Context: an optimization exercise on an open-source flow, tuned for small area, a short achievable clock period and few clock cycles. The choices shown serve that exercise and are no tape-out recipe. At most, simulation tests tie the RTL to the original design; equivalence was not proved. Some runs may be left out. An edit can pass the tests and still lose a function that they never use. Only the layout flow was run in runs 2 and 3; the RTL was not checked for function there.

==> design.v <==
module PE (
    input  wire        clk,
    input  wire        rst_n,
    input  wire        clr_acc,    
    input  wire        vld,        
    input  wire [7:0]  a_in,
    input  wire [8:0]  b_in,
    output reg  [7:0]  a_out,
    output reg  [8:0]  b_out,
    output reg signed [31:0] acc
  );
  wire signed [17:0] prod = $signed(a_in) * $signed(b_in);
  always @(posedge clk or negedge rst_n)
  begin
    if (!rst_n)
    begin
      a_out <= 0;
      b_out <= 0;
      acc <= 0;
    end
    else
    begin
      a_out <= a_in;
      b_out <= b_in;
      if (clr_acc)
        acc <= 0;
      else if (vld)
        acc <= acc + $signed(prod);
    end
  end
endmodule
module systolic_array_4x4 (
  input  wire        clk,
  input  wire        rst_n,
  input  wire        start,        
  input  wire        vld,          
  input  wire [31:0] a_bus,        
  input  wire [35:0] b_bus,        
  output wire [511:0] c_bus
  );
  wire [7:0] a_r0_t0, a_r0_t1, a_r0_t2, a_r0_t3, a_r0_t4;
  wire [7:0] a_r1_t0, a_r1_t1, a_r1_t2, a_r1_t3, a_r1_t4;
  wire [7:0] a_r2_t0, a_r2_t1, a_r2_t2, a_r2_t3, a_r2_t4;
  wire [7:0] a_r3_t0, a_r3_t1, a_r3_t2, a_r3_t3, a_r3_t4;
  reg [7:0] a1_d0;
  reg [7:0] a2_d1, a2_d2;
  reg [7:0] a3_d1, a3_d2, a3_d3;
  always @(posedge clk or negedge rst_n)
  begin
    if (!rst_n)
    begin
      a1_d0 <= 8'd0;
      a2_d1 <= 8'd0;
      a2_d2 <= 8'd0;
      a3_d1 <= 8'd0;
      a3_d2 <= 8'd0;
      a3_d3 <= 8'd0;
    end
    else if (start)
    begin
      a1_d0 <= 8'd0;
      a2_d1 <= 8'd0;
      a2_d2 <= 8'd0;
      a3_d1 <= 8'd0;
      a3_d2 <= 8'd0;
      a3_d3 <= 8'd0;
    end
    else if (vld)
    begin
      a1_d0 <= a_bus[23:16];                  
      a2_d1 <= a_bus[15:8 ];
      a2_d2 <= a2_d1;  
      a3_d1 <= a_bus[7 :0 ];
      a3_d2 <= a3_d1;
      a3_d3 <= a3_d2;  
    end
  end
  assign a_r0_t0 = a_bus[31:24];  
  assign a_r1_t0 = a1_d0;
  assign a_r2_t0 = a2_d2;
  assign a_r3_t0 = a3_d3;
  wire [8:0] b_t0_c0, b_t1_c0, b_t2_c0, b_t3_c0, b_t4_c0;
  wire [8:0] b_t0_c1, b_t1_c1, b_t2_c1, b_t3_c1, b_t4_c1;
  wire [8:0] b_t0_c2, b_t1_c2, b_t2_c2, b_t3_c2, b_t4_c2;
  wire [8:0] b_t0_c3, b_t1_c3, b_t2_c3, b_t3_c3, b_t4_c3;
  reg [8:0] b1_d0;
  reg [8:0] b2_d1, b2_d2;
  reg [8:0] b3_d1, b3_d2, b3_d3;
  always @(posedge clk or negedge rst_n)
  begin
    if (!rst_n)
    begin
      b1_d0 <= 9'd0;
      b2_d1 <= 9'd0;
      b2_d2 <= 9'd0;
      b3_d1 <= 9'd0;
      b3_d2 <= 9'd0;
      b3_d3 <= 9'd0;
    end
    else if (start)
    begin
      b1_d0 <= 9'd0;
      b2_d1 <= 9'd0;
      b2_d2 <= 9'd0;
      b3_d1 <= 9'd0;
      b3_d2 <= 9'd0;
      b3_d3 <= 9'd0;
    end
    else if (vld)
    begin
      b1_d0 <= b_bus[26:18];                  
      b2_d1 <= b_bus[17:9 ];
      b2_d2 <= b2_d1;  
      b3_d1 <= b_bus[8 :0 ];
      b3_d2 <= b3_d1;
      b3_d3 <= b3_d2;  
    end
  end
  assign b_t0_c0 = b_bus[35:27];  
  assign b_t0_c1 = b1_d0;
  assign b_t0_c2 = b2_d2;
  assign b_t0_c3 = b3_d3;
  wire [31:0] c00, c01, c02, c03;
  wire [31:0] c10, c11, c12, c13;
  wire [31:0] c20, c21, c22, c23;
  wire [31:0] c30, c31, c32, c33;
  PE pe00 (.clk(clk), .rst_n(rst_n), .clr_acc(start), .vld(vld),
           .a_in(a_r0_t0), .b_in(b_t0_c0), .a_out(a_r0_t1), .b_out(b_t1_c0), .acc(c00));
  PE pe01 (.clk(clk), .rst_n(rst_n), .clr_acc(start), .vld(vld),
           .a_in(a_r0_t1), .b_in(b_t0_c1), .a_out(a_r0_t2), .b_out(b_t1_c1), .acc(c01));
  PE pe02 (.clk(clk), .rst_n(rst_n), .clr_acc(start), .vld(vld),
           .a_in(a_r0_t2), .b_in(b_t0_c2), .a_out(a_r0_t3), .b_out(b_t1_c2), .acc(c02));
  PE pe03 (.clk(clk), .rst_n(rst_n), .clr_acc(start), .vld(vld),
           .a_in(a_r0_t3), .b_in(b_t0_c3), .a_out(a_r0_t4), .b_out(b_t1_c3), .acc(c03));
  PE pe10 (.clk(clk), .rst_n(rst_n), .clr_acc(start), .vld(vld),
           .a_in(a_r1_t0), .b_in(b_t1_c0), .a_out(a_r1_t1), .b_out(b_t2_c0), .acc(c10));
  PE pe11 (.clk(clk), .rst_n(rst_n), .clr_acc(start), .vld(vld),
           .a_in(a_r1_t1), .b_in(b_t1_c1), .a_out(a_r1_t2), .b_out(b_t2_c1), .acc(c11));
  PE pe12 (.clk(clk), .rst_n(rst_n), .clr_acc(start), .vld(vld),
           .a_in(a_r1_t2), .b_in(b_t1_c2), .a_out(a_r1_t3), .b_out(b_t2_c2), .acc(c12));
  PE pe13 (.clk(clk), .rst_n(rst_n), .clr_acc(start), .vld(vld),
           .a_in(a_r1_t3), .b_in(b_t1_c3), .a_out(a_r1_t4), .b_out(b_t2_c3), .acc(c13));
  PE pe20 (.clk(clk), .rst_n(rst_n), .clr_acc(start), .vld(vld),
           .a_in(a_r2_t0), .b_in(b_t2_c0), .a_out(a_r2_t1), .b_out(b_t3_c0), .acc(c20));
  PE pe21 (.clk(clk), .rst_n(rst_n), .clr_acc(start), .vld(vld),
           .a_in(a_r2_t1), .b_in(b_t2_c1), .a_out(a_r2_t2), .b_out(b_t3_c1), .acc(c21));
  PE pe22 (.clk(clk), .rst_n(rst_n), .clr_acc(start), .vld(vld),
           .a_in(a_r2_t2), .b_in(b_t2_c2), .a_out(a_r2_t3), .b_out(b_t3_c2), .acc(c22));
  PE pe23 (.clk(clk), .rst_n(rst_n), .clr_acc(start), .vld(vld),
           .a_in(a_r2_t3), .b_in(b_t2_c3), .a_out(a_r2_t4), .b_out(b_t3_c3), .acc(c23));
  PE pe30 (.clk(clk), .rst_n(rst_n), .clr_acc(start), .vld(vld),
           .a_in(a_r3_t0), .b_in(b_t3_c0), .a_out(a_r3_t1), .b_out(b_t4_c0), .acc(c30));
  PE pe31 (.clk(clk), .rst_n(rst_n), .clr_acc(start), .vld(vld),
           .a_in(a_r3_t1), .b_in(b_t3_c1), .a_out(a_r3_t2), .b_out(b_t4_c1), .acc(c31));
  PE pe32 (.clk(clk), .rst_n(rst_n), .clr_acc(start), .vld(vld),
           .a_in(a_r3_t2), .b_in(b_t3_c2), .a_out(a_r3_t3), .b_out(b_t4_c2), .acc(c32));
  PE pe33 (.clk(clk), .rst_n(rst_n), .clr_acc(start), .vld(vld),
           .a_in(a_r3_t3), .b_in(b_t3_c3), .a_out(a_r3_t4), .b_out(b_t4_c3), .acc(c33));
  assign c_bus = { c33, c32, c31, c30,
                   c23, c22, c21, c20,
                   c13, c12, c11, c10,
                   c03, c02, c01, c00 };
endmodule
module TPU(
    input         clk,
    input         rst_n,
    input         in_valid,
    input  [15:0] K,
    input  [7:0]  M,
    input  [7:0]  N,
    output reg    busy,
    output        A_wr_en,
    output [15:0] A_index,
    output [31:0] A_data_in,
    input  [31:0] A_data_out,
    output        B_wr_en,
    output [15:0] B_index0,
    output [15:0] B_index1,
    output [31:0] B_data_in,
    input  [31:0] B_data_out0,
    input  [31:0] B_data_out1,
    output        C_wr_en,
    output [15:0] C_index,
    output [127:0] C_data_in,
    input  [127:0] C_data_out
  );
  reg         c_wr_en_r;
  reg  [15:0] a_idx_r, b_idx_r0, b_idx_r1, c_idx_r;
  reg  [127:0] c_din_r;
  assign A_wr_en   = 1'b0;
  assign B_wr_en   = 1'b0;
  assign A_data_in = 32'd0;
  assign B_data_in = 32'd0;
  assign A_index   = a_idx_r;
  assign B_index0  = b_idx_r0;
  assign B_index1  = b_idx_r1;
  assign C_wr_en   = c_wr_en_r;
  assign C_index   = c_idx_r;
  assign C_data_in = c_din_r;
  localparam S_IDLE  = 4'd0;
  localparam S_RD0   = 4'd1;  
  localparam S_LD0   = 4'd2;  
  localparam S_RUN   = 4'd3;  
  localparam S_FLUSH = 4'd4;  
  localparam S_WR    = 4'd5;  
  reg [3:0] state, state_nxt;
  reg [7:0] M_tot, N_tot;
  reg [15:0] K_tot;      
  reg [7:0] blkM, blkN;               
  reg [7:0] ib, jb;                   
  reg [7:0] m_q, n_q, n_q2;
  reg [15:0] k_q;
  reg        has_second_block;
  reg        start_pending;
  reg [7:0]  M_req, N_req;
  reg [15:0] K_req;
  reg        in_valid_d;
  wire       idle        = (state == S_IDLE);
  wire [7:0] M_sane      = (M==0)?8'd1:M;
  wire [7:0] N_sane      = (N==0)?8'd1:N;
  wire [15:0] K_sane     = (K==0)?16'd1:K;
  wire       start_pulse = in_valid && !in_valid_d;
  wire       start_fire_live = idle && in_valid;
  wire       start_fire_pend = idle && !in_valid && start_pending;
  wire       start_fire  = start_fire_live || start_fire_pend;
  wire       use_pending = start_fire_pend;
  wire [7:0] start_M     = use_pending ? M_req : M_sane;
  wire [7:0] start_N     = use_pending ? N_req : N_sane;
  wire [15:0] start_K    = use_pending ? K_req : K_sane;
  reg [31:0] a_word_cur, b_word_cur0, b_word_cur1;
  function [7:0] pick8;
    input [31:0] w;
    input [1:0] idx;
    begin
      case (idx)
        2'd0:
          pick8 = w[31:24];
        2'd1:
          pick8 = w[23:16];
        2'd2:
          pick8 = w[15:8 ];
        default:
          pick8 = w[7:0];
      endcase
    end
  endfunction
  function [8:0] pick8_signed;
    input [31:0] w;
    input [1:0] idx;
    reg [7:0] val;
    begin
      case (idx)
        2'd0:
          val = w[31:24];
        2'd1:
          val = w[23:16];
        2'd2:
          val = w[15:8 ];
        default:
          val = w[7:0];
      endcase
      pick8_signed = {val[7], val};
    end
  endfunction
  wire       sa_start = (state == S_LD0);
  wire       sa_vld   = (state == S_RUN) || (state == S_FLUSH);
  reg  [7:0] sa_a0, sa_a1, sa_a2, sa_a3;
  reg  [8:0] sa0_b0, sa0_b1, sa0_b2, sa0_b3;
  reg  [8:0] sa1_b0, sa1_b1, sa1_b2, sa1_b3;
  wire [31:0] c00_0, c01_0, c02_0, c03_0;
  wire [31:0] c10_0, c11_0, c12_0, c13_0;
  wire [31:0] c20_0, c21_0, c22_0, c23_0;
  wire [31:0] c30_0, c31_0, c32_0, c33_0;
  wire [31:0] c00_1, c01_1, c02_1, c03_1;
  wire [31:0] c10_1, c11_1, c12_1, c13_1;
  wire [31:0] c20_1, c21_1, c22_1, c23_1;
  wire [31:0] c30_1, c31_1, c32_1, c33_1;
  wire [31:0]  sa_a_bus = { sa_a0, sa_a1, sa_a2, sa_a3 };
  wire [35:0]  sa_b_bus0 = { sa0_b0, sa0_b1, sa0_b2, sa0_b3 };
  wire [35:0]  sa_b_bus1 = { sa1_b0, sa1_b1, sa1_b2, sa1_b3 };
  wire [511:0] sa_c_bus0;
  wire [511:0] sa_c_bus1;
  systolic_array_4x4 SA4_0 (
                         .clk  (clk),
                         .rst_n(rst_n),
                         .start(sa_start),
                         .vld  (sa_vld),
                         .a_bus(sa_a_bus),
                         .b_bus(sa_b_bus0),
                         .c_bus(sa_c_bus0)
                       );
  systolic_array_4x4 SA4_1 (
                         .clk  (clk),
                         .rst_n(rst_n),
                         .start(sa_start),
                         .vld  (sa_vld),
                         .a_bus(sa_a_bus),
                         .b_bus(sa_b_bus1),
                         .c_bus(sa_c_bus1)
                       );
  assign c00_0 = sa_c_bus0[ 31:  0];
  assign c01_0 = sa_c_bus0[ 63: 32];
  assign c02_0 = sa_c_bus0[ 95: 64];
  assign c03_0 = sa_c_bus0[127: 96];
  assign c10_0 = sa_c_bus0[159:128];
  assign c11_0 = sa_c_bus0[191:160];
  assign c12_0 = sa_c_bus0[223:192];
  assign c13_0 = sa_c_bus0[255:224];
  assign c20_0 = sa_c_bus0[287:256];
  assign c21_0 = sa_c_bus0[319:288];
  assign c22_0 = sa_c_bus0[351:320];
  assign c23_0 = sa_c_bus0[383:352];
  assign c30_0 = sa_c_bus0[415:384];
  assign c31_0 = sa_c_bus0[447:416];
  assign c32_0 = sa_c_bus0[479:448];
  assign c33_0 = sa_c_bus0[511:480];
  assign c00_1 = sa_c_bus1[ 31:  0];
  assign c01_1 = sa_c_bus1[ 63: 32];
  assign c02_1 = sa_c_bus1[ 95: 64];
  assign c03_1 = sa_c_bus1[127: 96];
  assign c10_1 = sa_c_bus1[159:128];
  assign c11_1 = sa_c_bus1[191:160];
  assign c12_1 = sa_c_bus1[223:192];
  assign c13_1 = sa_c_bus1[255:224];
  assign c20_1 = sa_c_bus1[287:256];
  assign c21_1 = sa_c_bus1[319:288];
  assign c22_1 = sa_c_bus1[351:320];
  assign c23_1 = sa_c_bus1[383:352];
  assign c30_1 = sa_c_bus1[415:384];
  assign c31_1 = sa_c_bus1[447:416];
  assign c32_1 = sa_c_bus1[479:448];
  assign c33_1 = sa_c_bus1[511:480];
  reg [15:0] k_cnt;                    
  reg [2:0] flush_cnt, flush_need;    
  reg [1:0] row_cnt;                  
  reg       write_half;
  wire      row_write_done = (!has_second_block) || write_half;
  always @*
  begin
    sa_a0 = 8'd0;
    sa_a1 = 8'd0;
    sa_a2 = 8'd0;
    sa_a3 = 8'd0;
    sa0_b0 = 9'd0;
    sa0_b1 = 9'd0;
    sa0_b2 = 9'd0;
    sa0_b3 = 9'd0;
    sa1_b0 = 9'd0;
    sa1_b1 = 9'd0;
    sa1_b2 = 9'd0;
    sa1_b3 = 9'd0;
    if (state == S_RUN)
    begin
      if (0 < m_q)
        sa_a0 = pick8(a_word_cur, 2'd0);
      if (1 < m_q)
        sa_a1 = pick8(a_word_cur, 2'd1);
      if (2 < m_q)
        sa_a2 = pick8(a_word_cur, 2'd2);
      if (3 < m_q)
        sa_a3 = pick8(a_word_cur, 2'd3);
      if (0 < n_q)
        sa0_b0 = pick8_signed(b_word_cur0, 2'd0);
      if (1 < n_q)
        sa0_b1 = pick8_signed(b_word_cur0, 2'd1);
      if (2 < n_q)
        sa0_b2 = pick8_signed(b_word_cur0, 2'd2);
      if (3 < n_q)
        sa0_b3 = pick8_signed(b_word_cur0, 2'd3);
      if (0 < n_q2)
        sa1_b0 = pick8_signed(b_word_cur1, 2'd0);
      if (1 < n_q2)
        sa1_b1 = pick8_signed(b_word_cur1, 2'd1);
      if (2 < n_q2)
        sa1_b2 = pick8_signed(b_word_cur1, 2'd2);
      if (3 < n_q2)
        sa1_b3 = pick8_signed(b_word_cur1, 2'd3);
    end
  end
  reg [127:0] c_din_pack0;
  reg [127:0] c_din_pack1;
  always @*
  begin
    case (row_cnt)
      2'd0:
        c_din_pack0 = { (n_q>0)?c00_0:32'd0, (n_q>1)?c01_0:32'd0,
                        (n_q>2)?c02_0:32'd0, (n_q>3)?c03_0:32'd0 };
      2'd1:
        c_din_pack0 = { (n_q>0)?c10_0:32'd0, (n_q>1)?c11_0:32'd0,
                        (n_q>2)?c12_0:32'd0, (n_q>3)?c13_0:32'd0 };
      2'd2:
        c_din_pack0 = { (n_q>0)?c20_0:32'd0, (n_q>1)?c21_0:32'd0,
                        (n_q>2)?c22_0:32'd0, (n_q>3)?c23_0:32'd0 };
      default:
        c_din_pack0 = { (n_q>0)?c30_0:32'd0, (n_q>1)?c31_0:32'd0,
                        (n_q>2)?c32_0:32'd0, (n_q>3)?c33_0:32'd0 };
    endcase
  end
  always @*
  begin
    case (row_cnt)
      2'd0:
        c_din_pack1 = { (n_q2>0)?c00_1:32'd0, (n_q2>1)?c01_1:32'd0,
                        (n_q2>2)?c02_1:32'd0, (n_q2>3)?c03_1:32'd0 };
      2'd1:
        c_din_pack1 = { (n_q2>0)?c10_1:32'd0, (n_q2>1)?c11_1:32'd0,
                        (n_q2>2)?c12_1:32'd0, (n_q2>3)?c13_1:32'd0 };
      2'd2:
        c_din_pack1 = { (n_q2>0)?c20_1:32'd0, (n_q2>1)?c21_1:32'd0,
                        (n_q2>2)?c22_1:32'd0, (n_q2>3)?c23_1:32'd0 };
      default:
        c_din_pack1 = { (n_q2>0)?c30_1:32'd0, (n_q2>1)?c31_1:32'd0,
                        (n_q2>2)?c32_1:32'd0, (n_q2>3)?c33_1:32'd0 };
    endcase
  end
  always @*
  begin
    state_nxt = state;
    case (state)
      S_IDLE :
        state_nxt = (in_valid || start_pending) ? S_RD0 : S_IDLE;
      S_RD0  :
        state_nxt = S_LD0;
      S_LD0  :
        state_nxt = S_RUN;
      S_RUN  :
        state_nxt = (k_cnt == k_q-1) ? S_FLUSH : S_RUN;
      S_FLUSH:
        state_nxt = (flush_need == 0) ? S_WR
                    : ((flush_cnt + 3'd1) >= flush_need) ? S_WR : S_FLUSH;
      S_WR   : begin
        if (!row_write_done) begin
          state_nxt = S_WR;
        end else if (row_cnt == m_q-1) begin
          if (jb + (has_second_block ? 8'd2 : 8'd1) < blkN)
            state_nxt = S_RD0;   
          else if (ib + 8'd1 < blkM)
            state_nxt = S_RD0;   
          else
            state_nxt = S_IDLE;  
        end else begin
          state_nxt = S_WR;
        end
      end
      default:
        state_nxt = S_IDLE;
    endcase
  end
  always @(posedge clk or negedge rst_n)
  begin
    if (!rst_n)
    begin
      state <= S_IDLE;
      busy  <= 1'b0;
      a_idx_r <= 16'd0;
      b_idx_r0 <= 16'd0;
      b_idx_r1 <= 16'd0;
      c_idx_r <= 16'd0;
      c_wr_en_r <= 1'b0;
      c_din_r <= 128'd0;
      M_tot <= 0;
      N_tot <= 0;
      K_tot <= 0;
      blkM  <= 0;
      blkN  <= 0;
      ib <= 0;
      jb <= 0;
      m_q <= 0;
      n_q <= 0;
      n_q2 <= 0;
      has_second_block <= 1'b0;
      k_q <= 0;
      a_word_cur <= 32'd0;
      b_word_cur0 <= 32'd0;
      b_word_cur1 <= 32'd0;
      start_pending <= 1'b0;
      in_valid_d <= 1'b0;
      M_req <= 8'd0;
      N_req <= 8'd0;
      K_req <= 8'd0;
      k_cnt <= 0;
      flush_cnt <= 0;
      flush_need <= 0;
      row_cnt <= 0;
      write_half <= 1'b0;
      c_wr_en_r <= 1'b0;
    end
    else
    begin
      state <= state_nxt;
      c_wr_en_r <= 1'b0;
      in_valid_d <= in_valid;
      if (start_pulse && !idle)
      begin
        start_pending <= 1'b1;
        M_req <= M_sane;
        N_req <= N_sane;
        K_req <= K_sane;
      end
      else if (start_fire_pend)
      begin
        start_pending <= 1'b0;
      end
      case (state)
        S_IDLE:
        begin
          if (in_valid || start_pending)
            busy <= 1'b1;
          else
            busy <= 1'b0;
          if (start_fire)
          begin
            M_tot <= start_M;
            N_tot <= start_N;
            K_tot <= start_K;
            k_q   <= start_K;
            blkM  <= (start_M + 8'd3) >> 2;  
            blkN  <= (start_N + 8'd3) >> 2;  
            ib <= 8'd0;
            jb <= 8'd0;
          end
        end
        S_RD0:
        begin
          begin : _tile_sizes
            reg [8:0] M9, N9, start_row, start_col0, start_col1;
            reg [8:0] remM, remN0, remN1;
            reg [7:0] m_q_next, n_q_next, n_q2_next, max_n_q;
            reg       second_block;
            M9        = {1'b0, M_tot};
            N9        = {1'b0, N_tot};
            start_row = ({1'b0, ib} << 2);    
            start_col0 = ({1'b0, jb} << 2);    
            start_col1 = ({1'b0, (jb + 8'd1)} << 2);   
            remM      = (M9 > start_row) ? (M9 - start_row) : 9'd0;
            remN0     = (N9 > start_col0) ? (N9 - start_col0) : 9'd0;
            remN1     = (N9 > start_col1) ? (N9 - start_col1) : 9'd0;
            m_q_next  = (remM > 9'd4) ? 8'd4 : remM[7:0];
            n_q_next  = (remN0 > 9'd4) ? 8'd4 : remN0[7:0];
            second_block = (jb + 8'd1 < blkN);
            n_q2_next = second_block ? ((remN1 > 9'd4) ? 8'd4 : remN1[7:0]) : 8'd0;
            max_n_q   = (n_q2_next > n_q_next) ? n_q2_next : n_q_next;
            m_q       <= m_q_next;
            n_q       <= n_q_next;
            n_q2      <= n_q2_next;
            has_second_block <= second_block;
            flush_cnt <= 3'd0;
            flush_need <= (m_q_next - 8'd1) + (max_n_q - 8'd1);
          end
          k_cnt   <= 8'd0;
          row_cnt <= 2'd0;
          write_half <= 1'b0;
          begin : _ab_base
            reg [15:0] a_blk_base;
            reg [15:0] b_blk_base0;
            reg [15:0] b_blk_base1;
            reg        second_block;
            a_blk_base = {8'd0, ib} * {8'd0, K_tot};
            b_blk_base0 = {8'd0, jb} * {8'd0, K_tot};
            second_block = (jb + 8'd1 < blkN);
            if (second_block)
              b_blk_base1 = {8'd0, (jb + 8'd1)} * {8'd0, K_tot};
            else
              b_blk_base1 = b_blk_base0;
            a_idx_r   <= a_blk_base;
            b_idx_r0  <= b_blk_base0;
            b_idx_r1  <= b_blk_base1;
          end
        end
        S_LD0:
        begin
          a_word_cur <= A_data_out;   
          b_word_cur0 <= B_data_out0;
          if (has_second_block)
            b_word_cur1 <= B_data_out1;
          else
            b_word_cur1 <= 32'd0;
          if (k_q > 8'd1)
          begin
            a_idx_r <= a_idx_r + 16'd1;  
            b_idx_r0 <= b_idx_r0 + 16'd1;
            if (has_second_block)
              b_idx_r1 <= b_idx_r1 + 16'd1;
          end
        end
        S_RUN:
        begin
          if (k_cnt < k_q-1)
          begin
            a_word_cur <= A_data_out;   
            b_word_cur0 <= B_data_out0;
            if (has_second_block)
              b_word_cur1 <= B_data_out1;
            else
              b_word_cur1 <= 32'd0;
          end
          if (k_cnt + 8'd1 < k_q-1)
          begin
            a_idx_r <= a_idx_r + 16'd1;
            b_idx_r0 <= b_idx_r0 + 16'd1;
            if (has_second_block)
              b_idx_r1 <= b_idx_r1 + 16'd1;
          end
          if (k_cnt != k_q-1)
            k_cnt <= k_cnt + 8'd1;
        end
        S_FLUSH:
        begin
          if (flush_need != 0 && flush_cnt < flush_need)
            flush_cnt <= flush_cnt + 3'd1;
        end
        S_WR:
        begin
          c_wr_en_r <= 1'b1;
          begin : _cidx
            reg [15:0] ib4, row_glb;
            reg [15:0] n_blocks;   
            reg [1:0]  row_for_idx;
            reg [7:0]  col_block;
            row_for_idx = row_cnt;
            ib4          = ({8'd0, ib} << 2);                   
            row_glb      = ib4 + {14'd0, row_for_idx};          
            n_blocks     = ({8'd0, N_tot} + 8'd3) >> 2;         
            col_block    = jb + ((has_second_block && write_half) ? 8'd1 : 8'd0);
            c_idx_r      <= row_glb * n_blocks + {14'd0, 2'd0, col_block};   
          end
          if (has_second_block && write_half)
            c_din_r   <= c_din_pack1;
          else
            c_din_r   <= c_din_pack0;
          c_wr_en_r <= 1'b1;
          if (has_second_block && !write_half) begin
            write_half <= 1'b1;
          end else begin
            write_half <= 1'b0;
            if (row_cnt != (m_q-1))
            begin
              row_cnt <= row_cnt + 2'd1;
            end
            else
            begin
              if (jb + (has_second_block ? 8'd2 : 8'd1) < blkN)
              begin
                jb <= jb + (has_second_block ? 8'd2 : 8'd1);          
              end
              else if (ib + 8'd1 < blkM)
              begin
                ib <= ib + 8'd1;          
                jb <= 8'd0;
              end
              row_cnt <= 2'd0;
            end
          end
        end
      endcase
    end
  end
endmodule
==> run.sh <==
#!/bin/bash
# synth_recipe.tcl (not shown) runs the flow's synth.tcl, then flattens the netlist and writes it again
# the make line also repeats each setting of config.mk as NAME=value (left out here)
make -C /OpenROAD-flow-scripts/flow DESIGN_CONFIG=/design/flow/config.mk WORK_HOME=/design/flow/orfs CLKGATE_MAP_FILE= SYNTH_SCRIPT=/design/flow/synth_recipe.tcl finish
==> config.mk <==
export PLATFORM = sky130hd
export DESIGN_NAME = TPU
export DESIGN_NICKNAME = TPU
export VERILOG_FILES = /design/flow/design.v
export SDC_FILE = /design/flow/constraint.sdc
export NUM_CORES = 4
export LEC_CHECK = 0
export CAP_MARGIN = 20
export CORE_MARGIN = 2
export CORE_UTILIZATION = 40
export SLEW_MARGIN = 20
==> constraint.sdc <==
create_clock -name core_clock -period 10.0 [get_ports {clk}]
set_input_delay 2.0000 -clock core_clock [delete_from_list [all_inputs] [get_ports {clk}]]
set_output_delay 2.0000 -clock core_clock [all_outputs]
set_load 0.01 [all_outputs]
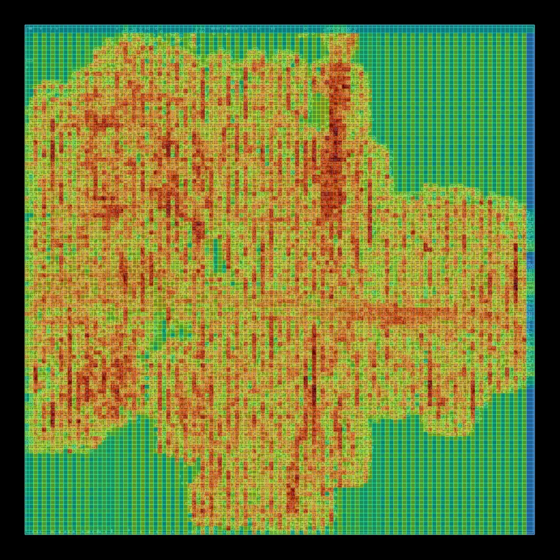
**Above:** run 1 (routing congestion map).
GR Util All Layers: 22.46%
GR peak layer: met2
met1 Use GR: 30.58%
fin util: 43.70%
routed length per instance: 20.02 um

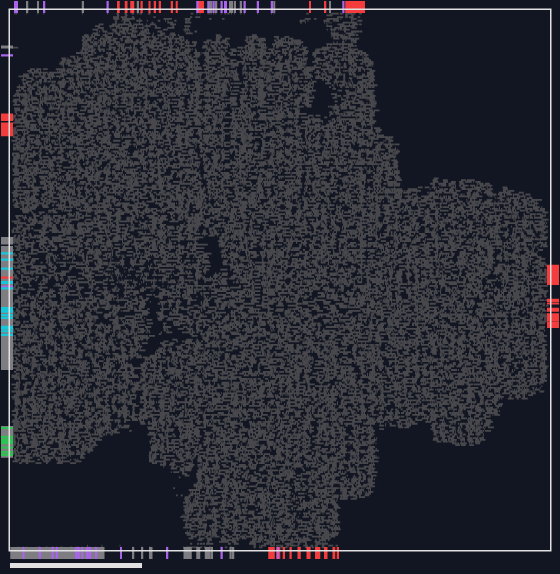
**Above:** run 1 (pin placement).
Bar = 200 um. Pins as bars across the die edge, other pins in grey.
M -> green  # pins 8, direction input, edge left
C_index -> cyan  # pins 16, direction output, edge left
B_data_in -> purple  # pins 32, direction output, edge 15 top, 15 bottom, 2 left
C_data_in -> red  # pins 128, direction output, edge 49 top, 38 right, 26 bottom, 15 left
all pins by edge = 207 bottom, 194 left, 80 top, 38 right
DIE HEIGHT: 820.1 um
Die Span X: 820.1 um
Buffers on Ports: 324

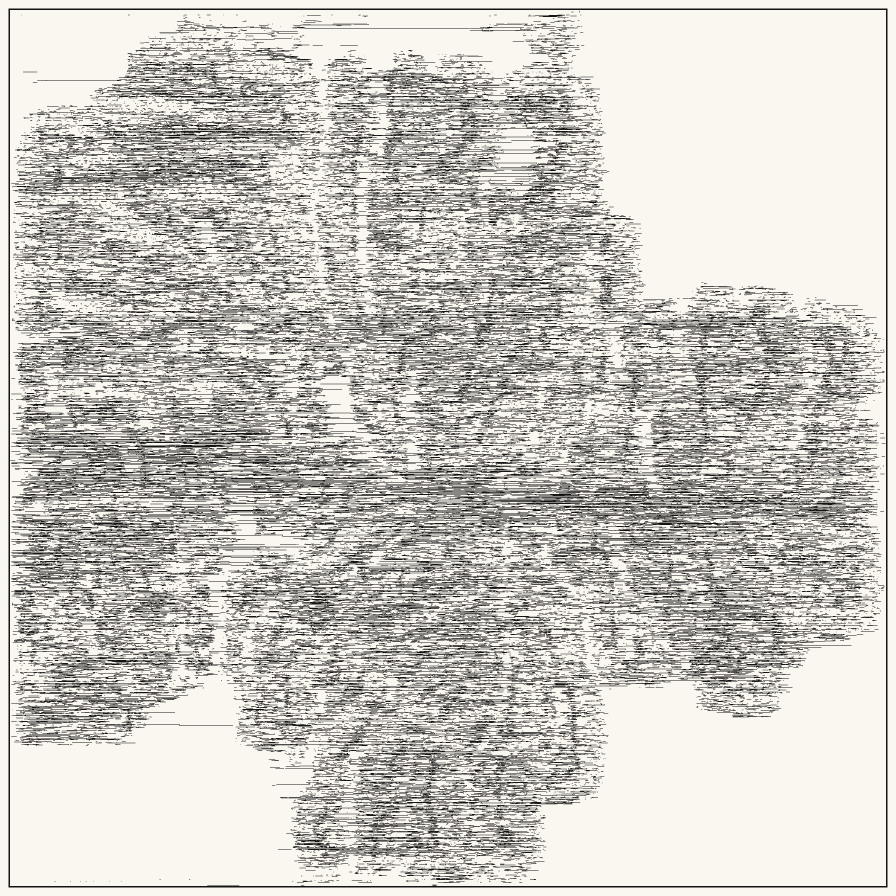
**Above:** run 1 (metal 1).
longest straight run = 243 um
main direction = horizontal

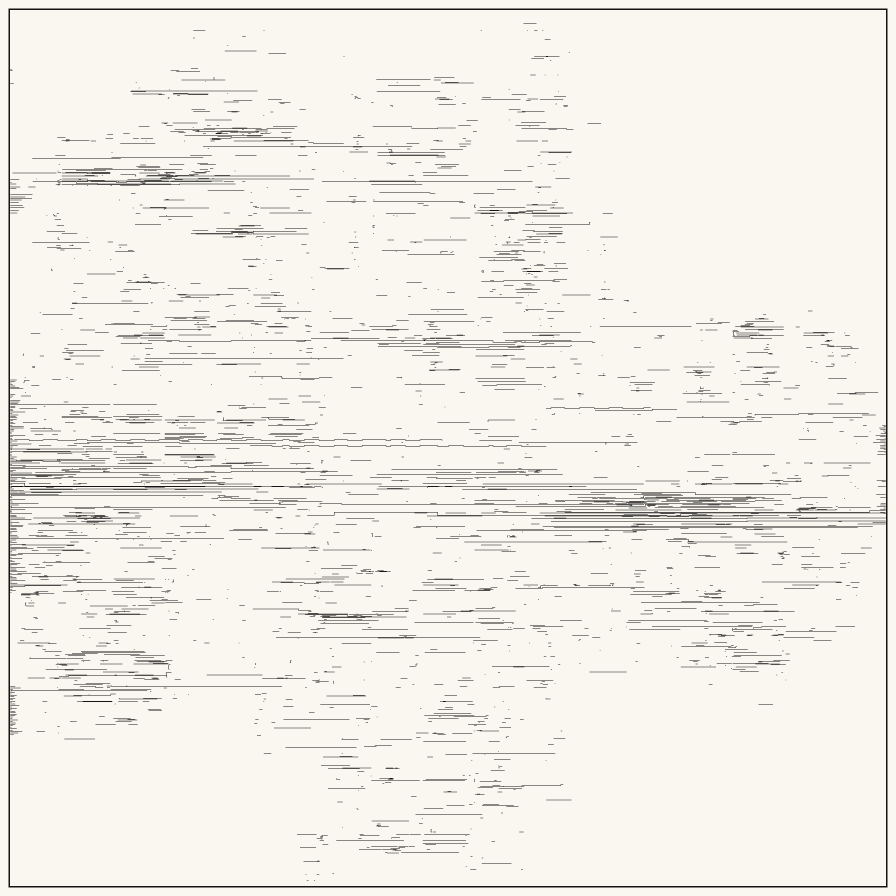
**Above:** run 1 (M3 wires).
main direction = horizontal
wire length on this layer = 41.5 mm
share of all routed wire = 5.6%
vias post-DR: 192700
drt total wl: 742600 um
met3 Track Usage GR: 3.180%

==> flow_summary_export.csv, run 1 <==
group,metric,value,unit
placement,place.detailed.hpwl,592200,um
clocking,h-tree-depth,5,
synthesis,ys_seq_area_share,17.78,%
sta,fmax,115.5,MHz
cells_and_area,final_nets,35290,
synthesis,synthesis.area,0.2664,mm2
synthesis,yosysWarnings,3,
setup_path,crit_required,10810,ps
synthesis,synth.top_cell.area_share,34.43,%
clocking,numCtsBuffers,271,
clocking,cts_sinks,1893,
sta,setup_violations,0,
run_status,status,"no timing/DRC/antenna violations",
setup_path,cp-startpoint,"m_q[7]$_DFFE_PN0P_",
synthesis,synth_largest_area_cell,"fa_1",
synthesis,ys_async_sr_fraction,100.0,%
clocking,hold_buffers,0,
floorplan,core.rowCount,299,
cells_and_area,area_growth,8.793,%
clocking,cts_max_path_buffers,4,
global_route,grt_pass1_vias,206300,
setup_path,critPathLaunchType,"flop",
clocking,clkTransAtPathRegs,60,ps
setup_path,critPathMaxFanout,20,
cells_and_area,final_common_cell,"inv_1",
synthesis,synth_area_per_cell,9.531,um2
clocking,clock-root-buffer,"clkbuf_16",
setup_path,r2r-end,"SA4_0.pe00.acc[24]$_DFFE_PN0P_",
synthesis,synth_edf_count,0,
floorplan,die_area,0.6726,mm2
clocking,clock_latency,1010,ps
setup_path,worstPathArrival,9470,ps
synthesis,synth_cells,27950,
sta,finalHoldViolCount,0,
placement,gp_congestion,0.9062,
sta,relSlewSlack,16.45,%
route,ant_nets,0,
synthesis,synth_ff_type,"dfrtp_1",
sta,period_minus_slack,8658,ps
sta,worst_slew_pin_slew,1253,ps
global_route,grt_max_degree,193,
floorplan,start_util,40.16,%
sta,maxSlewViolCount,0,
synthesis,synth.area.top_cells,"fa_1 34%, dfrtp_1 18%, ha_1 12%",
sta,fin_skew,93.62,ps
sta,timing.hold.ws,365.0,ps
cells_and_area,final_cell_mix,"6170 x inv_1, 4576 x fa_1, 2682 x nand2_1",
global_route,antenna_found_initial,49,
placement,placed_cells,36600,
setup_path,worst-path-buf-inv,4,
setup_path,critPathTopFamily,"adder cells",
cells_and_area,fin_cells,37100,
Testbench counts for the RTL of run 1, summed over its fixed seeds: cycles 638,763.
## run 1: metal layers
metal,GRT usage (%),share of wire [%],up-vias
li1,-,-,88230
met4,7.615,4.1,20
met1,30.58,44,99040
met2,36.91,47,4460
met3,3.180,5.6,981
met5,0,0.018,-
## run 1: worst min-delay path by stage
| stage | to | slack (ps) | depth (start not counted) |
|---|---|---|---|
| 2_1_floorplan | SA4_0.pe01.b_out[2]$_DFF_PN0_ | 350 | 0 |
| 3_3_place_gp | SA4_1.pe30.a_out[5]$_DFF_PN0_ | 360 | 0 |
| 3_5_place_dp | SA4_1.pe30.a_out[3]$_DFF_PN0_ | 370 | 0 |
| 4_1_cts | SA4_1.pe30.a_out[3]$_DFF_PN0_ | 360 | 0 |
| 5_1_grt | SA4_1.pe30.a_out[3]$_DFF_PN0_ | 380 | 0 |
| 6_report | SA4_1.pe30.a_out[3]$_DFF_PN0_ | 360 | 0 |
## run 1: kinds of logic (layout without fill, tap and decap cells)
logic type | after synthesis | in the layout | share of synthesized area [%]
AOI/OAI and AO/OA | 4631 | 4631 | 11.41
xor gates and xnor gates | 1131 | 1131 | 3.718
adders and majority gates | 7034 | 7034 | 45.95
buffers and inverters | 7150 | 7325 | 10.20
DFF | 1893 | 1893 | 17.78
muxes | 94 | 94 | 0.3724
other | 2 | 92 | 0.002819
and+or+nand+nor | 6017 | 6017 | 10.57
## run 1: metrics by stage
stage	cell area, um2	worst slack [ps]
floorplan	266700	352.0
global placement	280100	1482
detailed placement	280200	1478
CTS	289700	1374
global route	289800	883.9
finish	289800	1342
## run 1: Yosys cell counts, drive strengths merged, types with 31 or more instances
cell type and instances:
xor2 470, a21o 386, nor3 164, nand2b 386, mux2 41, dfrtp 1893
and3 78, o21a 131, nor2b 112, nand2 2698, a32o 60, nor2 887
o21ai 1643, ha 2452, or2 31, nand4 74, a222oi 256, a211oi 66
fa 4582, o211ai 46, o31ai 89, inv 6178, and2 998, a2111oi 33
o21bai 98, o311ai 105, xnor2 661, or3 51, a21oi 864, a22o 360
a31oi 71, nand3 423, a221oi 144, buf 133, mux2i 53, clkbuf 836
a21boi 42, a211o 34
## run 1: area by class of cell
| class | instances | area [um2] | share of cell area [%] |
|---|---|---|---|
| Sequential cell | 1893 | 47370 | 16.34 |
| Tap cell | 8879 | 11110 | 3.833 |
| Multi-Input combinational cell | 18980 | 192400 | 66.39 |
| Clock inverter | 125 | 1817 | 0.6268 |
| Clock buffer | 356 | 7721 | 2.664 |
| Antenna cell | 16 | 40.04 | 0.01381 |
| Timing Repair Buffer | 663 | 6143 | 2.120 |
| Inverter | 6181 | 23210 | 8.008 |
--- run 2 (changed files replaced; the others as in run 1) ---
==> design.v <==
module PE (
    input  wire        clk,
    input  wire        first,      
    input  wire [7:0]  a,
    input  wire [7:0]  b,
    output reg  [31:0] acc
  );
  reg signed [15:0] prod;
  always @(posedge clk)
  begin
    prod <= $signed(a) * $signed(b);
    acc  <= (first ? 32'd0 : acc) + {{16{prod[15]}}, prod};
  end
endmodule
module systolic_array_4x8 (
  input  wire         clk,
  input  wire         first,
  input  wire [31:0]  a_bus,    
  input  wire [63:0]  b_bus,    
  input  wire [2:0]   wsel,     
  output reg  [127:0] c_row
  );
  wire [31:0] acc [0:31];
  genvar r, c;
  generate
    for (r = 0; r < 4; r = r + 1) begin : g_row
      for (c = 0; c < 8; c = c + 1) begin : g_col
        PE pe (.clk(clk), .first(first),
               .a(a_bus[31-8*r -: 8]), .b(b_bus[63-8*c -: 8]),
               .acc(acc[r*8+c]));
      end
    end
  endgenerate
  always @*
  begin
    c_row = { acc[{wsel, 2'd0}], acc[{wsel, 2'd1}], acc[{wsel, 2'd2}], acc[{wsel, 2'd3}] };
  end
endmodule
module TPU(
    input         clk,
    input         rst_n,
    input         in_valid,
    input  [15:0] K,
    input  [7:0]  M,
    input  [7:0]  N,
    output reg    busy,
    output        A_wr_en,
    output [15:0] A_index,
    output [31:0] A_data_in,
    input  [31:0] A_data_out,
    output        B_wr_en,
    output [15:0] B_index0,
    output [15:0] B_index1,
    output [31:0] B_data_in,
    input  [31:0] B_data_out0,
    input  [31:0] B_data_out1,
    output        C_wr_en,
    output [15:0] C_index,
    output [127:0] C_data_in,
    input  [127:0] C_data_out
  );
  assign A_wr_en   = 1'b0;
  assign B_wr_en   = 1'b0;
  assign A_data_in = 32'd0;
  assign B_data_in = 32'd0;
  wire [7:0]  M_s = {M[7:1], M[0] | ~|M[7:1]};
  wire [7:0]  N_s = {N[7:1], N[0] | ~|N[7:1]};
  wire [15:0] K_s = {K[15:1], K[0] | ~|K[15:1]};
  reg [7:0]  Mr, Nr;
  reg [15:0] Kr;
  reg [7:0]  blkN;         
  reg [15:0] Kp1, K1m;     
  reg        run;          
  reg [15:0] krem;         
  reg [2:0]  bub;          
  reg        tfirst;       
  reg        jfirst;       
  reg        newcol;       
  reg [7:0]  i_rm, i_cn;   
  reg [15:0] a_idx, b_idx0, b_idx1;
  reg        v0, f0, l0;
  reg [7:0]  mask0;
  assign A_index  = a_idx;
  assign B_index0 = b_idx0;
  assign B_index1 = b_idx1;
  wire [2:0] i_mq1 = (i_rm >= 8'd4) ? 3'd3 : (i_rm[2:0] - 3'd1);    
  wire       i_h2  = (i_cn > 8'd4);
  wire [2:0] i_w1  = i_h2 ? {i_mq1[1:0], 1'b1} : i_mq1;              
  wire [7:0] i_mask;
  genvar gi;
  generate
    for (gi = 0; gi < 8; gi = gi + 1) begin : g_mask
      assign i_mask[7-gi] = (i_cn > gi);
    end
  endgenerate
  wire        slot    = run && (bub == 3'd0);
  wire        lastk   = (krem == 16'd1);
  wire [15:0] b_step  = tfirst ? (newcol ? Kp1 : K1m) : 16'd1;
  always @(posedge clk)
  begin
    if (slot)
    begin
      if (jfirst)
      begin
        a_idx  <= 16'd0;
        b_idx0 <= 16'd0;
        b_idx1 <= Kr;
      end
      else
      begin
        a_idx  <= (tfirst && newcol) ? 16'd0 : a_idx + 16'd1;
        b_idx0 <= b_idx0 + b_step;
        b_idx1 <= b_idx1 + b_step;
      end
      mask0 <= i_mask;
    end
  end
  always @(posedge clk or negedge rst_n)
  begin
    if (!rst_n)
    begin
      run <= 1'b0;
      krem <= 16'd0;
      bub <= 3'd0;
      tfirst <= 1'b0;
      jfirst <= 1'b0;
      newcol <= 1'b0;
      i_rm <= 8'd0;
      i_cn <= 8'd0;
      v0 <= 1'b0;
      f0 <= 1'b0;
      l0 <= 1'b0;
    end
    else
    begin
      v0 <= slot;
      f0 <= slot && tfirst;
      l0 <= slot && lastk;
      if (in_valid && !busy)
      begin
        run    <= 1'b1;
        krem   <= K_s;
        bub    <= 3'd0;
        tfirst <= 1'b1;
        jfirst <= 1'b1;
        newcol <= 1'b1;
        i_rm   <= M_s;
        i_cn   <= N_s;
      end
      else if (run)
      begin
        if (bub != 3'd0)
          bub <= bub - 3'd1;
        else
        begin
          tfirst <= 1'b0;
          jfirst <= 1'b0;
          if (lastk)
          begin
            krem   <= Kr;
            tfirst <= 1'b1;
            bub    <= i_w1;
            if (i_rm > 8'd4)
            begin
              i_rm   <= i_rm - 8'd4;
              newcol <= 1'b0;
            end
            else
            begin
              i_rm   <= Mr;
              i_cn   <= i_cn - 8'd8;
              newcol <= 1'b1;
              if (i_cn <= 8'd8)
                run <= 1'b0;
            end
          end
          else
            krem <= krem - 16'd1;
        end
      end
    end
  end
  reg [31:0] a_reg;
  reg [63:0] b_reg;
  reg        f1, l1, f2, l2;
  integer j;
  always @(posedge clk)
  begin
    a_reg <= A_data_out;
    for (j = 0; j < 4; j = j + 1)
    begin
      b_reg[63-8*j -: 8] <= (v0 && mask0[7-j]) ? B_data_out0[31-8*j -: 8] : 8'd0;
      b_reg[31-8*j -: 8] <= (v0 && mask0[3-j]) ? B_data_out1[31-8*j -: 8] : 8'd0;
    end
  end
  always @(posedge clk or negedge rst_n)
  begin
    if (!rst_n)
    begin
      f1 <= 1'b0;
      l1 <= 1'b0;
      f2 <= 1'b0;
      l2 <= 1'b0;
    end
    else
    begin
      f1 <= f0;
      l1 <= l0;
      f2 <= f1;
      l2 <= l1;
    end
  end
  reg  [2:0]   wsel;
  wire [127:0] c_row;
  systolic_array_4x8 SA (
    .clk  (clk),
    .first(f2),
    .a_bus(a_reg),
    .b_bus(b_reg),
    .wsel (wsel),
    .c_row(c_row)
  );
  reg         w_act;        
  reg  [1:0]  w_r;
  reg         w_h;
  reg  [15:0] w_ptr;        
  reg  [7:0]  w_colbase;    
  reg  [7:0]  w_rm, w_cn;
  reg         fin;
  reg         c_wr_en_r;
  reg  [15:0] c_idx_r;
  reg  [127:0] c_din_r;
  assign C_wr_en   = c_wr_en_r;
  assign C_index   = c_idx_r;
  assign C_data_in = c_din_r;
  wire w_h2     = (w_cn > 8'd4);
  wire w_rowend = !w_h2 || w_h;
  wire w_last_r = (w_r == 2'd3) || ((w_rm <= 8'd4) && ({6'd0, w_r} + 8'd1 == w_rm));
  always @*
    wsel = {w_r, w_h};
  always @(posedge clk)
  begin
    c_din_r <= c_row;
    c_idx_r <= w_ptr + {15'd0, w_h};
  end
  always @(posedge clk or negedge rst_n)
  begin
    if (!rst_n)
    begin
      busy <= 1'b0;
      Mr <= 8'd0;
      Nr <= 8'd0;
      Kr <= 16'd0;
      blkN <= 8'd0;
      Kp1 <= 16'd0;
      K1m <= 16'd0;
      w_act <= 1'b0;
      w_r <= 2'd0;
      w_h <= 1'b0;
      w_ptr <= 16'd0;
      w_colbase <= 8'd0;
      w_rm <= 8'd0;
      w_cn <= 8'd0;
      fin <= 1'b0;
      c_wr_en_r <= 1'b0;
    end
    else
    begin
      blkN <= (Nr + 8'd3) >> 2;
      Kp1  <= Kr + 16'd1;
      K1m  <= 16'd1 - Kr;
      c_wr_en_r <= w_act;
      fin <= 1'b0;
      if (in_valid && !busy)
      begin
        busy <= 1'b1;
        Mr <= M_s;
        Nr <= N_s;
        Kr <= K_s;
        w_ptr <= 16'd0;
        w_colbase <= 8'd0;
        w_rm <= M_s;
        w_cn <= N_s;
      end
      else if (fin)
        busy <= 1'b0;
      if (w_act)
      begin
        if (!w_rowend)
          w_h <= 1'b1;
        else
        begin
          w_h <= 1'b0;
          if (!w_last_r)
          begin
            w_r   <= w_r + 2'd1;
            w_ptr <= w_ptr + {8'd0, blkN};
          end
          else
          begin
            w_act <= 1'b0;
            if (w_rm > 8'd4)
            begin
              w_rm  <= w_rm - 8'd4;
              w_ptr <= w_ptr + {8'd0, blkN};
            end
            else
            begin
              w_rm <= Mr;
              w_cn <= w_cn - 8'd8;
              w_colbase <= w_colbase + 8'd2;
              w_ptr <= {8'd0, w_colbase} + 16'd2;
              if (w_cn <= 8'd8)
                fin <= 1'b1;
            end
          end
        end
      end
      if (l2)
      begin
        w_act <= 1'b1;
        w_r   <= 2'd0;
        w_h   <= 1'b0;
      end
    end
  end
endmodule
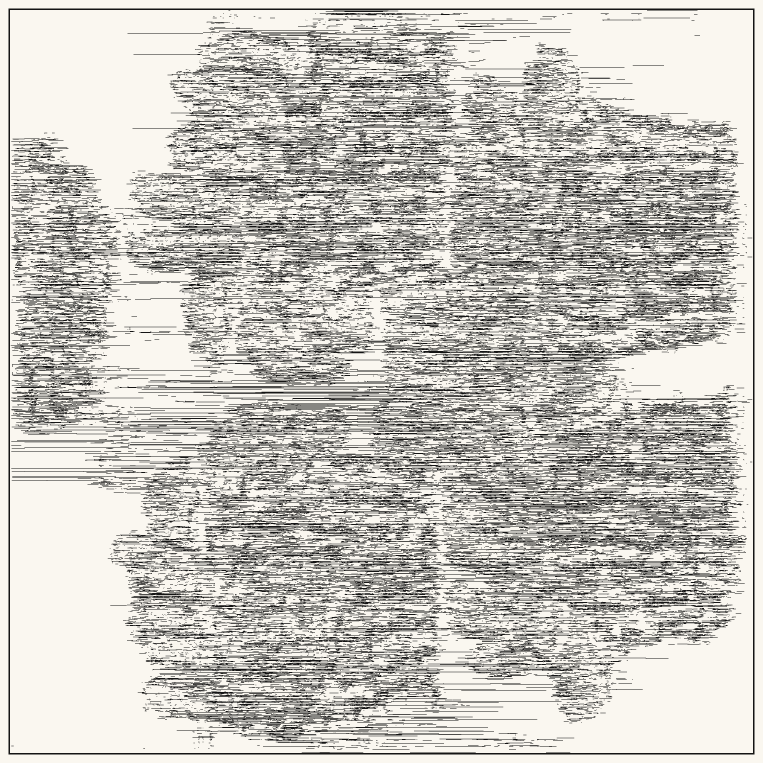
**Above:** run 2 (metal 1).
main direction = horizontal
share of all routed wire = 46%
wire length on this layer = 251 mm
longest straight run = 197 um

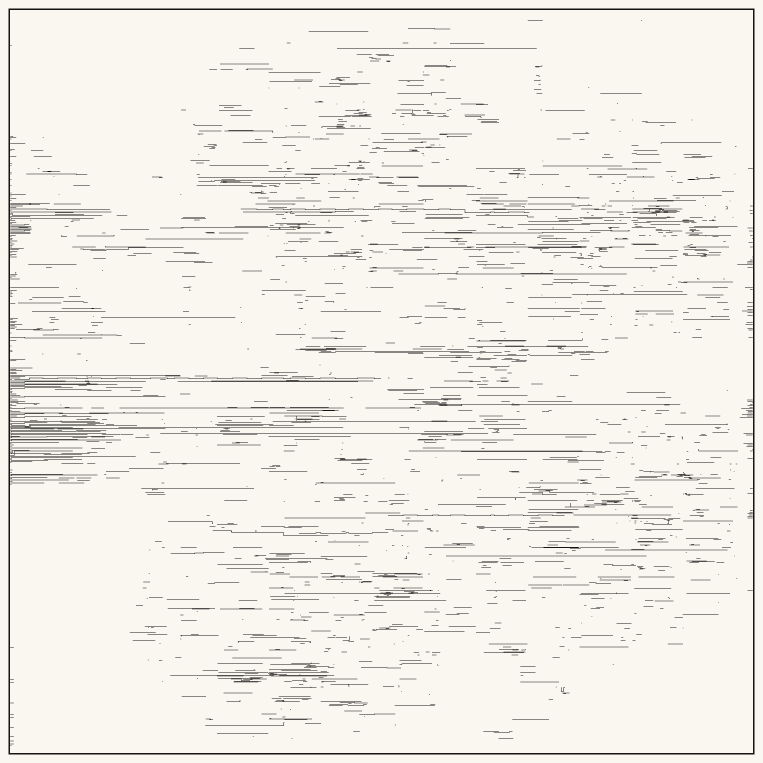
**Above:** run 2 (M3 wires).
wire length on this layer = 31.8 mm
share of all routed wire = 5.8%
longest straight run = 306 um
nets with wire on the layer = 1166
main direction = horizontal
vias post-DR: 143300
met3 Track Usage GR: 3.579%
drt total wl: 548900 um

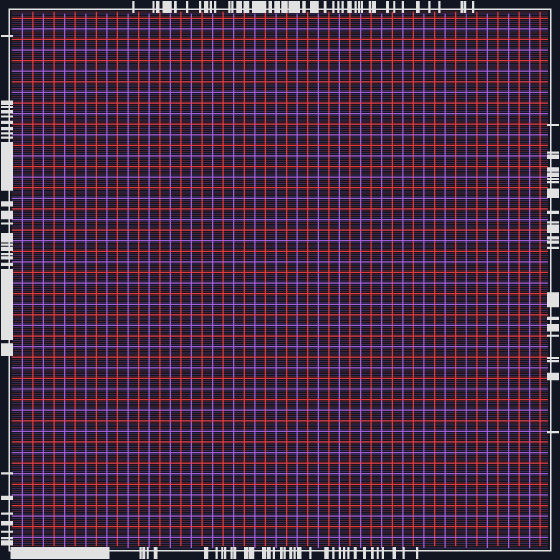
**Above:** run 2 (supply network).
Pins as bars on the die edge.
VDD -> red
VSS -> purple
met1 rails = 254
met4 straps = 50

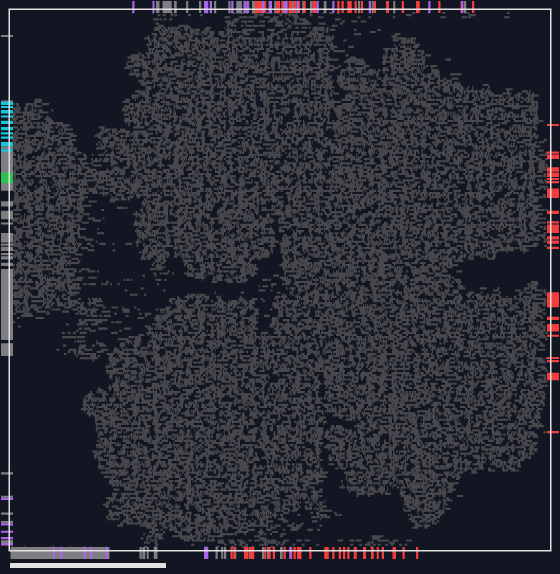
**Above:** run 2 (pin placement).
Bar = 200 um. Pins as bars across the die edge, other pins in grey.
C_data_in -> red  # pins 128, direction output, edge 59 right, 35 top, 34 bottom
B_data_in -> purple  # pins 32, direction output, edge 19 top, 8 bottom, 5 left
C_index -> cyan  # pins 16, direction output, edge left
M -> green  # pins 8, direction input, edge left

==> run 2 against run 1 <==
Core utilization rose by 0.29 points. Routed wire length fell by 26%. Clock-buffer cell count rose by 4. Synthesized cell count fell by 24%. Worst setup slack improved by 2400 ps. Die area fell by 29%. Cell count fell by 25%. Global-route usage rose by 0.11 points.
==> flow_summary_export.csv, run 2 <==
group,metric,value,unit
floorplan,die_area,0.4807,mm2
synthesis,ys_seq_area_share,21.72,%
placement,gp_congestion,0.9046,
synthesis,synth_cells,21340,
clocking,clock_latency,980,ps
clocking,cts_sinks,1994,
placement,pre_cts_ws,3800,ps
sta,finalHoldViolCount,0,
clocking,h-tree-depth,5,
synthesis,yosysWarnings,3,
floorplan,die_x,693.3,um
placement,post_dp_cell_area,0.1994,mm2
synthesis,synthTopCellsByCount,"3086 x inv_1, 1976 x ha_1, 1795 x fa_1",
sta,setup_violations,0,
synthesis,synth_area_per_cell,8.908,um2
clocking,cts_max_path_buffers,4,
synthesis,ys_async_sr_fraction,8.124,%
global_route,antenna_found_initial,105,
sta,fin_skew,74.36,ps
sta,relSlewSlack,24.87,%
setup_path,crit_required,10780,ps
synthesis,synth_edf_count,56,
cells_and_area,design_area,0.2085,mm2
sta,maxSlewViolCount,0,
sta,worst_slew_pin_slew,1127,ps
synthesis,yosysMostFrequentCell,"inv_1",
route,ant_nets,0,
clocking,hold_buffers,0,
cells_and_area,final_common_cell,"inv_1",
synthesis,synth_ff_type,"dfxtp_1",
floorplan,start_util,40.11,%
route,detail_route.wl_per_cell,19.77,um
global_route,grt_usage,22.57,%
run_status,status,"no timing/DRC/antenna violations",
floorplan,die_h,693.3,um
sta,fin_ws,3703,ps
synthesis,synth_largest_area_cell,"fa_1",
setup_path,worstPathArrival,7070,ps
clocking,clock-root-buffer,"clkbuf_16",
clocking,numCtsBuffers,266,
setup_path,critPathLaunchType,"flop",
synthesis,synth.top_cell.area_share,18.91,%
floorplan,core.rowCount,253,
placement,io_buffers,324,
[run 2: cell types whose count changed after synthesis, moves of 322 or more]
cell	before	now
a22o_1	360	38
and2_1	997	1374
dfrtp_1	1893	162
dfxtp_1	0	1776
fa_1	4582	1795
ha_1	2452	1976
inv_1	6178	3086
nand2_1	2696	1235
nor2b_1	112	1249
o21ai_0	1629	757
xnor2_1	661	1170
[run 2: worst paths after layout]
kind | end | slack [ps] | cells past startpoint
worst min-delay path | f1$_DFF_PN0_ | 340 | 0
min in group asynchronous | w_ptr[15]$_DFF_PN0_ | 960 | 1
max in group asynchronous | v0$_DFF_PN0_ | 7720 | 2
worst max register to register | SA.g_row[0].g_col[3].pe.prod[15]$_DFF_P_ | 3700 | 19
worst max-delay path | SA.g_row[0].g_col[3].pe.prod[15]$_DFF_P_ | 3700 | 19
worst min register to register | f1$_DFF_PN0_ | 340 | 0
[run 2: area by class of cell]
type	count	area [um2]
Timing Repair Buffer	474	4466
Multi-Input combinational cell	15460	134100
Sequential cell	1994	41440
Clock inverter	119	1488
Clock buffer	360	7525
Inverter	3088	11600
Fill cell	46310	265400
Tap cell	6247	7816
Antenna cell	24	60.06
[run 2: cells by family (layout without fill, tap and decap cells)]
group,Yosys count,in the layout,share of synthesized area [%]
AND/OR/NAND/NOR,6186,6186,17.01
buffers and inverters,3950,4041,7.940
adder cells (fa/ha/maj),3771,3771,31.91
AO/OA/AOI/OAI,3670,3670,12.29
flip-flops,1994,1994,21.72
XOR/XNOR,1471,1471,6.778
multiplexers,295,295,2.345
other,1,90,0.001973
[run 2: routing by layer]
layer  part of all wire (%)  global-route usage [%]  vias up
met5                  0.090                       0        -
met4                    3.3                   6.620       78
met3                    5.8                   3.579      760
met2                     45                   36.67     3289
met1                     46                   30.89    69800
li1                       -                       -    69350
[run 2: per-stage QoR]
step	util, %	instances
floorplan	-	21400
global placement	42.07	27260
detailed placement	42.07	27260
CTS	43.98	27740
global route	43.98	27750
finish	43.99	27770
[run 2: critical path: cells and delay by family (launching register included)]
kind | cells | cell delay, ps
AND/OR/NAND/NOR | 3 | 490
XOR/XNOR | 1 | 650
buffers and inverters | 5 | 900
adder cells (fa/ha/maj) | 5 | 2280
AO/OA/AOI/OAI | 5 | 900
flip-flops | 1 | 820
==> run 3: a larger rewrite; changed files in full <==
==> design.v <==
module PE (
    input  wire        clk,
    input  wire        first,
    input  wire [7:0]  a,
    input  wire [7:0]  b,
    output reg  [15:0] S,
    output reg  [15:0] C,
    output reg  [15:0] H,
    output reg  [1:0]  Q
  );
  wire pp_0_0 = (a[0] & b[0]);
  wire pp_0_1 = (a[0] & b[1]);
  wire pp_0_2 = (a[0] & b[2]);
  wire pp_0_3 = (a[0] & b[3]);
  wire pp_0_4 = (a[0] & b[4]);
  wire pp_0_5 = (a[0] & b[5]);
  wire pp_0_6 = (a[0] & b[6]);
  wire pp_0_7 = ~(a[0] & b[7]);
  wire pp_1_0 = (a[1] & b[0]);
  wire pp_1_1 = (a[1] & b[1]);
  wire pp_1_2 = (a[1] & b[2]);
  wire pp_1_3 = (a[1] & b[3]);
  wire pp_1_4 = (a[1] & b[4]);
  wire pp_1_5 = (a[1] & b[5]);
  wire pp_1_6 = (a[1] & b[6]);
  wire pp_1_7 = ~(a[1] & b[7]);
  wire pp_2_0 = (a[2] & b[0]);
  wire pp_2_1 = (a[2] & b[1]);
  wire pp_2_2 = (a[2] & b[2]);
  wire pp_2_3 = (a[2] & b[3]);
  wire pp_2_4 = (a[2] & b[4]);
  wire pp_2_5 = (a[2] & b[5]);
  wire pp_2_6 = (a[2] & b[6]);
  wire pp_2_7 = ~(a[2] & b[7]);
  wire pp_3_0 = (a[3] & b[0]);
  wire pp_3_1 = (a[3] & b[1]);
  wire pp_3_2 = (a[3] & b[2]);
  wire pp_3_3 = (a[3] & b[3]);
  wire pp_3_4 = (a[3] & b[4]);
  wire pp_3_5 = (a[3] & b[5]);
  wire pp_3_6 = (a[3] & b[6]);
  wire pp_3_7 = ~(a[3] & b[7]);
  wire pp_4_0 = (a[4] & b[0]);
  wire pp_4_1 = (a[4] & b[1]);
  wire pp_4_2 = (a[4] & b[2]);
  wire pp_4_3 = (a[4] & b[3]);
  wire pp_4_4 = (a[4] & b[4]);
  wire pp_4_5 = (a[4] & b[5]);
  wire pp_4_6 = (a[4] & b[6]);
  wire pp_4_7 = ~(a[4] & b[7]);
  wire pp_5_0 = (a[5] & b[0]);
  wire pp_5_1 = (a[5] & b[1]);
  wire pp_5_2 = (a[5] & b[2]);
  wire pp_5_3 = (a[5] & b[3]);
  wire pp_5_4 = (a[5] & b[4]);
  wire pp_5_5 = (a[5] & b[5]);
  wire pp_5_6 = (a[5] & b[6]);
  wire pp_5_7 = ~(a[5] & b[7]);
  wire pp_6_0 = (a[6] & b[0]);
  wire pp_6_1 = (a[6] & b[1]);
  wire pp_6_2 = (a[6] & b[2]);
  wire pp_6_3 = (a[6] & b[3]);
  wire pp_6_4 = (a[6] & b[4]);
  wire pp_6_5 = (a[6] & b[5]);
  wire pp_6_6 = (a[6] & b[6]);
  wire pp_6_7 = ~(a[6] & b[7]);
  wire pp_7_0 = ~(a[7] & b[0]);
  wire pp_7_1 = ~(a[7] & b[1]);
  wire pp_7_2 = ~(a[7] & b[2]);
  wire pp_7_3 = ~(a[7] & b[3]);
  wire pp_7_4 = ~(a[7] & b[4]);
  wire pp_7_5 = ~(a[7] & b[5]);
  wire pp_7_6 = ~(a[7] & b[6]);
  wire pp_7_7 = (a[7] & b[7]);
  wire sg_0 = S[0] & ~first;
  wire cg_0 = C[0] & ~first;
  wire sg_1 = S[1] & ~first;
  wire cg_1 = C[1] & ~first;
  wire sg_2 = S[2] & ~first;
  wire cg_2 = C[2] & ~first;
  wire sg_3 = S[3] & ~first;
  wire cg_3 = C[3] & ~first;
  wire sg_4 = S[4] & ~first;
  wire cg_4 = C[4] & ~first;
  wire sg_5 = S[5] & ~first;
  wire cg_5 = C[5] & ~first;
  wire sg_6 = S[6] & ~first;
  wire cg_6 = C[6] & ~first;
  wire sg_7 = S[7] & ~first;
  wire cg_7 = C[7] & ~first;
  wire sg_8 = S[8] & ~first;
  wire cg_8 = C[8] & ~first;
  wire sg_9 = S[9] & ~first;
  wire cg_9 = C[9] & ~first;
  wire sg_10 = S[10] & ~first;
  wire cg_10 = C[10] & ~first;
  wire sg_11 = S[11] & ~first;
  wire cg_11 = C[11] & ~first;
  wire sg_12 = S[12] & ~first;
  wire cg_12 = C[12] & ~first;
  wire sg_13 = S[13] & ~first;
  wire cg_13 = C[13] & ~first;
  wire sg_14 = S[14] & ~first;
  wire cg_14 = C[14] & ~first;
  wire sg_15 = S[15] & ~first;
  wire cg_15 = C[15] & ~first;
  wire hs_1 = pp_0_7 ^ pp_1_6;
  wire hc_1 = pp_0_7 & pp_1_6;
  wire fs_2 = pp_1_7 ^ pp_2_6 ^ pp_3_5;
  wire fc_2 = (pp_1_7 & pp_2_6) | (pp_1_7 & pp_3_5) | (pp_2_6 & pp_3_5);
  wire hs_3 = pp_0_4 ^ pp_1_3;
  wire hc_3 = pp_0_4 & pp_1_3;
  wire fs_4 = pp_0_5 ^ pp_1_4 ^ pp_2_3;
  wire fc_4 = (pp_0_5 & pp_1_4) | (pp_0_5 & pp_2_3) | (pp_1_4 & pp_2_3);
  wire hs_5 = pp_3_2 ^ pp_4_1;
  wire hc_5 = pp_3_2 & pp_4_1;
  wire fs_6 = pp_0_6 ^ pp_1_5 ^ pp_2_4;
  wire fc_6 = (pp_0_6 & pp_1_5) | (pp_0_6 & pp_2_4) | (pp_1_5 & pp_2_4);
  wire fs_7 = pp_3_3 ^ pp_4_2 ^ pp_5_1;
  wire fc_7 = (pp_3_3 & pp_4_2) | (pp_3_3 & pp_5_1) | (pp_4_2 & pp_5_1);
  wire hs_8 = pp_6_0 ^ sg_6;
  wire hc_8 = pp_6_0 & sg_6;
  wire fs_9 = hs_1 ^ pp_2_5 ^ pp_3_4;
  wire fc_9 = (hs_1 & pp_2_5) | (hs_1 & pp_3_4) | (pp_2_5 & pp_3_4);
  wire fs_10 = pp_4_3 ^ pp_5_2 ^ pp_6_1;
  wire fc_10 = (pp_4_3 & pp_5_2) | (pp_4_3 & pp_6_1) | (pp_5_2 & pp_6_1);
  wire fs_11 = pp_7_0 ^ sg_7 ^ cg_7;
  wire fc_11 = (pp_7_0 & sg_7) | (pp_7_0 & cg_7) | (sg_7 & cg_7);
  wire fs_12 = fs_2 ^ pp_4_4 ^ pp_5_3;
  wire fc_12 = (fs_2 & pp_4_4) | (fs_2 & pp_5_3) | (pp_4_4 & pp_5_3);
  wire fs_13 = pp_6_2 ^ pp_7_1 ^ 1'b1;
  wire fc_13 = (pp_6_2 & pp_7_1) | (pp_6_2 & 1'b1) | (pp_7_1 & 1'b1);
  wire fs_14 = sg_8 ^ cg_8 ^ hc_1;
  wire fc_14 = (sg_8 & cg_8) | (sg_8 & hc_1) | (cg_8 & hc_1);
  wire fs_15 = pp_2_7 ^ pp_3_6 ^ pp_4_5;
  wire fc_15 = (pp_2_7 & pp_3_6) | (pp_2_7 & pp_4_5) | (pp_3_6 & pp_4_5);
  wire fs_16 = pp_5_4 ^ pp_6_3 ^ pp_7_2;
  wire fc_16 = (pp_5_4 & pp_6_3) | (pp_5_4 & pp_7_2) | (pp_6_3 & pp_7_2);
  wire fs_17 = sg_9 ^ cg_9 ^ fc_2;
  wire fc_17 = (sg_9 & cg_9) | (sg_9 & fc_2) | (cg_9 & fc_2);
  wire fs_18 = pp_3_7 ^ pp_4_6 ^ pp_5_5;
  wire fc_18 = (pp_3_7 & pp_4_6) | (pp_3_7 & pp_5_5) | (pp_4_6 & pp_5_5);
  wire fs_19 = pp_6_4 ^ pp_7_3 ^ sg_10;
  wire fc_19 = (pp_6_4 & pp_7_3) | (pp_6_4 & sg_10) | (pp_7_3 & sg_10);
  wire fs_20 = pp_4_7 ^ pp_5_6 ^ pp_6_5;
  wire fc_20 = (pp_4_7 & pp_5_6) | (pp_4_7 & pp_6_5) | (pp_5_6 & pp_6_5);
  wire hs_21 = pp_0_2 ^ pp_1_1;
  wire hc_21 = pp_0_2 & pp_1_1;
  wire fs_22 = pp_0_3 ^ pp_1_2 ^ pp_2_1;
  wire fc_22 = (pp_0_3 & pp_1_2) | (pp_0_3 & pp_2_1) | (pp_1_2 & pp_2_1);
  wire hs_23 = pp_3_0 ^ sg_3;
  wire hc_23 = pp_3_0 & sg_3;
  wire fs_24 = hs_3 ^ pp_2_2 ^ pp_3_1;
  wire fc_24 = (hs_3 & pp_2_2) | (hs_3 & pp_3_1) | (pp_2_2 & pp_3_1);
  wire fs_25 = pp_4_0 ^ sg_4 ^ cg_4;
  wire fc_25 = (pp_4_0 & sg_4) | (pp_4_0 & cg_4) | (sg_4 & cg_4);
  wire fs_26 = fs_4 ^ hs_5 ^ pp_5_0;
  wire fc_26 = (fs_4 & hs_5) | (fs_4 & pp_5_0) | (hs_5 & pp_5_0);
  wire fs_27 = sg_5 ^ cg_5 ^ hc_3;
  wire fc_27 = (sg_5 & cg_5) | (sg_5 & hc_3) | (cg_5 & hc_3);
  wire fs_28 = fs_6 ^ fs_7 ^ hs_8;
  wire fc_28 = (fs_6 & fs_7) | (fs_6 & hs_8) | (fs_7 & hs_8);
  wire fs_29 = cg_6 ^ fc_4 ^ hc_5;
  wire fc_29 = (cg_6 & fc_4) | (cg_6 & hc_5) | (fc_4 & hc_5);
  wire fs_30 = fs_9 ^ fs_10 ^ fs_11;
  wire fc_30 = (fs_9 & fs_10) | (fs_9 & fs_11) | (fs_10 & fs_11);
  wire fs_31 = fc_6 ^ fc_7 ^ hc_8;
  wire fc_31 = (fc_6 & fc_7) | (fc_6 & hc_8) | (fc_7 & hc_8);
  wire fs_32 = fs_12 ^ fs_13 ^ fs_14;
  wire fc_32 = (fs_12 & fs_13) | (fs_12 & fs_14) | (fs_13 & fs_14);
  wire fs_33 = fc_9 ^ fc_10 ^ fc_11;
  wire fc_33 = (fc_9 & fc_10) | (fc_9 & fc_11) | (fc_10 & fc_11);
  wire fs_34 = fs_15 ^ fs_16 ^ fs_17;
  wire fc_34 = (fs_15 & fs_16) | (fs_15 & fs_17) | (fs_16 & fs_17);
  wire fs_35 = fc_12 ^ fc_13 ^ fc_14;
  wire fc_35 = (fc_12 & fc_13) | (fc_12 & fc_14) | (fc_13 & fc_14);
  wire fs_36 = fs_18 ^ fs_19 ^ cg_10;
  wire fc_36 = (fs_18 & fs_19) | (fs_18 & cg_10) | (fs_19 & cg_10);
  wire fs_37 = fc_15 ^ fc_16 ^ fc_17;
  wire fc_37 = (fc_15 & fc_16) | (fc_15 & fc_17) | (fc_16 & fc_17);
  wire fs_38 = fs_20 ^ pp_7_4 ^ sg_11;
  wire fc_38 = (fs_20 & pp_7_4) | (fs_20 & sg_11) | (pp_7_4 & sg_11);
  wire fs_39 = cg_11 ^ fc_18 ^ fc_19;
  wire fc_39 = (cg_11 & fc_18) | (cg_11 & fc_19) | (fc_18 & fc_19);
  wire fs_40 = pp_5_7 ^ pp_6_6 ^ pp_7_5;
  wire fc_40 = (pp_5_7 & pp_6_6) | (pp_5_7 & pp_7_5) | (pp_6_6 & pp_7_5);
  wire fs_41 = sg_12 ^ cg_12 ^ fc_20;
  wire fc_41 = (sg_12 & cg_12) | (sg_12 & fc_20) | (cg_12 & fc_20);
  wire fs_42 = pp_6_7 ^ pp_7_6 ^ sg_13;
  wire fc_42 = (pp_6_7 & pp_7_6) | (pp_6_7 & sg_13) | (pp_7_6 & sg_13);
  wire hs_43 = pp_0_1 ^ pp_1_0;
  wire hc_43 = pp_0_1 & pp_1_0;
  wire fs_44 = hs_21 ^ pp_2_0 ^ sg_2;
  wire fc_44 = (hs_21 & pp_2_0) | (hs_21 & sg_2) | (pp_2_0 & sg_2);
  wire fs_45 = fs_22 ^ hs_23 ^ cg_3;
  wire fc_45 = (fs_22 & hs_23) | (fs_22 & cg_3) | (hs_23 & cg_3);
  wire fs_46 = fs_24 ^ fs_25 ^ fc_22;
  wire fc_46 = (fs_24 & fs_25) | (fs_24 & fc_22) | (fs_25 & fc_22);
  wire fs_47 = fs_26 ^ fs_27 ^ fc_24;
  wire fc_47 = (fs_26 & fs_27) | (fs_26 & fc_24) | (fs_27 & fc_24);
  wire fs_48 = fs_28 ^ fs_29 ^ fc_26;
  wire fc_48 = (fs_28 & fs_29) | (fs_28 & fc_26) | (fs_29 & fc_26);
  wire fs_49 = fs_30 ^ fs_31 ^ fc_28;
  wire fc_49 = (fs_30 & fs_31) | (fs_30 & fc_28) | (fs_31 & fc_28);
  wire fs_50 = fs_32 ^ fs_33 ^ fc_30;
  wire fc_50 = (fs_32 & fs_33) | (fs_32 & fc_30) | (fs_33 & fc_30);
  wire fs_51 = fs_34 ^ fs_35 ^ fc_32;
  wire fc_51 = (fs_34 & fs_35) | (fs_34 & fc_32) | (fs_35 & fc_32);
  wire fs_52 = fs_36 ^ fs_37 ^ fc_34;
  wire fc_52 = (fs_36 & fs_37) | (fs_36 & fc_34) | (fs_37 & fc_34);
  wire fs_53 = fs_38 ^ fs_39 ^ fc_36;
  wire fc_53 = (fs_38 & fs_39) | (fs_38 & fc_36) | (fs_39 & fc_36);
  wire fs_54 = fs_40 ^ fs_41 ^ fc_38;
  wire fc_54 = (fs_40 & fs_41) | (fs_40 & fc_38) | (fs_41 & fc_38);
  wire fs_55 = fs_42 ^ cg_13 ^ fc_40;
  wire fc_55 = (fs_42 & cg_13) | (fs_42 & fc_40) | (cg_13 & fc_40);
  wire fs_56 = pp_7_7 ^ sg_14 ^ cg_14;
  wire fc_56 = (pp_7_7 & sg_14) | (pp_7_7 & cg_14) | (sg_14 & cg_14);
  wire hs_57 = 1'b1 ^ sg_15;
  wire hc_57 = 1'b1 & sg_15;
  wire hs_58 = pp_0_0 ^ sg_0;
  wire hc_58 = pp_0_0 & sg_0;
  wire fs_59 = hs_43 ^ sg_1 ^ cg_1;
  wire fc_59 = (hs_43 & sg_1) | (hs_43 & cg_1) | (sg_1 & cg_1);
  wire fs_60 = fs_44 ^ cg_2 ^ hc_43;
  wire fc_60 = (fs_44 & cg_2) | (fs_44 & hc_43) | (cg_2 & hc_43);
  wire fs_61 = fs_45 ^ hc_21 ^ fc_44;
  wire fc_61 = (fs_45 & hc_21) | (fs_45 & fc_44) | (hc_21 & fc_44);
  wire fs_62 = fs_46 ^ hc_23 ^ fc_45;
  wire fc_62 = (fs_46 & hc_23) | (fs_46 & fc_45) | (hc_23 & fc_45);
  wire fs_63 = fs_47 ^ fc_25 ^ fc_46;
  wire fc_63 = (fs_47 & fc_25) | (fs_47 & fc_46) | (fc_25 & fc_46);
  wire fs_64 = fs_48 ^ fc_27 ^ fc_47;
  wire fc_64 = (fs_48 & fc_27) | (fs_48 & fc_47) | (fc_27 & fc_47);
  wire fs_65 = fs_49 ^ fc_29 ^ fc_48;
  wire fc_65 = (fs_49 & fc_29) | (fs_49 & fc_48) | (fc_29 & fc_48);
  wire fs_66 = fs_50 ^ fc_31 ^ fc_49;
  wire fc_66 = (fs_50 & fc_31) | (fs_50 & fc_49) | (fc_31 & fc_49);
  wire fs_67 = fs_51 ^ fc_33 ^ fc_50;
  wire fc_67 = (fs_51 & fc_33) | (fs_51 & fc_50) | (fc_33 & fc_50);
  wire fs_68 = fs_52 ^ fc_35 ^ fc_51;
  wire fc_68 = (fs_52 & fc_35) | (fs_52 & fc_51) | (fc_35 & fc_51);
  wire fs_69 = fs_53 ^ fc_37 ^ fc_52;
  wire fc_69 = (fs_53 & fc_37) | (fs_53 & fc_52) | (fc_37 & fc_52);
  wire fs_70 = fs_54 ^ fc_39 ^ fc_53;
  wire fc_70 = (fs_54 & fc_39) | (fs_54 & fc_53) | (fc_39 & fc_53);
  wire fs_71 = fs_55 ^ fc_41 ^ fc_54;
  wire fc_71 = (fs_55 & fc_41) | (fs_55 & fc_54) | (fc_41 & fc_54);
  wire fs_72 = fs_56 ^ fc_42 ^ fc_55;
  wire fc_72 = (fs_56 & fc_42) | (fs_56 & fc_55) | (fc_42 & fc_55);
  wire fs_73 = hs_57 ^ cg_15 ^ fc_56;
  wire fc_73 = (hs_57 & cg_15) | (hs_57 & fc_56) | (cg_15 & fc_56);
  always @(posedge clk)
  begin
    S[0] <= hs_58;
    C[0] <= cg_0;
    S[1] <= fs_59;
    C[1] <= hc_58;
    S[2] <= fs_60;
    C[2] <= fc_59;
    S[3] <= fs_61;
    C[3] <= fc_60;
    S[4] <= fs_62;
    C[4] <= fc_61;
    S[5] <= fs_63;
    C[5] <= fc_62;
    S[6] <= fs_64;
    C[6] <= fc_63;
    S[7] <= fs_65;
    C[7] <= fc_64;
    S[8] <= fs_66;
    C[8] <= fc_65;
    S[9] <= fs_67;
    C[9] <= fc_66;
    S[10] <= fs_68;
    C[10] <= fc_67;
    S[11] <= fs_69;
    C[11] <= fc_68;
    S[12] <= fs_70;
    C[12] <= fc_69;
    S[13] <= fs_71;
    C[13] <= fc_70;
    S[14] <= fs_72;
    C[14] <= fc_71;
    S[15] <= fs_73;
    C[15] <= fc_72;
    Q <= {fc_73, hc_57};
    H <= first ? 16'd0 : H + {15'd0, Q[0]} + {15'd0, Q[1]} - 16'd1;
  end
endmodule
module systolic_array_4x8 (
  input  wire         clk,
  input  wire         first,
  input  wire [31:0]  a_bus,    
  input  wire [63:0]  b_bus,    
  input  wire [2:0]   wsel,     
  output reg  [127:0] c_row
  );
  wire [15:0] S [0:31];
  wire [15:0] C [0:31];
  wire [15:0] H [0:31];
  wire [1:0]  Q [0:31];
  genvar r, c;
  generate
    for (r = 0; r < 4; r = r + 1) begin : g_row
      for (c = 0; c < 8; c = c + 1) begin : g_col
        PE pe (.clk(clk), .first(first),
               .a(a_bus[31-8*r -: 8]), .b(b_bus[63-8*c -: 8]),
               .S(S[r*8+c]), .C(C[r*8+c]), .H(H[r*8+c]), .Q(Q[r*8+c]));
      end
    end
  endgenerate
  integer j;
  reg [4:0]  n;
  reg [15:0] hq;
  always @*
  begin
    c_row = 128'd0;
    for (j = 0; j < 4; j = j + 1)
    begin
      n  = {wsel, j[1:0]};
      hq = {15'd0, Q[n][0]} + {15'd0, Q[n][1]} - 16'd1;
      c_row[127-32*j -: 32] = {H[n], S[n]} + {16'd0, C[n]} + {hq, 16'd0};
    end
  end
endmodule
module TPU(
    input         clk,
    input         rst_n,
    input         in_valid,
    input  [15:0] K,
    input  [7:0]  M,
    input  [7:0]  N,
    output reg    busy,
    output        A_wr_en,
    output [15:0] A_index,
    output [31:0] A_data_in,
    input  [31:0] A_data_out,
    output        B_wr_en,
    output [15:0] B_index0,
    output [15:0] B_index1,
    output [31:0] B_data_in,
    input  [31:0] B_data_out0,
    input  [31:0] B_data_out1,
    output        C_wr_en,
    output [15:0] C_index,
    output [127:0] C_data_in,
    input  [127:0] C_data_out
  );
  assign A_wr_en   = 1'b0;
  assign B_wr_en   = 1'b0;
  assign A_data_in = 32'd0;
  assign B_data_in = 32'd0;
  wire [7:0]  M_s = {M[7:1], M[0] | ~|M[7:1]};
  wire [7:0]  N_s = {N[7:1], N[0] | ~|N[7:1]};
  wire [15:0] K_s = {K[15:1], K[0] | ~|K[15:1]};
  reg [7:0]  Mr, Nr;
  reg [15:0] Kr;
  reg [7:0]  blkN;         
  reg [15:0] Kp1, K1m;     
  reg        run;          
  reg [15:0] krem;         
  reg [2:0]  bub;          
  reg        tfirst;       
  reg        jfirst;       
  reg        newcol;       
  reg [7:0]  i_rm, i_cn;   
  reg [15:0] a_idx, b_idx0, b_idx1;
  reg        v0, f0, l0;
  reg [7:0]  mask0;
  assign A_index  = a_idx;
  assign B_index0 = b_idx0;
  assign B_index1 = b_idx1;
  wire [2:0] i_mq1 = (i_rm >= 8'd4) ? 3'd3 : (i_rm[2:0] - 3'd1);    
  wire       i_h2  = (i_cn > 8'd4);
  wire [2:0] i_w1  = i_h2 ? {i_mq1[1:0], 1'b1} : i_mq1;              
  wire [7:0] i_mask;
  genvar gi;
  generate
    for (gi = 0; gi < 8; gi = gi + 1) begin : g_mask
      assign i_mask[7-gi] = (i_cn > gi);
    end
  endgenerate
  wire        slot    = run && (bub == 3'd0);
  wire        lastk   = (krem == 16'd1);
  wire [15:0] b_step  = tfirst ? (newcol ? Kp1 : K1m) : 16'd1;
  always @(posedge clk)
  begin
    if (slot)
    begin
      if (jfirst)
      begin
        a_idx  <= 16'd0;
        b_idx0 <= 16'd0;
        b_idx1 <= Kr;
      end
      else
      begin
        a_idx  <= (tfirst && newcol) ? 16'd0 : a_idx + 16'd1;
        b_idx0 <= b_idx0 + b_step;
        b_idx1 <= b_idx1 + b_step;
      end
      mask0 <= i_mask;
    end
  end
  always @(posedge clk or negedge rst_n)
  begin
    if (!rst_n)
    begin
      run <= 1'b0;
      krem <= 16'd0;
      bub <= 3'd0;
      tfirst <= 1'b0;
      jfirst <= 1'b0;
      newcol <= 1'b0;
      i_rm <= 8'd0;
      i_cn <= 8'd0;
      v0 <= 1'b0;
      f0 <= 1'b0;
      l0 <= 1'b0;
    end
    else
    begin
      v0 <= slot;
      f0 <= slot && tfirst;
      l0 <= slot && lastk;
      if (in_valid && !busy)
      begin
        run    <= 1'b1;
        krem   <= K_s;
        bub    <= 3'd0;
        tfirst <= 1'b1;
        jfirst <= 1'b1;
        newcol <= 1'b1;
        i_rm   <= M_s;
        i_cn   <= N_s;
      end
      else if (run)
      begin
        if (bub != 3'd0)
          bub <= bub - 3'd1;
        else
        begin
          tfirst <= 1'b0;
          jfirst <= 1'b0;
          if (lastk)
          begin
            krem   <= Kr;
            tfirst <= 1'b1;
            bub    <= i_w1;
            if (i_rm > 8'd4)
            begin
              i_rm   <= i_rm - 8'd4;
              newcol <= 1'b0;
            end
            else
            begin
              i_rm   <= Mr;
              i_cn   <= i_cn - 8'd8;
              newcol <= 1'b1;
              if (i_cn <= 8'd8)
                run <= 1'b0;
            end
          end
          else
            krem <= krem - 16'd1;
        end
      end
    end
  end
  reg [31:0] a_reg;
  reg [63:0] b_reg;
  reg        f1, l1;
  integer j;
  always @(posedge clk)
  begin
    a_reg <= A_data_out;
    for (j = 0; j < 4; j = j + 1)
    begin
      b_reg[63-8*j -: 8] <= (v0 && mask0[7-j]) ? B_data_out0[31-8*j -: 8] : 8'd0;
      b_reg[31-8*j -: 8] <= (v0 && mask0[3-j]) ? B_data_out1[31-8*j -: 8] : 8'd0;
    end
  end
  always @(posedge clk or negedge rst_n)
  begin
    if (!rst_n)
    begin
      f1 <= 1'b0;
      l1 <= 1'b0;
    end
    else
    begin
      f1 <= f0;
      l1 <= l0;
    end
  end
  reg  [2:0]   wsel;
  wire [127:0] c_row;
  systolic_array_4x8 SA (
    .clk  (clk),
    .first(f1),
    .a_bus(a_reg),
    .b_bus(b_reg),
    .wsel (wsel),
    .c_row(c_row)
  );
  reg         w_act;        
  reg  [1:0]  w_r;
  reg         w_h;
  reg  [15:0] w_ptr;        
  reg  [7:0]  w_colbase;    
  reg  [7:0]  w_rm, w_cn;
  reg         fin;
  reg         c_wr_en_r;
  reg  [15:0] c_idx_r;
  reg  [127:0] c_din_r;
  assign C_wr_en   = c_wr_en_r;
  assign C_index   = c_idx_r;
  assign C_data_in = c_din_r;
  wire w_h2     = (w_cn > 8'd4);
  wire w_rowend = !w_h2 || w_h;
  wire w_last_r = (w_r == 2'd3) || ((w_rm <= 8'd4) && ({6'd0, w_r} + 8'd1 == w_rm));
  always @*
    wsel = {w_r, w_h};
  always @(posedge clk)
  begin
    c_din_r <= c_row;
    c_idx_r <= w_ptr + {15'd0, w_h};
  end
  always @(posedge clk or negedge rst_n)
  begin
    if (!rst_n)
    begin
      busy <= 1'b0;
      Mr <= 8'd0;
      Nr <= 8'd0;
      Kr <= 16'd0;
      blkN <= 8'd0;
      Kp1 <= 16'd0;
      K1m <= 16'd0;
      w_act <= 1'b0;
      w_r <= 2'd0;
      w_h <= 1'b0;
      w_ptr <= 16'd0;
      w_colbase <= 8'd0;
      w_rm <= 8'd0;
      w_cn <= 8'd0;
      fin <= 1'b0;
      c_wr_en_r <= 1'b0;
    end
    else
    begin
      blkN <= (Nr + 8'd3) >> 2;
      Kp1  <= Kr + 16'd1;
      K1m  <= 16'd1 - Kr;
      c_wr_en_r <= w_act;
      fin <= 1'b0;
      if (in_valid && !busy)
      begin
        busy <= 1'b1;
        Mr <= M_s;
        Nr <= N_s;
        Kr <= K_s;
        w_ptr <= 16'd0;
        w_colbase <= 8'd0;
        w_rm <= M_s;
        w_cn <= N_s;
      end
      else if (fin)
        busy <= 1'b0;
      if (w_act)
      begin
        if (!w_rowend)
          w_h <= 1'b1;
        else
        begin
          w_h <= 1'b0;
          if (!w_last_r)
          begin
            w_r   <= w_r + 2'd1;
            w_ptr <= w_ptr + {8'd0, blkN};
          end
          else
          begin
            w_act <= 1'b0;
            if (w_rm > 8'd4)
            begin
              w_rm  <= w_rm - 8'd4;
              w_ptr <= w_ptr + {8'd0, blkN};
            end
            else
            begin
              w_rm <= Mr;
              w_cn <= w_cn - 8'd8;
              w_colbase <= w_colbase + 8'd2;
              w_ptr <= {8'd0, w_colbase} + 16'd2;
              if (w_cn <= 8'd8)
                fin <= 1'b1;
            end
          end
        end
      end
      if (l1)
      begin
        w_act <= 1'b1;
        w_r   <= 2'd0;
        w_h   <= 1'b0;
      end
    end
  end
endmodule
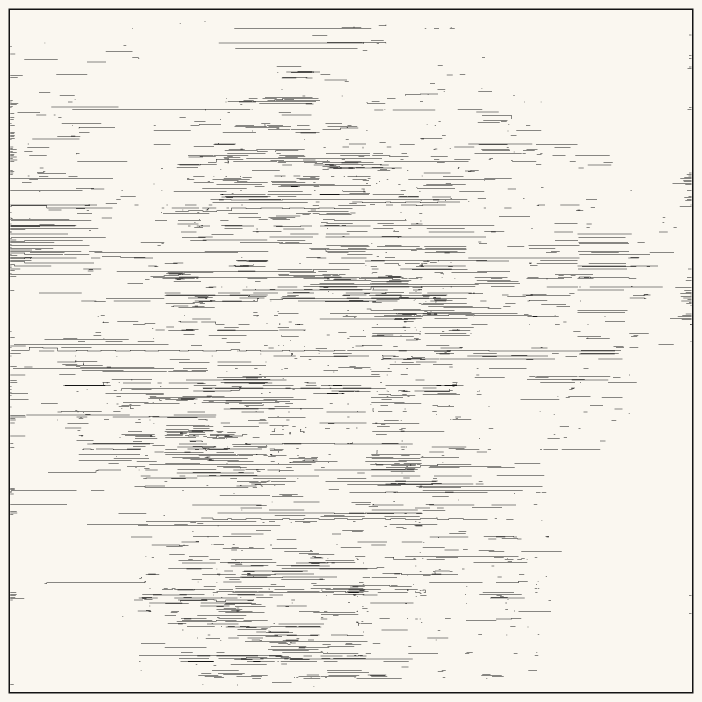
**Above:** run 3 (M3 wires).
share of all routed wire = 7.8%
wire length on this layer = 39.3 mm
longest straight run = 193 um

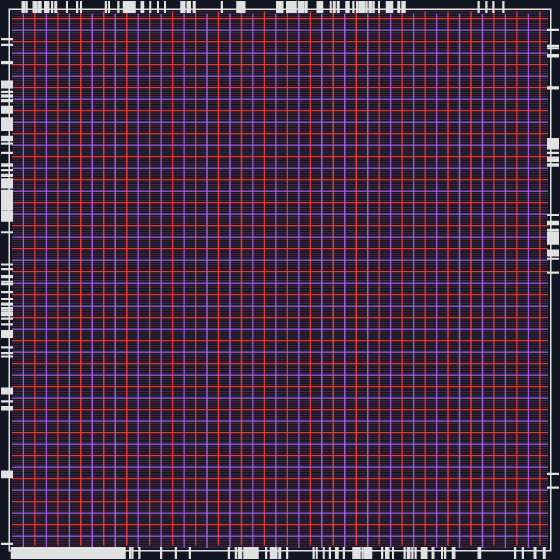
**Above:** run 3 (supply network).
Pins as bars on the die edge.
VDD -> red
VSS -> purple
met4 straps = 46
rows = 233
met5 straps = 46
met1 rails = 234
Die Span X: 638.5 um
core area: 0.4017 mm2
DIE HEIGHT: 638.5 um

==> run 3 against run 2 <==
Critical path type unchanged. Fmax is 14% lower. Routed wire length is 8.0% lower. Sequential share of layout area up 4.0 points. Critical endpoint is now c_din_r[95]$_DFF_P_.
==> flow_summary_export.csv, run 3 <==
group,metric,value,unit
clocking,clock-root-buffer,"clkbuf_16",
sta,period_minus_slack,7317,ps
synthesis,ys_seq_area_share,26.40,%
cells_and_area,final_cell_mix,"2408 x inv_1, 2055 x fa_1, 1777 x dfxtp_1",
placement,place.detailed.hpwl,353900,um
sta,fmax,136.7,MHz
cells_and_area,nFillCells,38600,
synthesis,synth_ff_type,"dfxtp_1",
synthesis,yosysWarnings,3,
setup_path,critPathLaunchType,"flop",
synthesis,yosysMostFrequentCell,"inv_1",
synthesis,synthesis.area,0.1611,mm2
floorplan,start_util,40.09,%
cells_and_area,area_growth,10.79,%
placement,gp_congestion,0.8879,
synthesis,synth.area.top_cells,"fa_1 26%, dfxtp_1 23%, ha_1 7.6%",
clocking,clkTransAtPathRegs,60,ps
min_path,hold_path_end,"l1$_DFF_PN0_",
synthesis,ys_async_sr_fraction,7.782,%
route,via_count,118000,
placement,io_buffers,324,
route,ant_nets,0,
cells_and_area,final_nets,20260,
cells_and_area,final_common_cell,"inv_1",
clocking,numCtsBuffers,274,
synthesis,synth_area_per_cell,9.434,um2
synthesis,synth.top_cell.area_share,25.54,%
sta,relSlewSlack,15.58,%
global_route,antenna_found_initial,52,
setup_path,critPathMaxFanout,31,
synthesis,synth_largest_area_cell,"fa_1",
floorplan,core.rowCount,233,
global_route,grt_max_degree,209,
synthesis,synthTopCellsByCount,"2410 x inv_1, 2055 x fa_1, 1840 x dfxtp_1",
run_status,status,"no timing/DRC/antenna violations",
sta,fin_skew,69.15,ps
sta,setup_violations,0,
clocking,cts_sinks,2056,
setup_path,r2r-end,"c_din_r[95]$_DFF_P_",
route,routed_wl,505200,um
setup_path,reg2regPathDepth,18,
synthesis,synth_cells,17070,
setup_path,worstPathArrival,8140,ps
synthesis,synth_edf_count,56,
setup_path,crit_required,10820,ps
clocking,h-tree-depth,5,
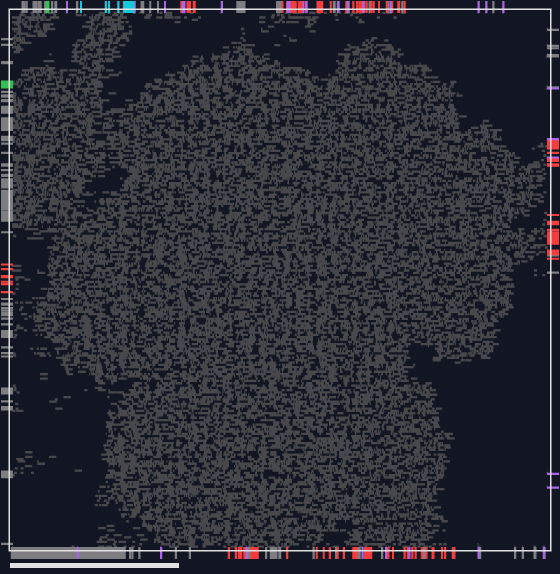
**Above:** run 3 (pin placement).
Bar = 200 um. Pins as bars across the die edge, other pins in grey.
C_data_in -> red  # pins 128, direction output, edge 47 bottom, 40 top, 34 right, 7 left
M -> green  # pins 8, direction input, edge 6 left, 2 top
B_data_in -> purple  # pins 32, direction output, edge 19 top, 8 bottom, 5 right
C_index -> cyan  # pins 16, direction output, edge top

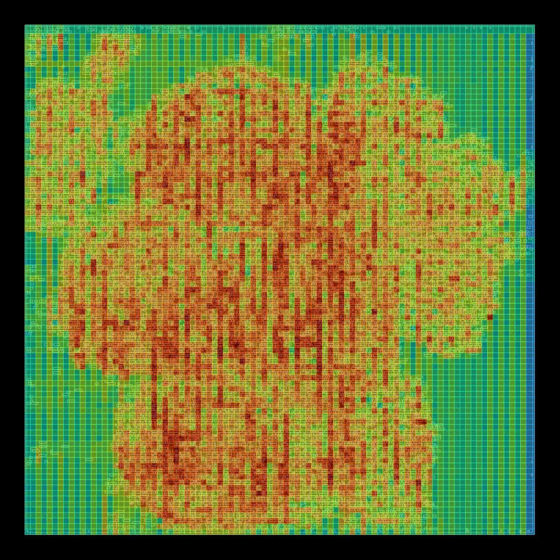
**Above:** run 3 (routing congestion map).
fin util: 44.41%
met1 Use GR: 33.26%
met2 Use GR: 38.98%
routed length per instance: 22.46 um

==> run 3: cell count changes after synthesis, moves of 189 or more <==
cell,previous run,this run
a21oi_1,1143,603
inv_1,3086,2410
o21ai_0,757,415
a21o_1,536,130
fa_1,1795,2055
nor2_1,1116,927
xnor2_1,1170,309
ha_1,1976,984
nand2b_1,281,504
nor2b_1,1249,772
==> run 3: worst max-delay path by stage <==
stage	from	endpoint	slack (ps)	cells after the start
2_1_floorplan	w_h$_DFFE_PN0P_	c_din_r[62]$_DFF_P_	5460	20
3_3_place_gp	w_r[0]$_DFFE_PN0P_	c_din_r[95]$_DFF_P_	2970	18
3_5_place_dp	w_r[0]$_DFFE_PN0P_	c_din_r[95]$_DFF_P_	2970	18
4_1_cts	w_r[0]$_DFFE_PN0P_	c_din_r[126]$_DFF_P_	2920	17
5_1_grt	w_r[0]$_DFFE_PN0P_	c_din_r[93]$_DFF_P_	2620	18
6_report	w_r[0]$_DFFE_PN0P_	c_din_r[95]$_DFF_P_	2680	18
==> run 3: metrics by stage <==
step                      hold slack (ps)  cells  cell area (um2)  setup WS [ps]
after floorplan                     331.2  17140           161300           5461
final                               347.4  22490           178400           2683
after CTS                           349.4  22450           178300           2918
after global placement              334.3  21970           169100           2973
after global routing                362.2  22480           178400           2617
after detailed placement            336.2  21970           169100           2973
==> run 3: kinds of logic (layout without fill, tap and decap cells) <==
family / count (synthesis) / count (layout) / share of synthesized area [%]
adder cells (fa/ha/maj): 3039 / 3039 / 33.19
flip-flops: 2056 / 2056 / 26.40
XOR/XNOR: 543 / 543 / 2.953
buffers and inverters: 3371 / 3401 / 8.028
AND/OR/NAND/NOR: 5521 / 5521 / 17.81
other: 1 / 102 / 0.002328
multiplexers: 322 / 322 / 2.612
AO/OA/AOI/OAI: 2218 / 2218 / 9.007
==> run 3: worst max-delay path, delay by kind of cell, from the launching register on <==
kind	cells	cell delay, ps
adder cells (fa/ha/maj)	2	630
buffers and inverters	2	760
AO/OA/AOI/OAI	9	2740
AND/OR/NAND/NOR	4	2020
flip-flops	1	850
XOR/XNOR	1	120
==> run 3: layout make-up <==
cell class | count | area (um2) | share of cell area, %
multi-input cells | 11710 | 106000 | 59.41
flip-flops and latches | 2056 | 42700 | 23.93
inverters | 2412 | 9072 | 5.085
clock buffers | 375 | 7923 | 4.440
well taps | 5287 | 6615 | 3.708
repair buffers | 506 | 4748 | 2.661
clock inverters | 108 | 1280 | 0.7174
diodes | 36 | 90.09 | 0.05049
==> run 3: layer usage <==
metal	vias to the layer above	wire length, um	global-route usage (%)
met5	-	234	0
met4	38	23390	10.24
met3	921	39340	5.045
met2	3854	226100	38.98
met1	59080	216100	33.26
li1	54060	-	-
**Run 3: metal 1**

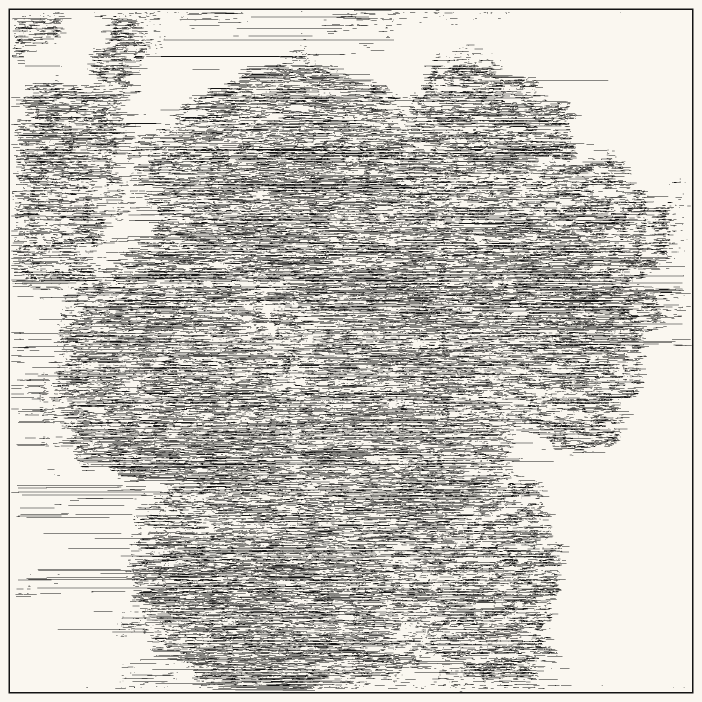

## Run 4: what changed since run 3
--- a/design.v
+++ b/design.v
@@ -311,6 +311,19 @@
     end
   endgenerate
+  reg [15:0] rS [0:3];
+  reg [15:0] rC [0:3];
+  reg [15:0] rH [0:3];
+  reg [1:0]  rQ [0:3];
   integer j;
-  reg [4:0]  n;
+  always @(posedge clk)
+  begin
+    for (j = 0; j < 4; j = j + 1)
+    begin
+      rS[j] <= S[{wsel, j[1:0]}];
+      rC[j] <= C[{wsel, j[1:0]}];
+      rH[j] <= H[{wsel, j[1:0]}];
+      rQ[j] <= Q[{wsel, j[1:0]}];
+    end
+  end
   reg [15:0] hq;
   always @*
@@ -319,7 +332,6 @@
     for (j = 0; j < 4; j = j + 1)
     begin
-      n  = {wsel, j[1:0]};
-      hq = {15'd0, Q[n][0]} + {15'd0, Q[n][1]} - 16'd1;
-      c_row[127-32*j -: 32] = {H[n], S[n]} + {16'd0, C[n]} + {hq, 16'd0};
+      hq = {15'd0, rQ[j][0]} + {15'd0, rQ[j][1]} - 16'd1;
+      c_row[127-32*j -: 32] = {rH[j], rS[j]} + {16'd0, rC[j]} + {hq, 16'd0};
     end
   end
@@ -505,11 +517,17 @@
     .c_row(c_row)
   );
+  reg  [7:0]  t_rm, t_cn;   
+  reg  [15:0] t_base;       
+  reg  [7:0]  t_colbase;    
   reg         w_act;        
   reg  [1:0]  w_r;
   reg         w_h;
+  reg  [2:0]  w_left;       
+  reg         w_H;          
+  reg         w_final;      
   reg  [15:0] w_ptr;        
-  reg  [7:0]  w_colbase;    
-  reg  [7:0]  w_rm, w_cn;
-  reg         fin;
+  reg         fin, fin_d;
+  reg         w_act_d;
+  reg  [15:0] w_idx_d;
   reg         c_wr_en_r;
   reg  [15:0] c_idx_r;
@@ -518,7 +536,8 @@
   assign C_index   = c_idx_r;
   assign C_data_in = c_din_r;
-  wire w_h2     = (w_cn > 8'd4);
-  wire w_rowend = !w_h2 || w_h;
-  wire w_last_r = (w_r == 2'd3) || ((w_rm <= 8'd4) && ({6'd0, w_r} + 8'd1 == w_rm));
+  wire       t_lrb = (t_rm <= 8'd4);        
+  wire       t_lcp = (t_cn <= 8'd8);        
+  wire       t_H   = (t_cn > 8'd4);
+  wire [2:0] t_mq  = t_lrb ? t_rm[2:0] : 3'd4;
   always @*
     wsel = {w_r, w_h};
@@ -526,5 +545,6 @@
   begin
     c_din_r <= c_row;
-    c_idx_r <= w_ptr + {15'd0, w_h};
+    w_idx_d <= w_ptr + {15'd0, w_h};
+    c_idx_r <= w_idx_d;
   end
   always @(posedge clk or negedge rst_n)
@@ -539,12 +559,18 @@
       Kp1 <= 16'd0;
       K1m <= 16'd0;
+      t_rm <= 8'd0;
+      t_cn <= 8'd0;
+      t_base <= 16'd0;
+      t_colbase <= 8'd0;
       w_act <= 1'b0;
       w_r <= 2'd0;
       w_h <= 1'b0;
+      w_left <= 3'd0;
+      w_H <= 1'b0;
+      w_final <= 1'b0;
       w_ptr <= 16'd0;
-      w_colbase <= 8'd0;
-      w_rm <= 8'd0;
-      w_cn <= 8'd0;
       fin <= 1'b0;
+      fin_d <= 1'b0;
+      w_act_d <= 1'b0;
       c_wr_en_r <= 1'b0;
     end
@@ -554,6 +580,8 @@
       Kp1  <= Kr + 16'd1;
       K1m  <= 16'd1 - Kr;
-      c_wr_en_r <= w_act;
+      w_act_d <= w_act;
+      c_wr_en_r <= w_act_d;
       fin <= 1'b0;
+      fin_d <= fin;
       if (in_valid && !busy)
       begin
@@ -562,48 +590,50 @@
         Nr <= N_s;
         Kr <= K_s;
-        w_ptr <= 16'd0;
-        w_colbase <= 8'd0;
-        w_rm <= M_s;
-        w_cn <= N_s;
+        t_rm <= M_s;
+        t_cn <= N_s;
+        t_base <= 16'd0;
+        t_colbase <= 8'd0;
       end
-      else if (fin)
+      else if (fin_d)
         busy <= 1'b0;
       if (w_act)
       begin
-        if (!w_rowend)
+        if (w_left == 3'd1)
+        begin
+          w_act <= 1'b0;
+          if (w_final)
+            fin <= 1'b1;
+        end
+        w_left <= w_left - 3'd1;
+        if (w_H && !w_h)
           w_h <= 1'b1;
         else
         begin
-          w_h <= 1'b0;
-          if (!w_last_r)
-          begin
-            w_r   <= w_r + 2'd1;
-            w_ptr <= w_ptr + {8'd0, blkN};
-          end
-          else
-          begin
-            w_act <= 1'b0;
-            if (w_rm > 8'd4)
-            begin
-              w_rm  <= w_rm - 8'd4;
-              w_ptr <= w_ptr + {8'd0, blkN};
-            end
-            else
-            begin
-              w_rm <= Mr;
-              w_cn <= w_cn - 8'd8;
-              w_colbase <= w_colbase + 8'd2;
-              w_ptr <= {8'd0, w_colbase} + 16'd2;
-              if (w_cn <= 8'd8)
-                fin <= 1'b1;
-            end
-          end
+          w_h   <= 1'b0;
+          w_r   <= w_r + 2'd1;
+          w_ptr <= w_ptr + {8'd0, blkN};
         end
       end
       if (l1)
       begin
-        w_act <= 1'b1;
-        w_r   <= 2'd0;
-        w_h   <= 1'b0;
+        w_act   <= 1'b1;
+        w_r     <= 2'd0;
+        w_h     <= 1'b0;
+        w_left  <= t_H ? {t_mq[1:0], 1'b0} : t_mq;
+        w_H     <= t_H;
+        w_final <= t_lrb && t_lcp;
+        w_ptr   <= t_base;
+        if (t_lrb)
+        begin
+          t_rm      <= Mr;
+          t_cn      <= t_cn - 8'd8;
+          t_colbase <= t_colbase + 8'd2;
+          t_base    <= {8'd0, t_colbase} + 16'd2;
+        end
+        else
+        begin
+          t_rm   <= t_rm - 8'd4;
+          t_base <= t_base + {6'd0, blkN, 2'b00};
+        end
       end
     end
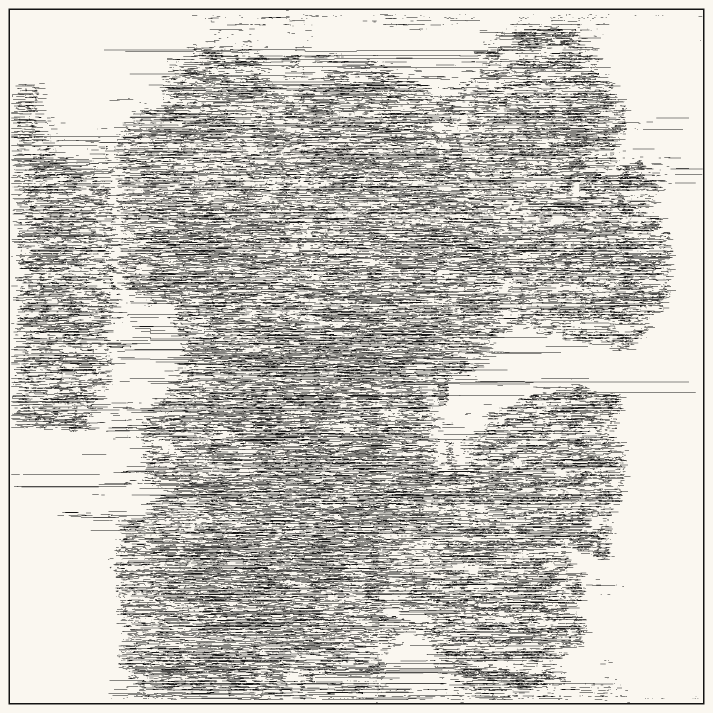
**Above:** run 4 (metal 1).
main direction = horizontal
longest straight run = 195 um
nets with wire on the layer = 19266

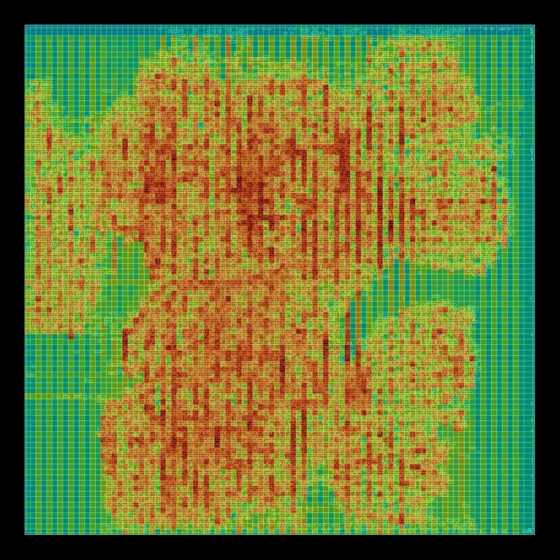
**Above:** run 4 (routing congestion map).
met2 Use GR: 39.11%
fin util: 44.67%
GR Util All Layers: 24.80%
met3 Track Usage GR: 5.536%
met1 Use GR: 33.44%

==> run 4 against run 3 <==
Die area increased by 3.1%. Synthesized area increased by 3.1%.
==> flow_summary_export.csv, run 4 <==
group,metric,value,unit
clocking,clkTransAtPathRegs,60,ps
cells_and_area,area_growth,11.14,%
clocking,h-tree-depth,5,
sta,timing.hold.ws,324.7,ps
run_status,status,"no timing/DRC/antenna violations",
floorplan,core.rowCount,236,
floorplan,start_util,40.19,%
min_path,holdPathStages,0,
route,detail_route.wl_per_cell,22.38,um
synthesis,synth_edf_count,56,
clocking,hold_buffers,0,
global_route,grt_pass1_vias,123300,
clocking,clock-root-buffer,"clkbuf_16",
synthesis,synthTopCellsByCount,"2609 x inv_1, 2056 x dfxtp_1, 2056 x fa_1",
placement,pre_cts_ws,5436,ps
cells_and_area,final_nets,20820,
floorplan,die_h,648.3,um
sta,relSlewSlack,11.40,%
synthesis,synth.area.top_cells,"dfxtp_1 25%, fa_1 25%, ha_1 7.5%",
placement,io_buffers,324,
floorplan,core_area,0.4131,mm2
synthesis,ys_seq_area_share,28.56,%
setup_path,crit_required,10840,ps
sta,period_minus_slack,4744,ps
synthesis,synthesis.area,0.1660,mm2
setup_path,critPathMaxFanout,32,
setup_path,worst-path-buf-inv,4,
min_path,hold_path_end,"c_idx_r[2]$_DFF_P_",
floorplan,die_x,648.3,um
clocking,numCtsBuffers,293,
sta,fin_ws,5256,ps
placement,gp_congestion,0.8760,
clocking,clock_latency,980,ps
sta,fin_skew,55.42,ps
setup_path,reg2reg_slack,5260,ps
sta,fmax,210.8,MHz
setup_path,worstPathArrival,5580,ps
setup_path,critPathTopFamily,"buffers and inverters",
setup_path,r2r-end,"SA.rC[2][10]$_DFF_P_",
Testbench counts for the RTL of run 4, summed over its fixed seeds: cycles 577,824.
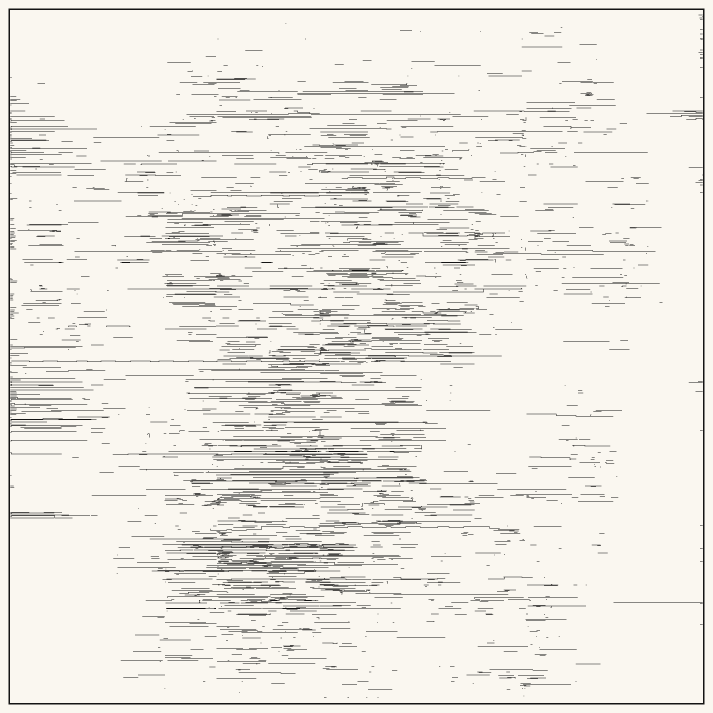
**Above:** run 4 (M3 wires).
share of all routed wire = 8.5%
longest straight run = 217 um
wire length on this layer = 44.3 mm
drt total wl: 521000 um
vias post-DR: 120700

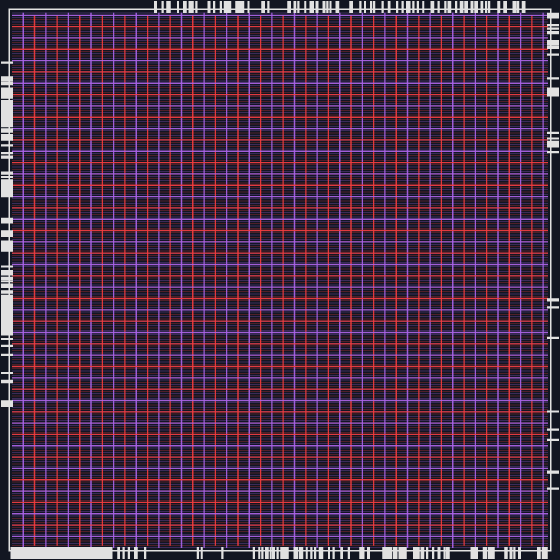
**Above:** run 4 (supply network).
Pins as bars on the die edge.
VDD -> red
VSS -> purple
met4 straps = 47
rows = 236
met1 rails = 237
signal pins = 519

run 4: metrics by stage:
stage                     utilization (%)  instances  cell area [um2]
final                               44.67      23280           184500
after global routing                44.66      23260           184500
after CTS                           44.63      23220           184400
after detailed placement            42.20      22690           174300
after global placement              42.20      22690           174300
after floorplan                         -      17680           166300
run 4: final cells by class:
class                      instances  area, um2
clock inverter                   124       1518
timing repair buffer             502       4721
multi-input combinational      11810     105400
clock buffer                     403       8528
fill                           39670     228600
tap                             5474       6849
sequential                      2295      47580
inverter                        2612       9822
antenna                           61      152.6
run 4: routing by layer:
metal / wire length [um] / part of all wire, %
met1: 222500 / 43
met2: 233400 / 45
met3: 44280 / 8.5
met4: 20590 / 4.0
met5: 203 / 0.039
run 4: worst max-delay path by stage:
stage	startpoint	end	slack (ps)	depth (start not counted)
CTS	w_h$_DFFE_PN0P_	SA.rC[2][10]$_DFF_P_	5420	9
global placement	w_h$_DFFE_PN0P_	SA.rC[2][10]$_DFF_P_	5440	9
finish	w_h$_DFFE_PN0P_	SA.rC[2][10]$_DFF_P_	5260	9
global route	f1$_DFF_PN0_	SA.g_row[0].g_col[0].pe.S[11]$_DFF_P_	5210	9
detailed placement	w_h$_DFFE_PN0P_	SA.rC[2][10]$_DFF_P_	5440	9
floorplan	newcol$_DFFE_PN0P_	b_idx1[15]$_DFFE_PP_	6340	14
run 4: kinds of logic after synthesis:
kind of cell	synth area share [%]
buffers and inverters	8.237
AND/OR/NAND/NOR	16.62
flip-flops	28.56
XOR/XNOR	3.281
adder cells (fa/ha/maj)	32.29
multiplexers	2.146
other	0.002258
AO/OA/AOI/OAI	8.863
==> run 5: too many edits to list; what changed since run 4 <==
design.v: 641 -> 597 lines; modules unchanged: 0
  PE: edited, 290 -> 230 lines
  systolic_array_4x8: edited, 48 -> 49 lines
  TPU: edited, 303 -> 318 lines
==> module systolic_array_4x8 as of run 5 <==
module systolic_array_4x8 (
  input  wire         clk,
  input  wire         first,
  input  wire [47:0]  a_enc,    
  input  wire [63:0]  b_bus,    
  input  wire [2:0]   wsel,     
  output reg  [127:0] c_row
  );
  wire [15:0] S [0:31];
  wire [15:0] C [0:31];
  wire [15:0] H [0:31];
  wire [1:0]  Q [0:31];
  genvar r, c;
  generate
    for (r = 0; r < 4; r = r + 1) begin : g_row
      for (c = 0; c < 8; c = c + 1) begin : g_col
        PE pe (.clk(clk), .first(first),
               .one(a_enc[47-12*r -: 4]), .two(a_enc[43-12*r -: 4]), .neg(a_enc[39-12*r -: 4]),
               .b(b_bus[63-8*c -: 8]),
               .S(S[r*8+c]), .C(C[r*8+c]), .H(H[r*8+c]), .Q(Q[r*8+c]));
      end
    end
  endgenerate
  reg [15:0] rS [0:3];
  reg [15:0] rC [0:3];
  reg [15:0] rH [0:3];
  reg [1:0]  rQ [0:3];
  integer j;
  always @(posedge clk)
  begin
    for (j = 0; j < 4; j = j + 1)
    begin
      rS[j] <= S[{wsel, j[1:0]}];
      rC[j] <= C[{wsel, j[1:0]}];
      rH[j] <= H[{wsel, j[1:0]}];
      rQ[j] <= Q[{wsel, j[1:0]}];
    end
  end
  reg [15:0] hq;
  always @*
  begin
    c_row = 128'd0;
    for (j = 0; j < 4; j = j + 1)
    begin
      hq = {15'd0, rQ[j][0]} + {15'd0, rQ[j][1]} - 16'd1;
      c_row[127-32*j -: 32] = {rH[j], rS[j]} + {16'd0, rC[j]} + {hq, 16'd0};
    end
  end
endmodule
==> flow/run.sh (new file) <==
#!/bin/bash
# Layout flow: the standard ORFS flow (standard synthesis unchanged), with
# timing repair (floorplan, CTS, global route) aiming for SETUP_MARGIN ns of
# setup slack at the design's clock period, so that the layout is repaired
# towards a shorter achieved period. Everything else is standard.sh.
set -euo pipefail
SETUP_MARGIN=6.4
bash standard.sh SETUP_SLACK_MARGIN=$SETUP_MARGIN finish > make_finish.log 2>&1
==> standard.sh (new file) <==
#!/bin/bash
# synth_recipe.tcl (not shown) runs the flow's synth.tcl, then flattens the netlist and writes it again
# the make line also repeats each setting of config.mk as NAME=value (left out here)
make -C /OpenROAD-flow-scripts/flow DESIGN_CONFIG=/design/flow/config.mk WORK_HOME=/design/flow/orfs CLKGATE_MAP_FILE= SYNTH_SCRIPT=/design/flow/synth_recipe.tcl "${@:-finish}"
removed: run.sh
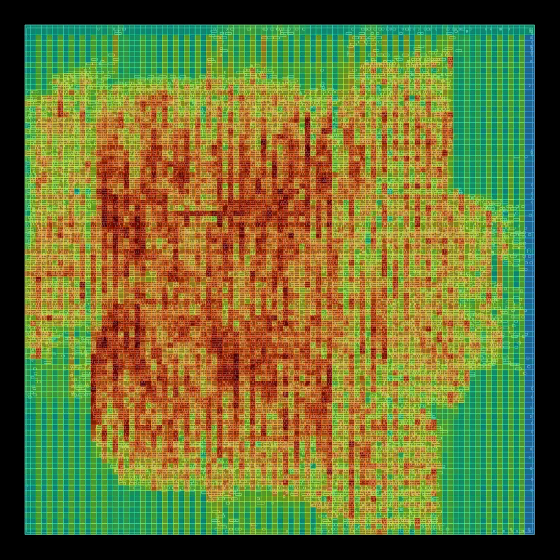
**Above:** run 5 (routing congestion map).
fin util: 45.17%
met1 Use GR: 34.05%
routed length per instance: 23.96 um
GR Util All Layers: 26.32%
met3 Track Usage GR: 7.222%

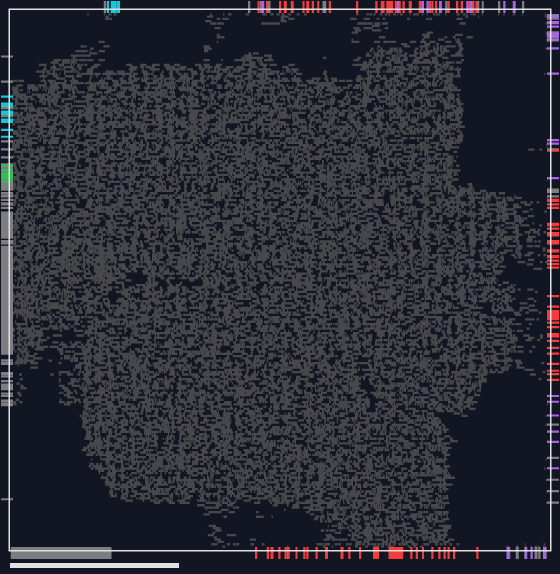
**Above:** run 5 (pin placement).
Bar = 200 um. Pins as bars across the die edge, other pins in grey.
C_index -> cyan  # pins 16, direction output, edge 9 left, 7 top
C_data_in -> red  # pins 128, direction output, edge 47 bottom, 41 top, 40 right
B_data_in -> purple  # pins 32, direction output, edge 18 right, 9 top, 5 bottom
M -> green  # pins 8, direction input, edge left
all pins by edge = 189 bottom, 183 left, 74 top, 73 right
DIE HEIGHT: 640.3 um
Die Span X: 640.3 um

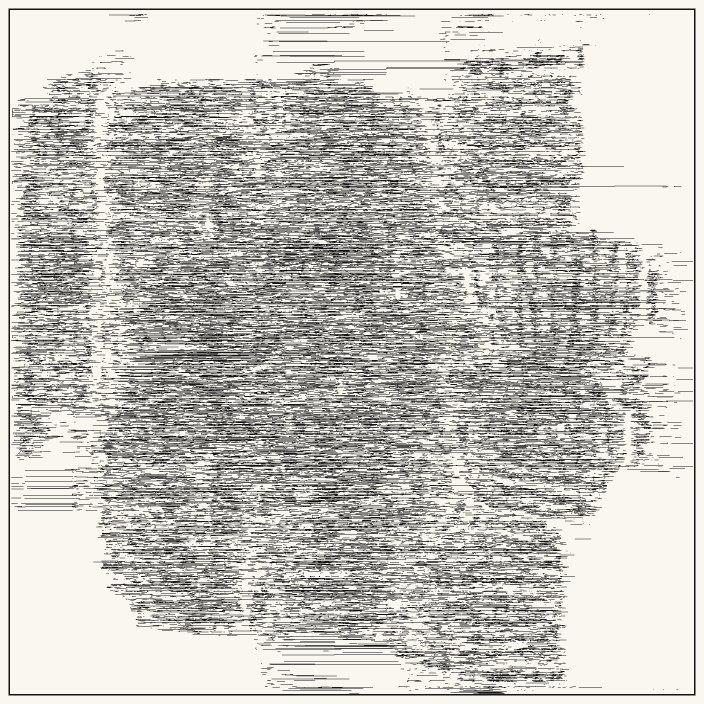
**Above:** run 5 (metal 1).
share of all routed wire = 41%
wire length on this layer = 223 mm
main direction = horizontal

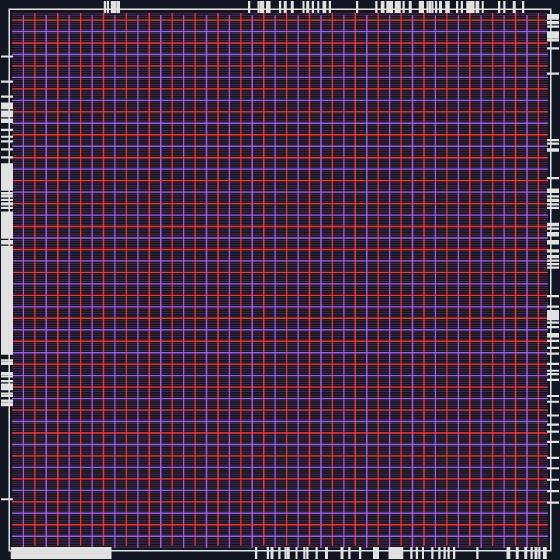
**Above:** run 5 (supply network).
Pins as bars on the die edge.
VSS -> purple
VDD -> red
met5 straps = 46
signal pins = 519
core area: 0.4029 mm2

==> run 5 against run 4 <==
Still clean. Worst setup slack better by 1100 ps. Sequential share of layout area is 0.56 points higher. Sequential cell count is 16 higher. Global-route usage is 1.5 points higher. Synthesized area is 2.5% lower. Clock-buffer cell count is 15 higher. Cell area is 1.4% lower. Worst hold slack worse by 1.6 ps. Largest cell class unchanged. Highest routed layer unchanged.
==> flow_summary_export.csv, run 5 <==
group,metric,value,unit
synthesis,synth_edf_count,56,
route,routed_wl,549600,um
setup_path,critPathMaxFanout,2,
synthesis,synth_cells,17350,
sta,finalHoldViolCount,0,
setup_path,crit_cells,1,
cells_and_area,area_growth,12.39,%
synthesis,ys_seq_area_share,29.48,%
clocking,cts_sinks,2311,
cells_and_area,regArea,0.04794,mm2
setup_path,worstPathArrival,1620,ps
floorplan,die_area,0.4099,mm2
synthesis,synth_area_per_cell,9.336,um2
run_status,status,"no timing/DRC/antenna violations",
synthesis,yosysWarnings,11,
floorplan,start_util,40.19,%
setup_path,worst-path-buf-inv,1,
setup_path,r2r-end,"SA.rS[0][6]$_DFF_P_",
sta,relSlewSlack,20.22,%
route,via_count,124600,
setup_path,critPathTopFamily,"flip-flops",
sta,fin_skew,43.49,ps
clocking,numCtsBuffers,291,
cells_and_area,design_area,0.1820,mm2
setup_path,reg2reg_slack,6410,ps
clocking,clkTransAtPathRegs,60,ps
sta,fmax,276.6,MHz
synthesis,ys_async_sr_fraction,7.919,%
placement,io_buffers,324,
cells_and_area,final_nets,19980,
floorplan,core.rowCount,233,
synthesis,synth_largest_area_cell,"dfxtp_1",
setup_path,critPathLaunchType,"flop",
global_route,grt_pass1_vias,125400,
clocking,clock-root-buffer,"clkbuf_16",
placement,place.detailed.hpwl,356100,um
Testbench counts for the RTL of run 5, summed over its fixed seeds: cycles 577,824.
==> run 5: cell count changes in the layout (fill, tap and decap cells not counted), sizes merged, moves of 135 or more <==
cell,delta
clkdlybuf4s50,-194
nand2,-664
xnor2,+732
inv,-163
ha,+135
nor2b,+154
buf,+193
nand2b,-289
fa,-738
a22oi,+853
xor2,+453
and2,-1086
==> run 5: cell type report <==
type / instances / share of cell area (%)
antenna: 26 / 0.03575
clock buffer: 418 / 4.733
clock inverter: 108 / 0.7061
inverter: 2451 / 5.063
multi-input combinational: 11570 / 55.64
sequential: 2311 / 26.34
tap: 5405 / 3.716
timing repair buffer: 650 / 3.761
==> run 5: logic make-up (layout without fill, tap and decap cells) <==
kind of cell | after synthesis | in the layout | synth area share, %
muxes | 341 | 341 | 2.745
xor gates and xnor gates | 1807 | 1807 | 9.774
AOI/OAI and AO/OA | 3148 | 3148 | 13.24
DFF | 2311 | 2311 | 29.48
adders and majority gates | 2448 | 2448 | 25.03
other | 1 | 92 | 0.002316
and+or+nand+nor | 3757 | 3759 | 11.37
buffers and inverters | 3532 | 3627 | 8.352
==> run 5: metrics by stage <==
step           hold WS [ps]  utilization, %  instances  setup slack (ps)
2_1_floorplan         309.6               -      17410              6434
3_3_place_gp          312.8           42.16      22270              5118
3_5_place_dp          312.1           42.16      22270              5108
5_1_grt               335.2           45.16      22920              6321
4_1_cts               326.1           44.99      22880              6326
6_report              323.1           45.17      22940              6384
==> run 5: worst max path at each step <==
| stage | to |
|---|---|
| 2_1_floorplan | krem[7]$_DFFE_PN0P_ |
| 3_3_place_gp | SA.g_row[2].g_col[4].pe.S[9]$_DFF_P_ |
| 3_5_place_dp | SA.g_row[2].g_col[2].pe.S[9]$_DFF_P_ |
| 4_1_cts | B_index1[15] |
| 5_1_grt | b_idx0[15]$_SDFFCE_PP0P_ |
| 6_report | B_index1[15] |
==> run 5: timing repair <==
action                                  in CTS  in global routing
hold buffers                                 0                  0
cloned                                       9                  2
gates resized for setup                    638                 67
endpoints found under the setup margin    1095                215
buffers inserted                            72                 32
pin swaps                                    9                  2
==> run 5: layer usage <==
metal | GRT usage, % | part of all wire (%) | wire, um
met2 | 41.01 | 44 | 240400
met3 | 7.222 | 10 | 55890
met1 | 34.05 | 41 | 223400
met5 | 0 | 0.13 | 695
met4 | 11.63 | 5.3 | 29260

what the ideal ports hide:
How much do the figures lean on ideal ports? The routed layouts below were timed once more, with nothing changed but the port constraints.
Step 1 sets driving cells, clkbuf_16 on the clock port and buf_2 on the other inputs (assumed; they add their load-dependent delay and slew).
Step 2, shift: input delay + t, output delay - t, t = (earliest + latest rising clock arrival at the registers) / 2. This alone moves slack from input paths to output paths.
Three values: no drivers, after step 1, after step 2; two values: the first two.
run	t (ns)	setup slack, ns	hold WS [ns]	worst setup path at the end
run 1	1.095	1.342 / 1.342 / 1.342	0.365 / 0.365 / 0.365	register to register
run 2	1.057	3.703 / 3.703 / 3.703	0.343 / 0.343 / 0.343	register to register
run 3	1.032	2.683 / 2.683 / 2.683	0.347 / 0.347 / 0.347	register to register
run 4	1.061	5.256 / 5.256 / 5.256	0.325 / 0.325 / 0.325	register to register
run 5	1.050	6.384 / 6.266 / 5.842	0.323 / 0.323 / 0.323	input to register
After both steps setup and hold are still met in every run listed. The setup slack of run 5, which loses most, moves by -0.118 ns with the drivers and by -0.542 ns with both steps.
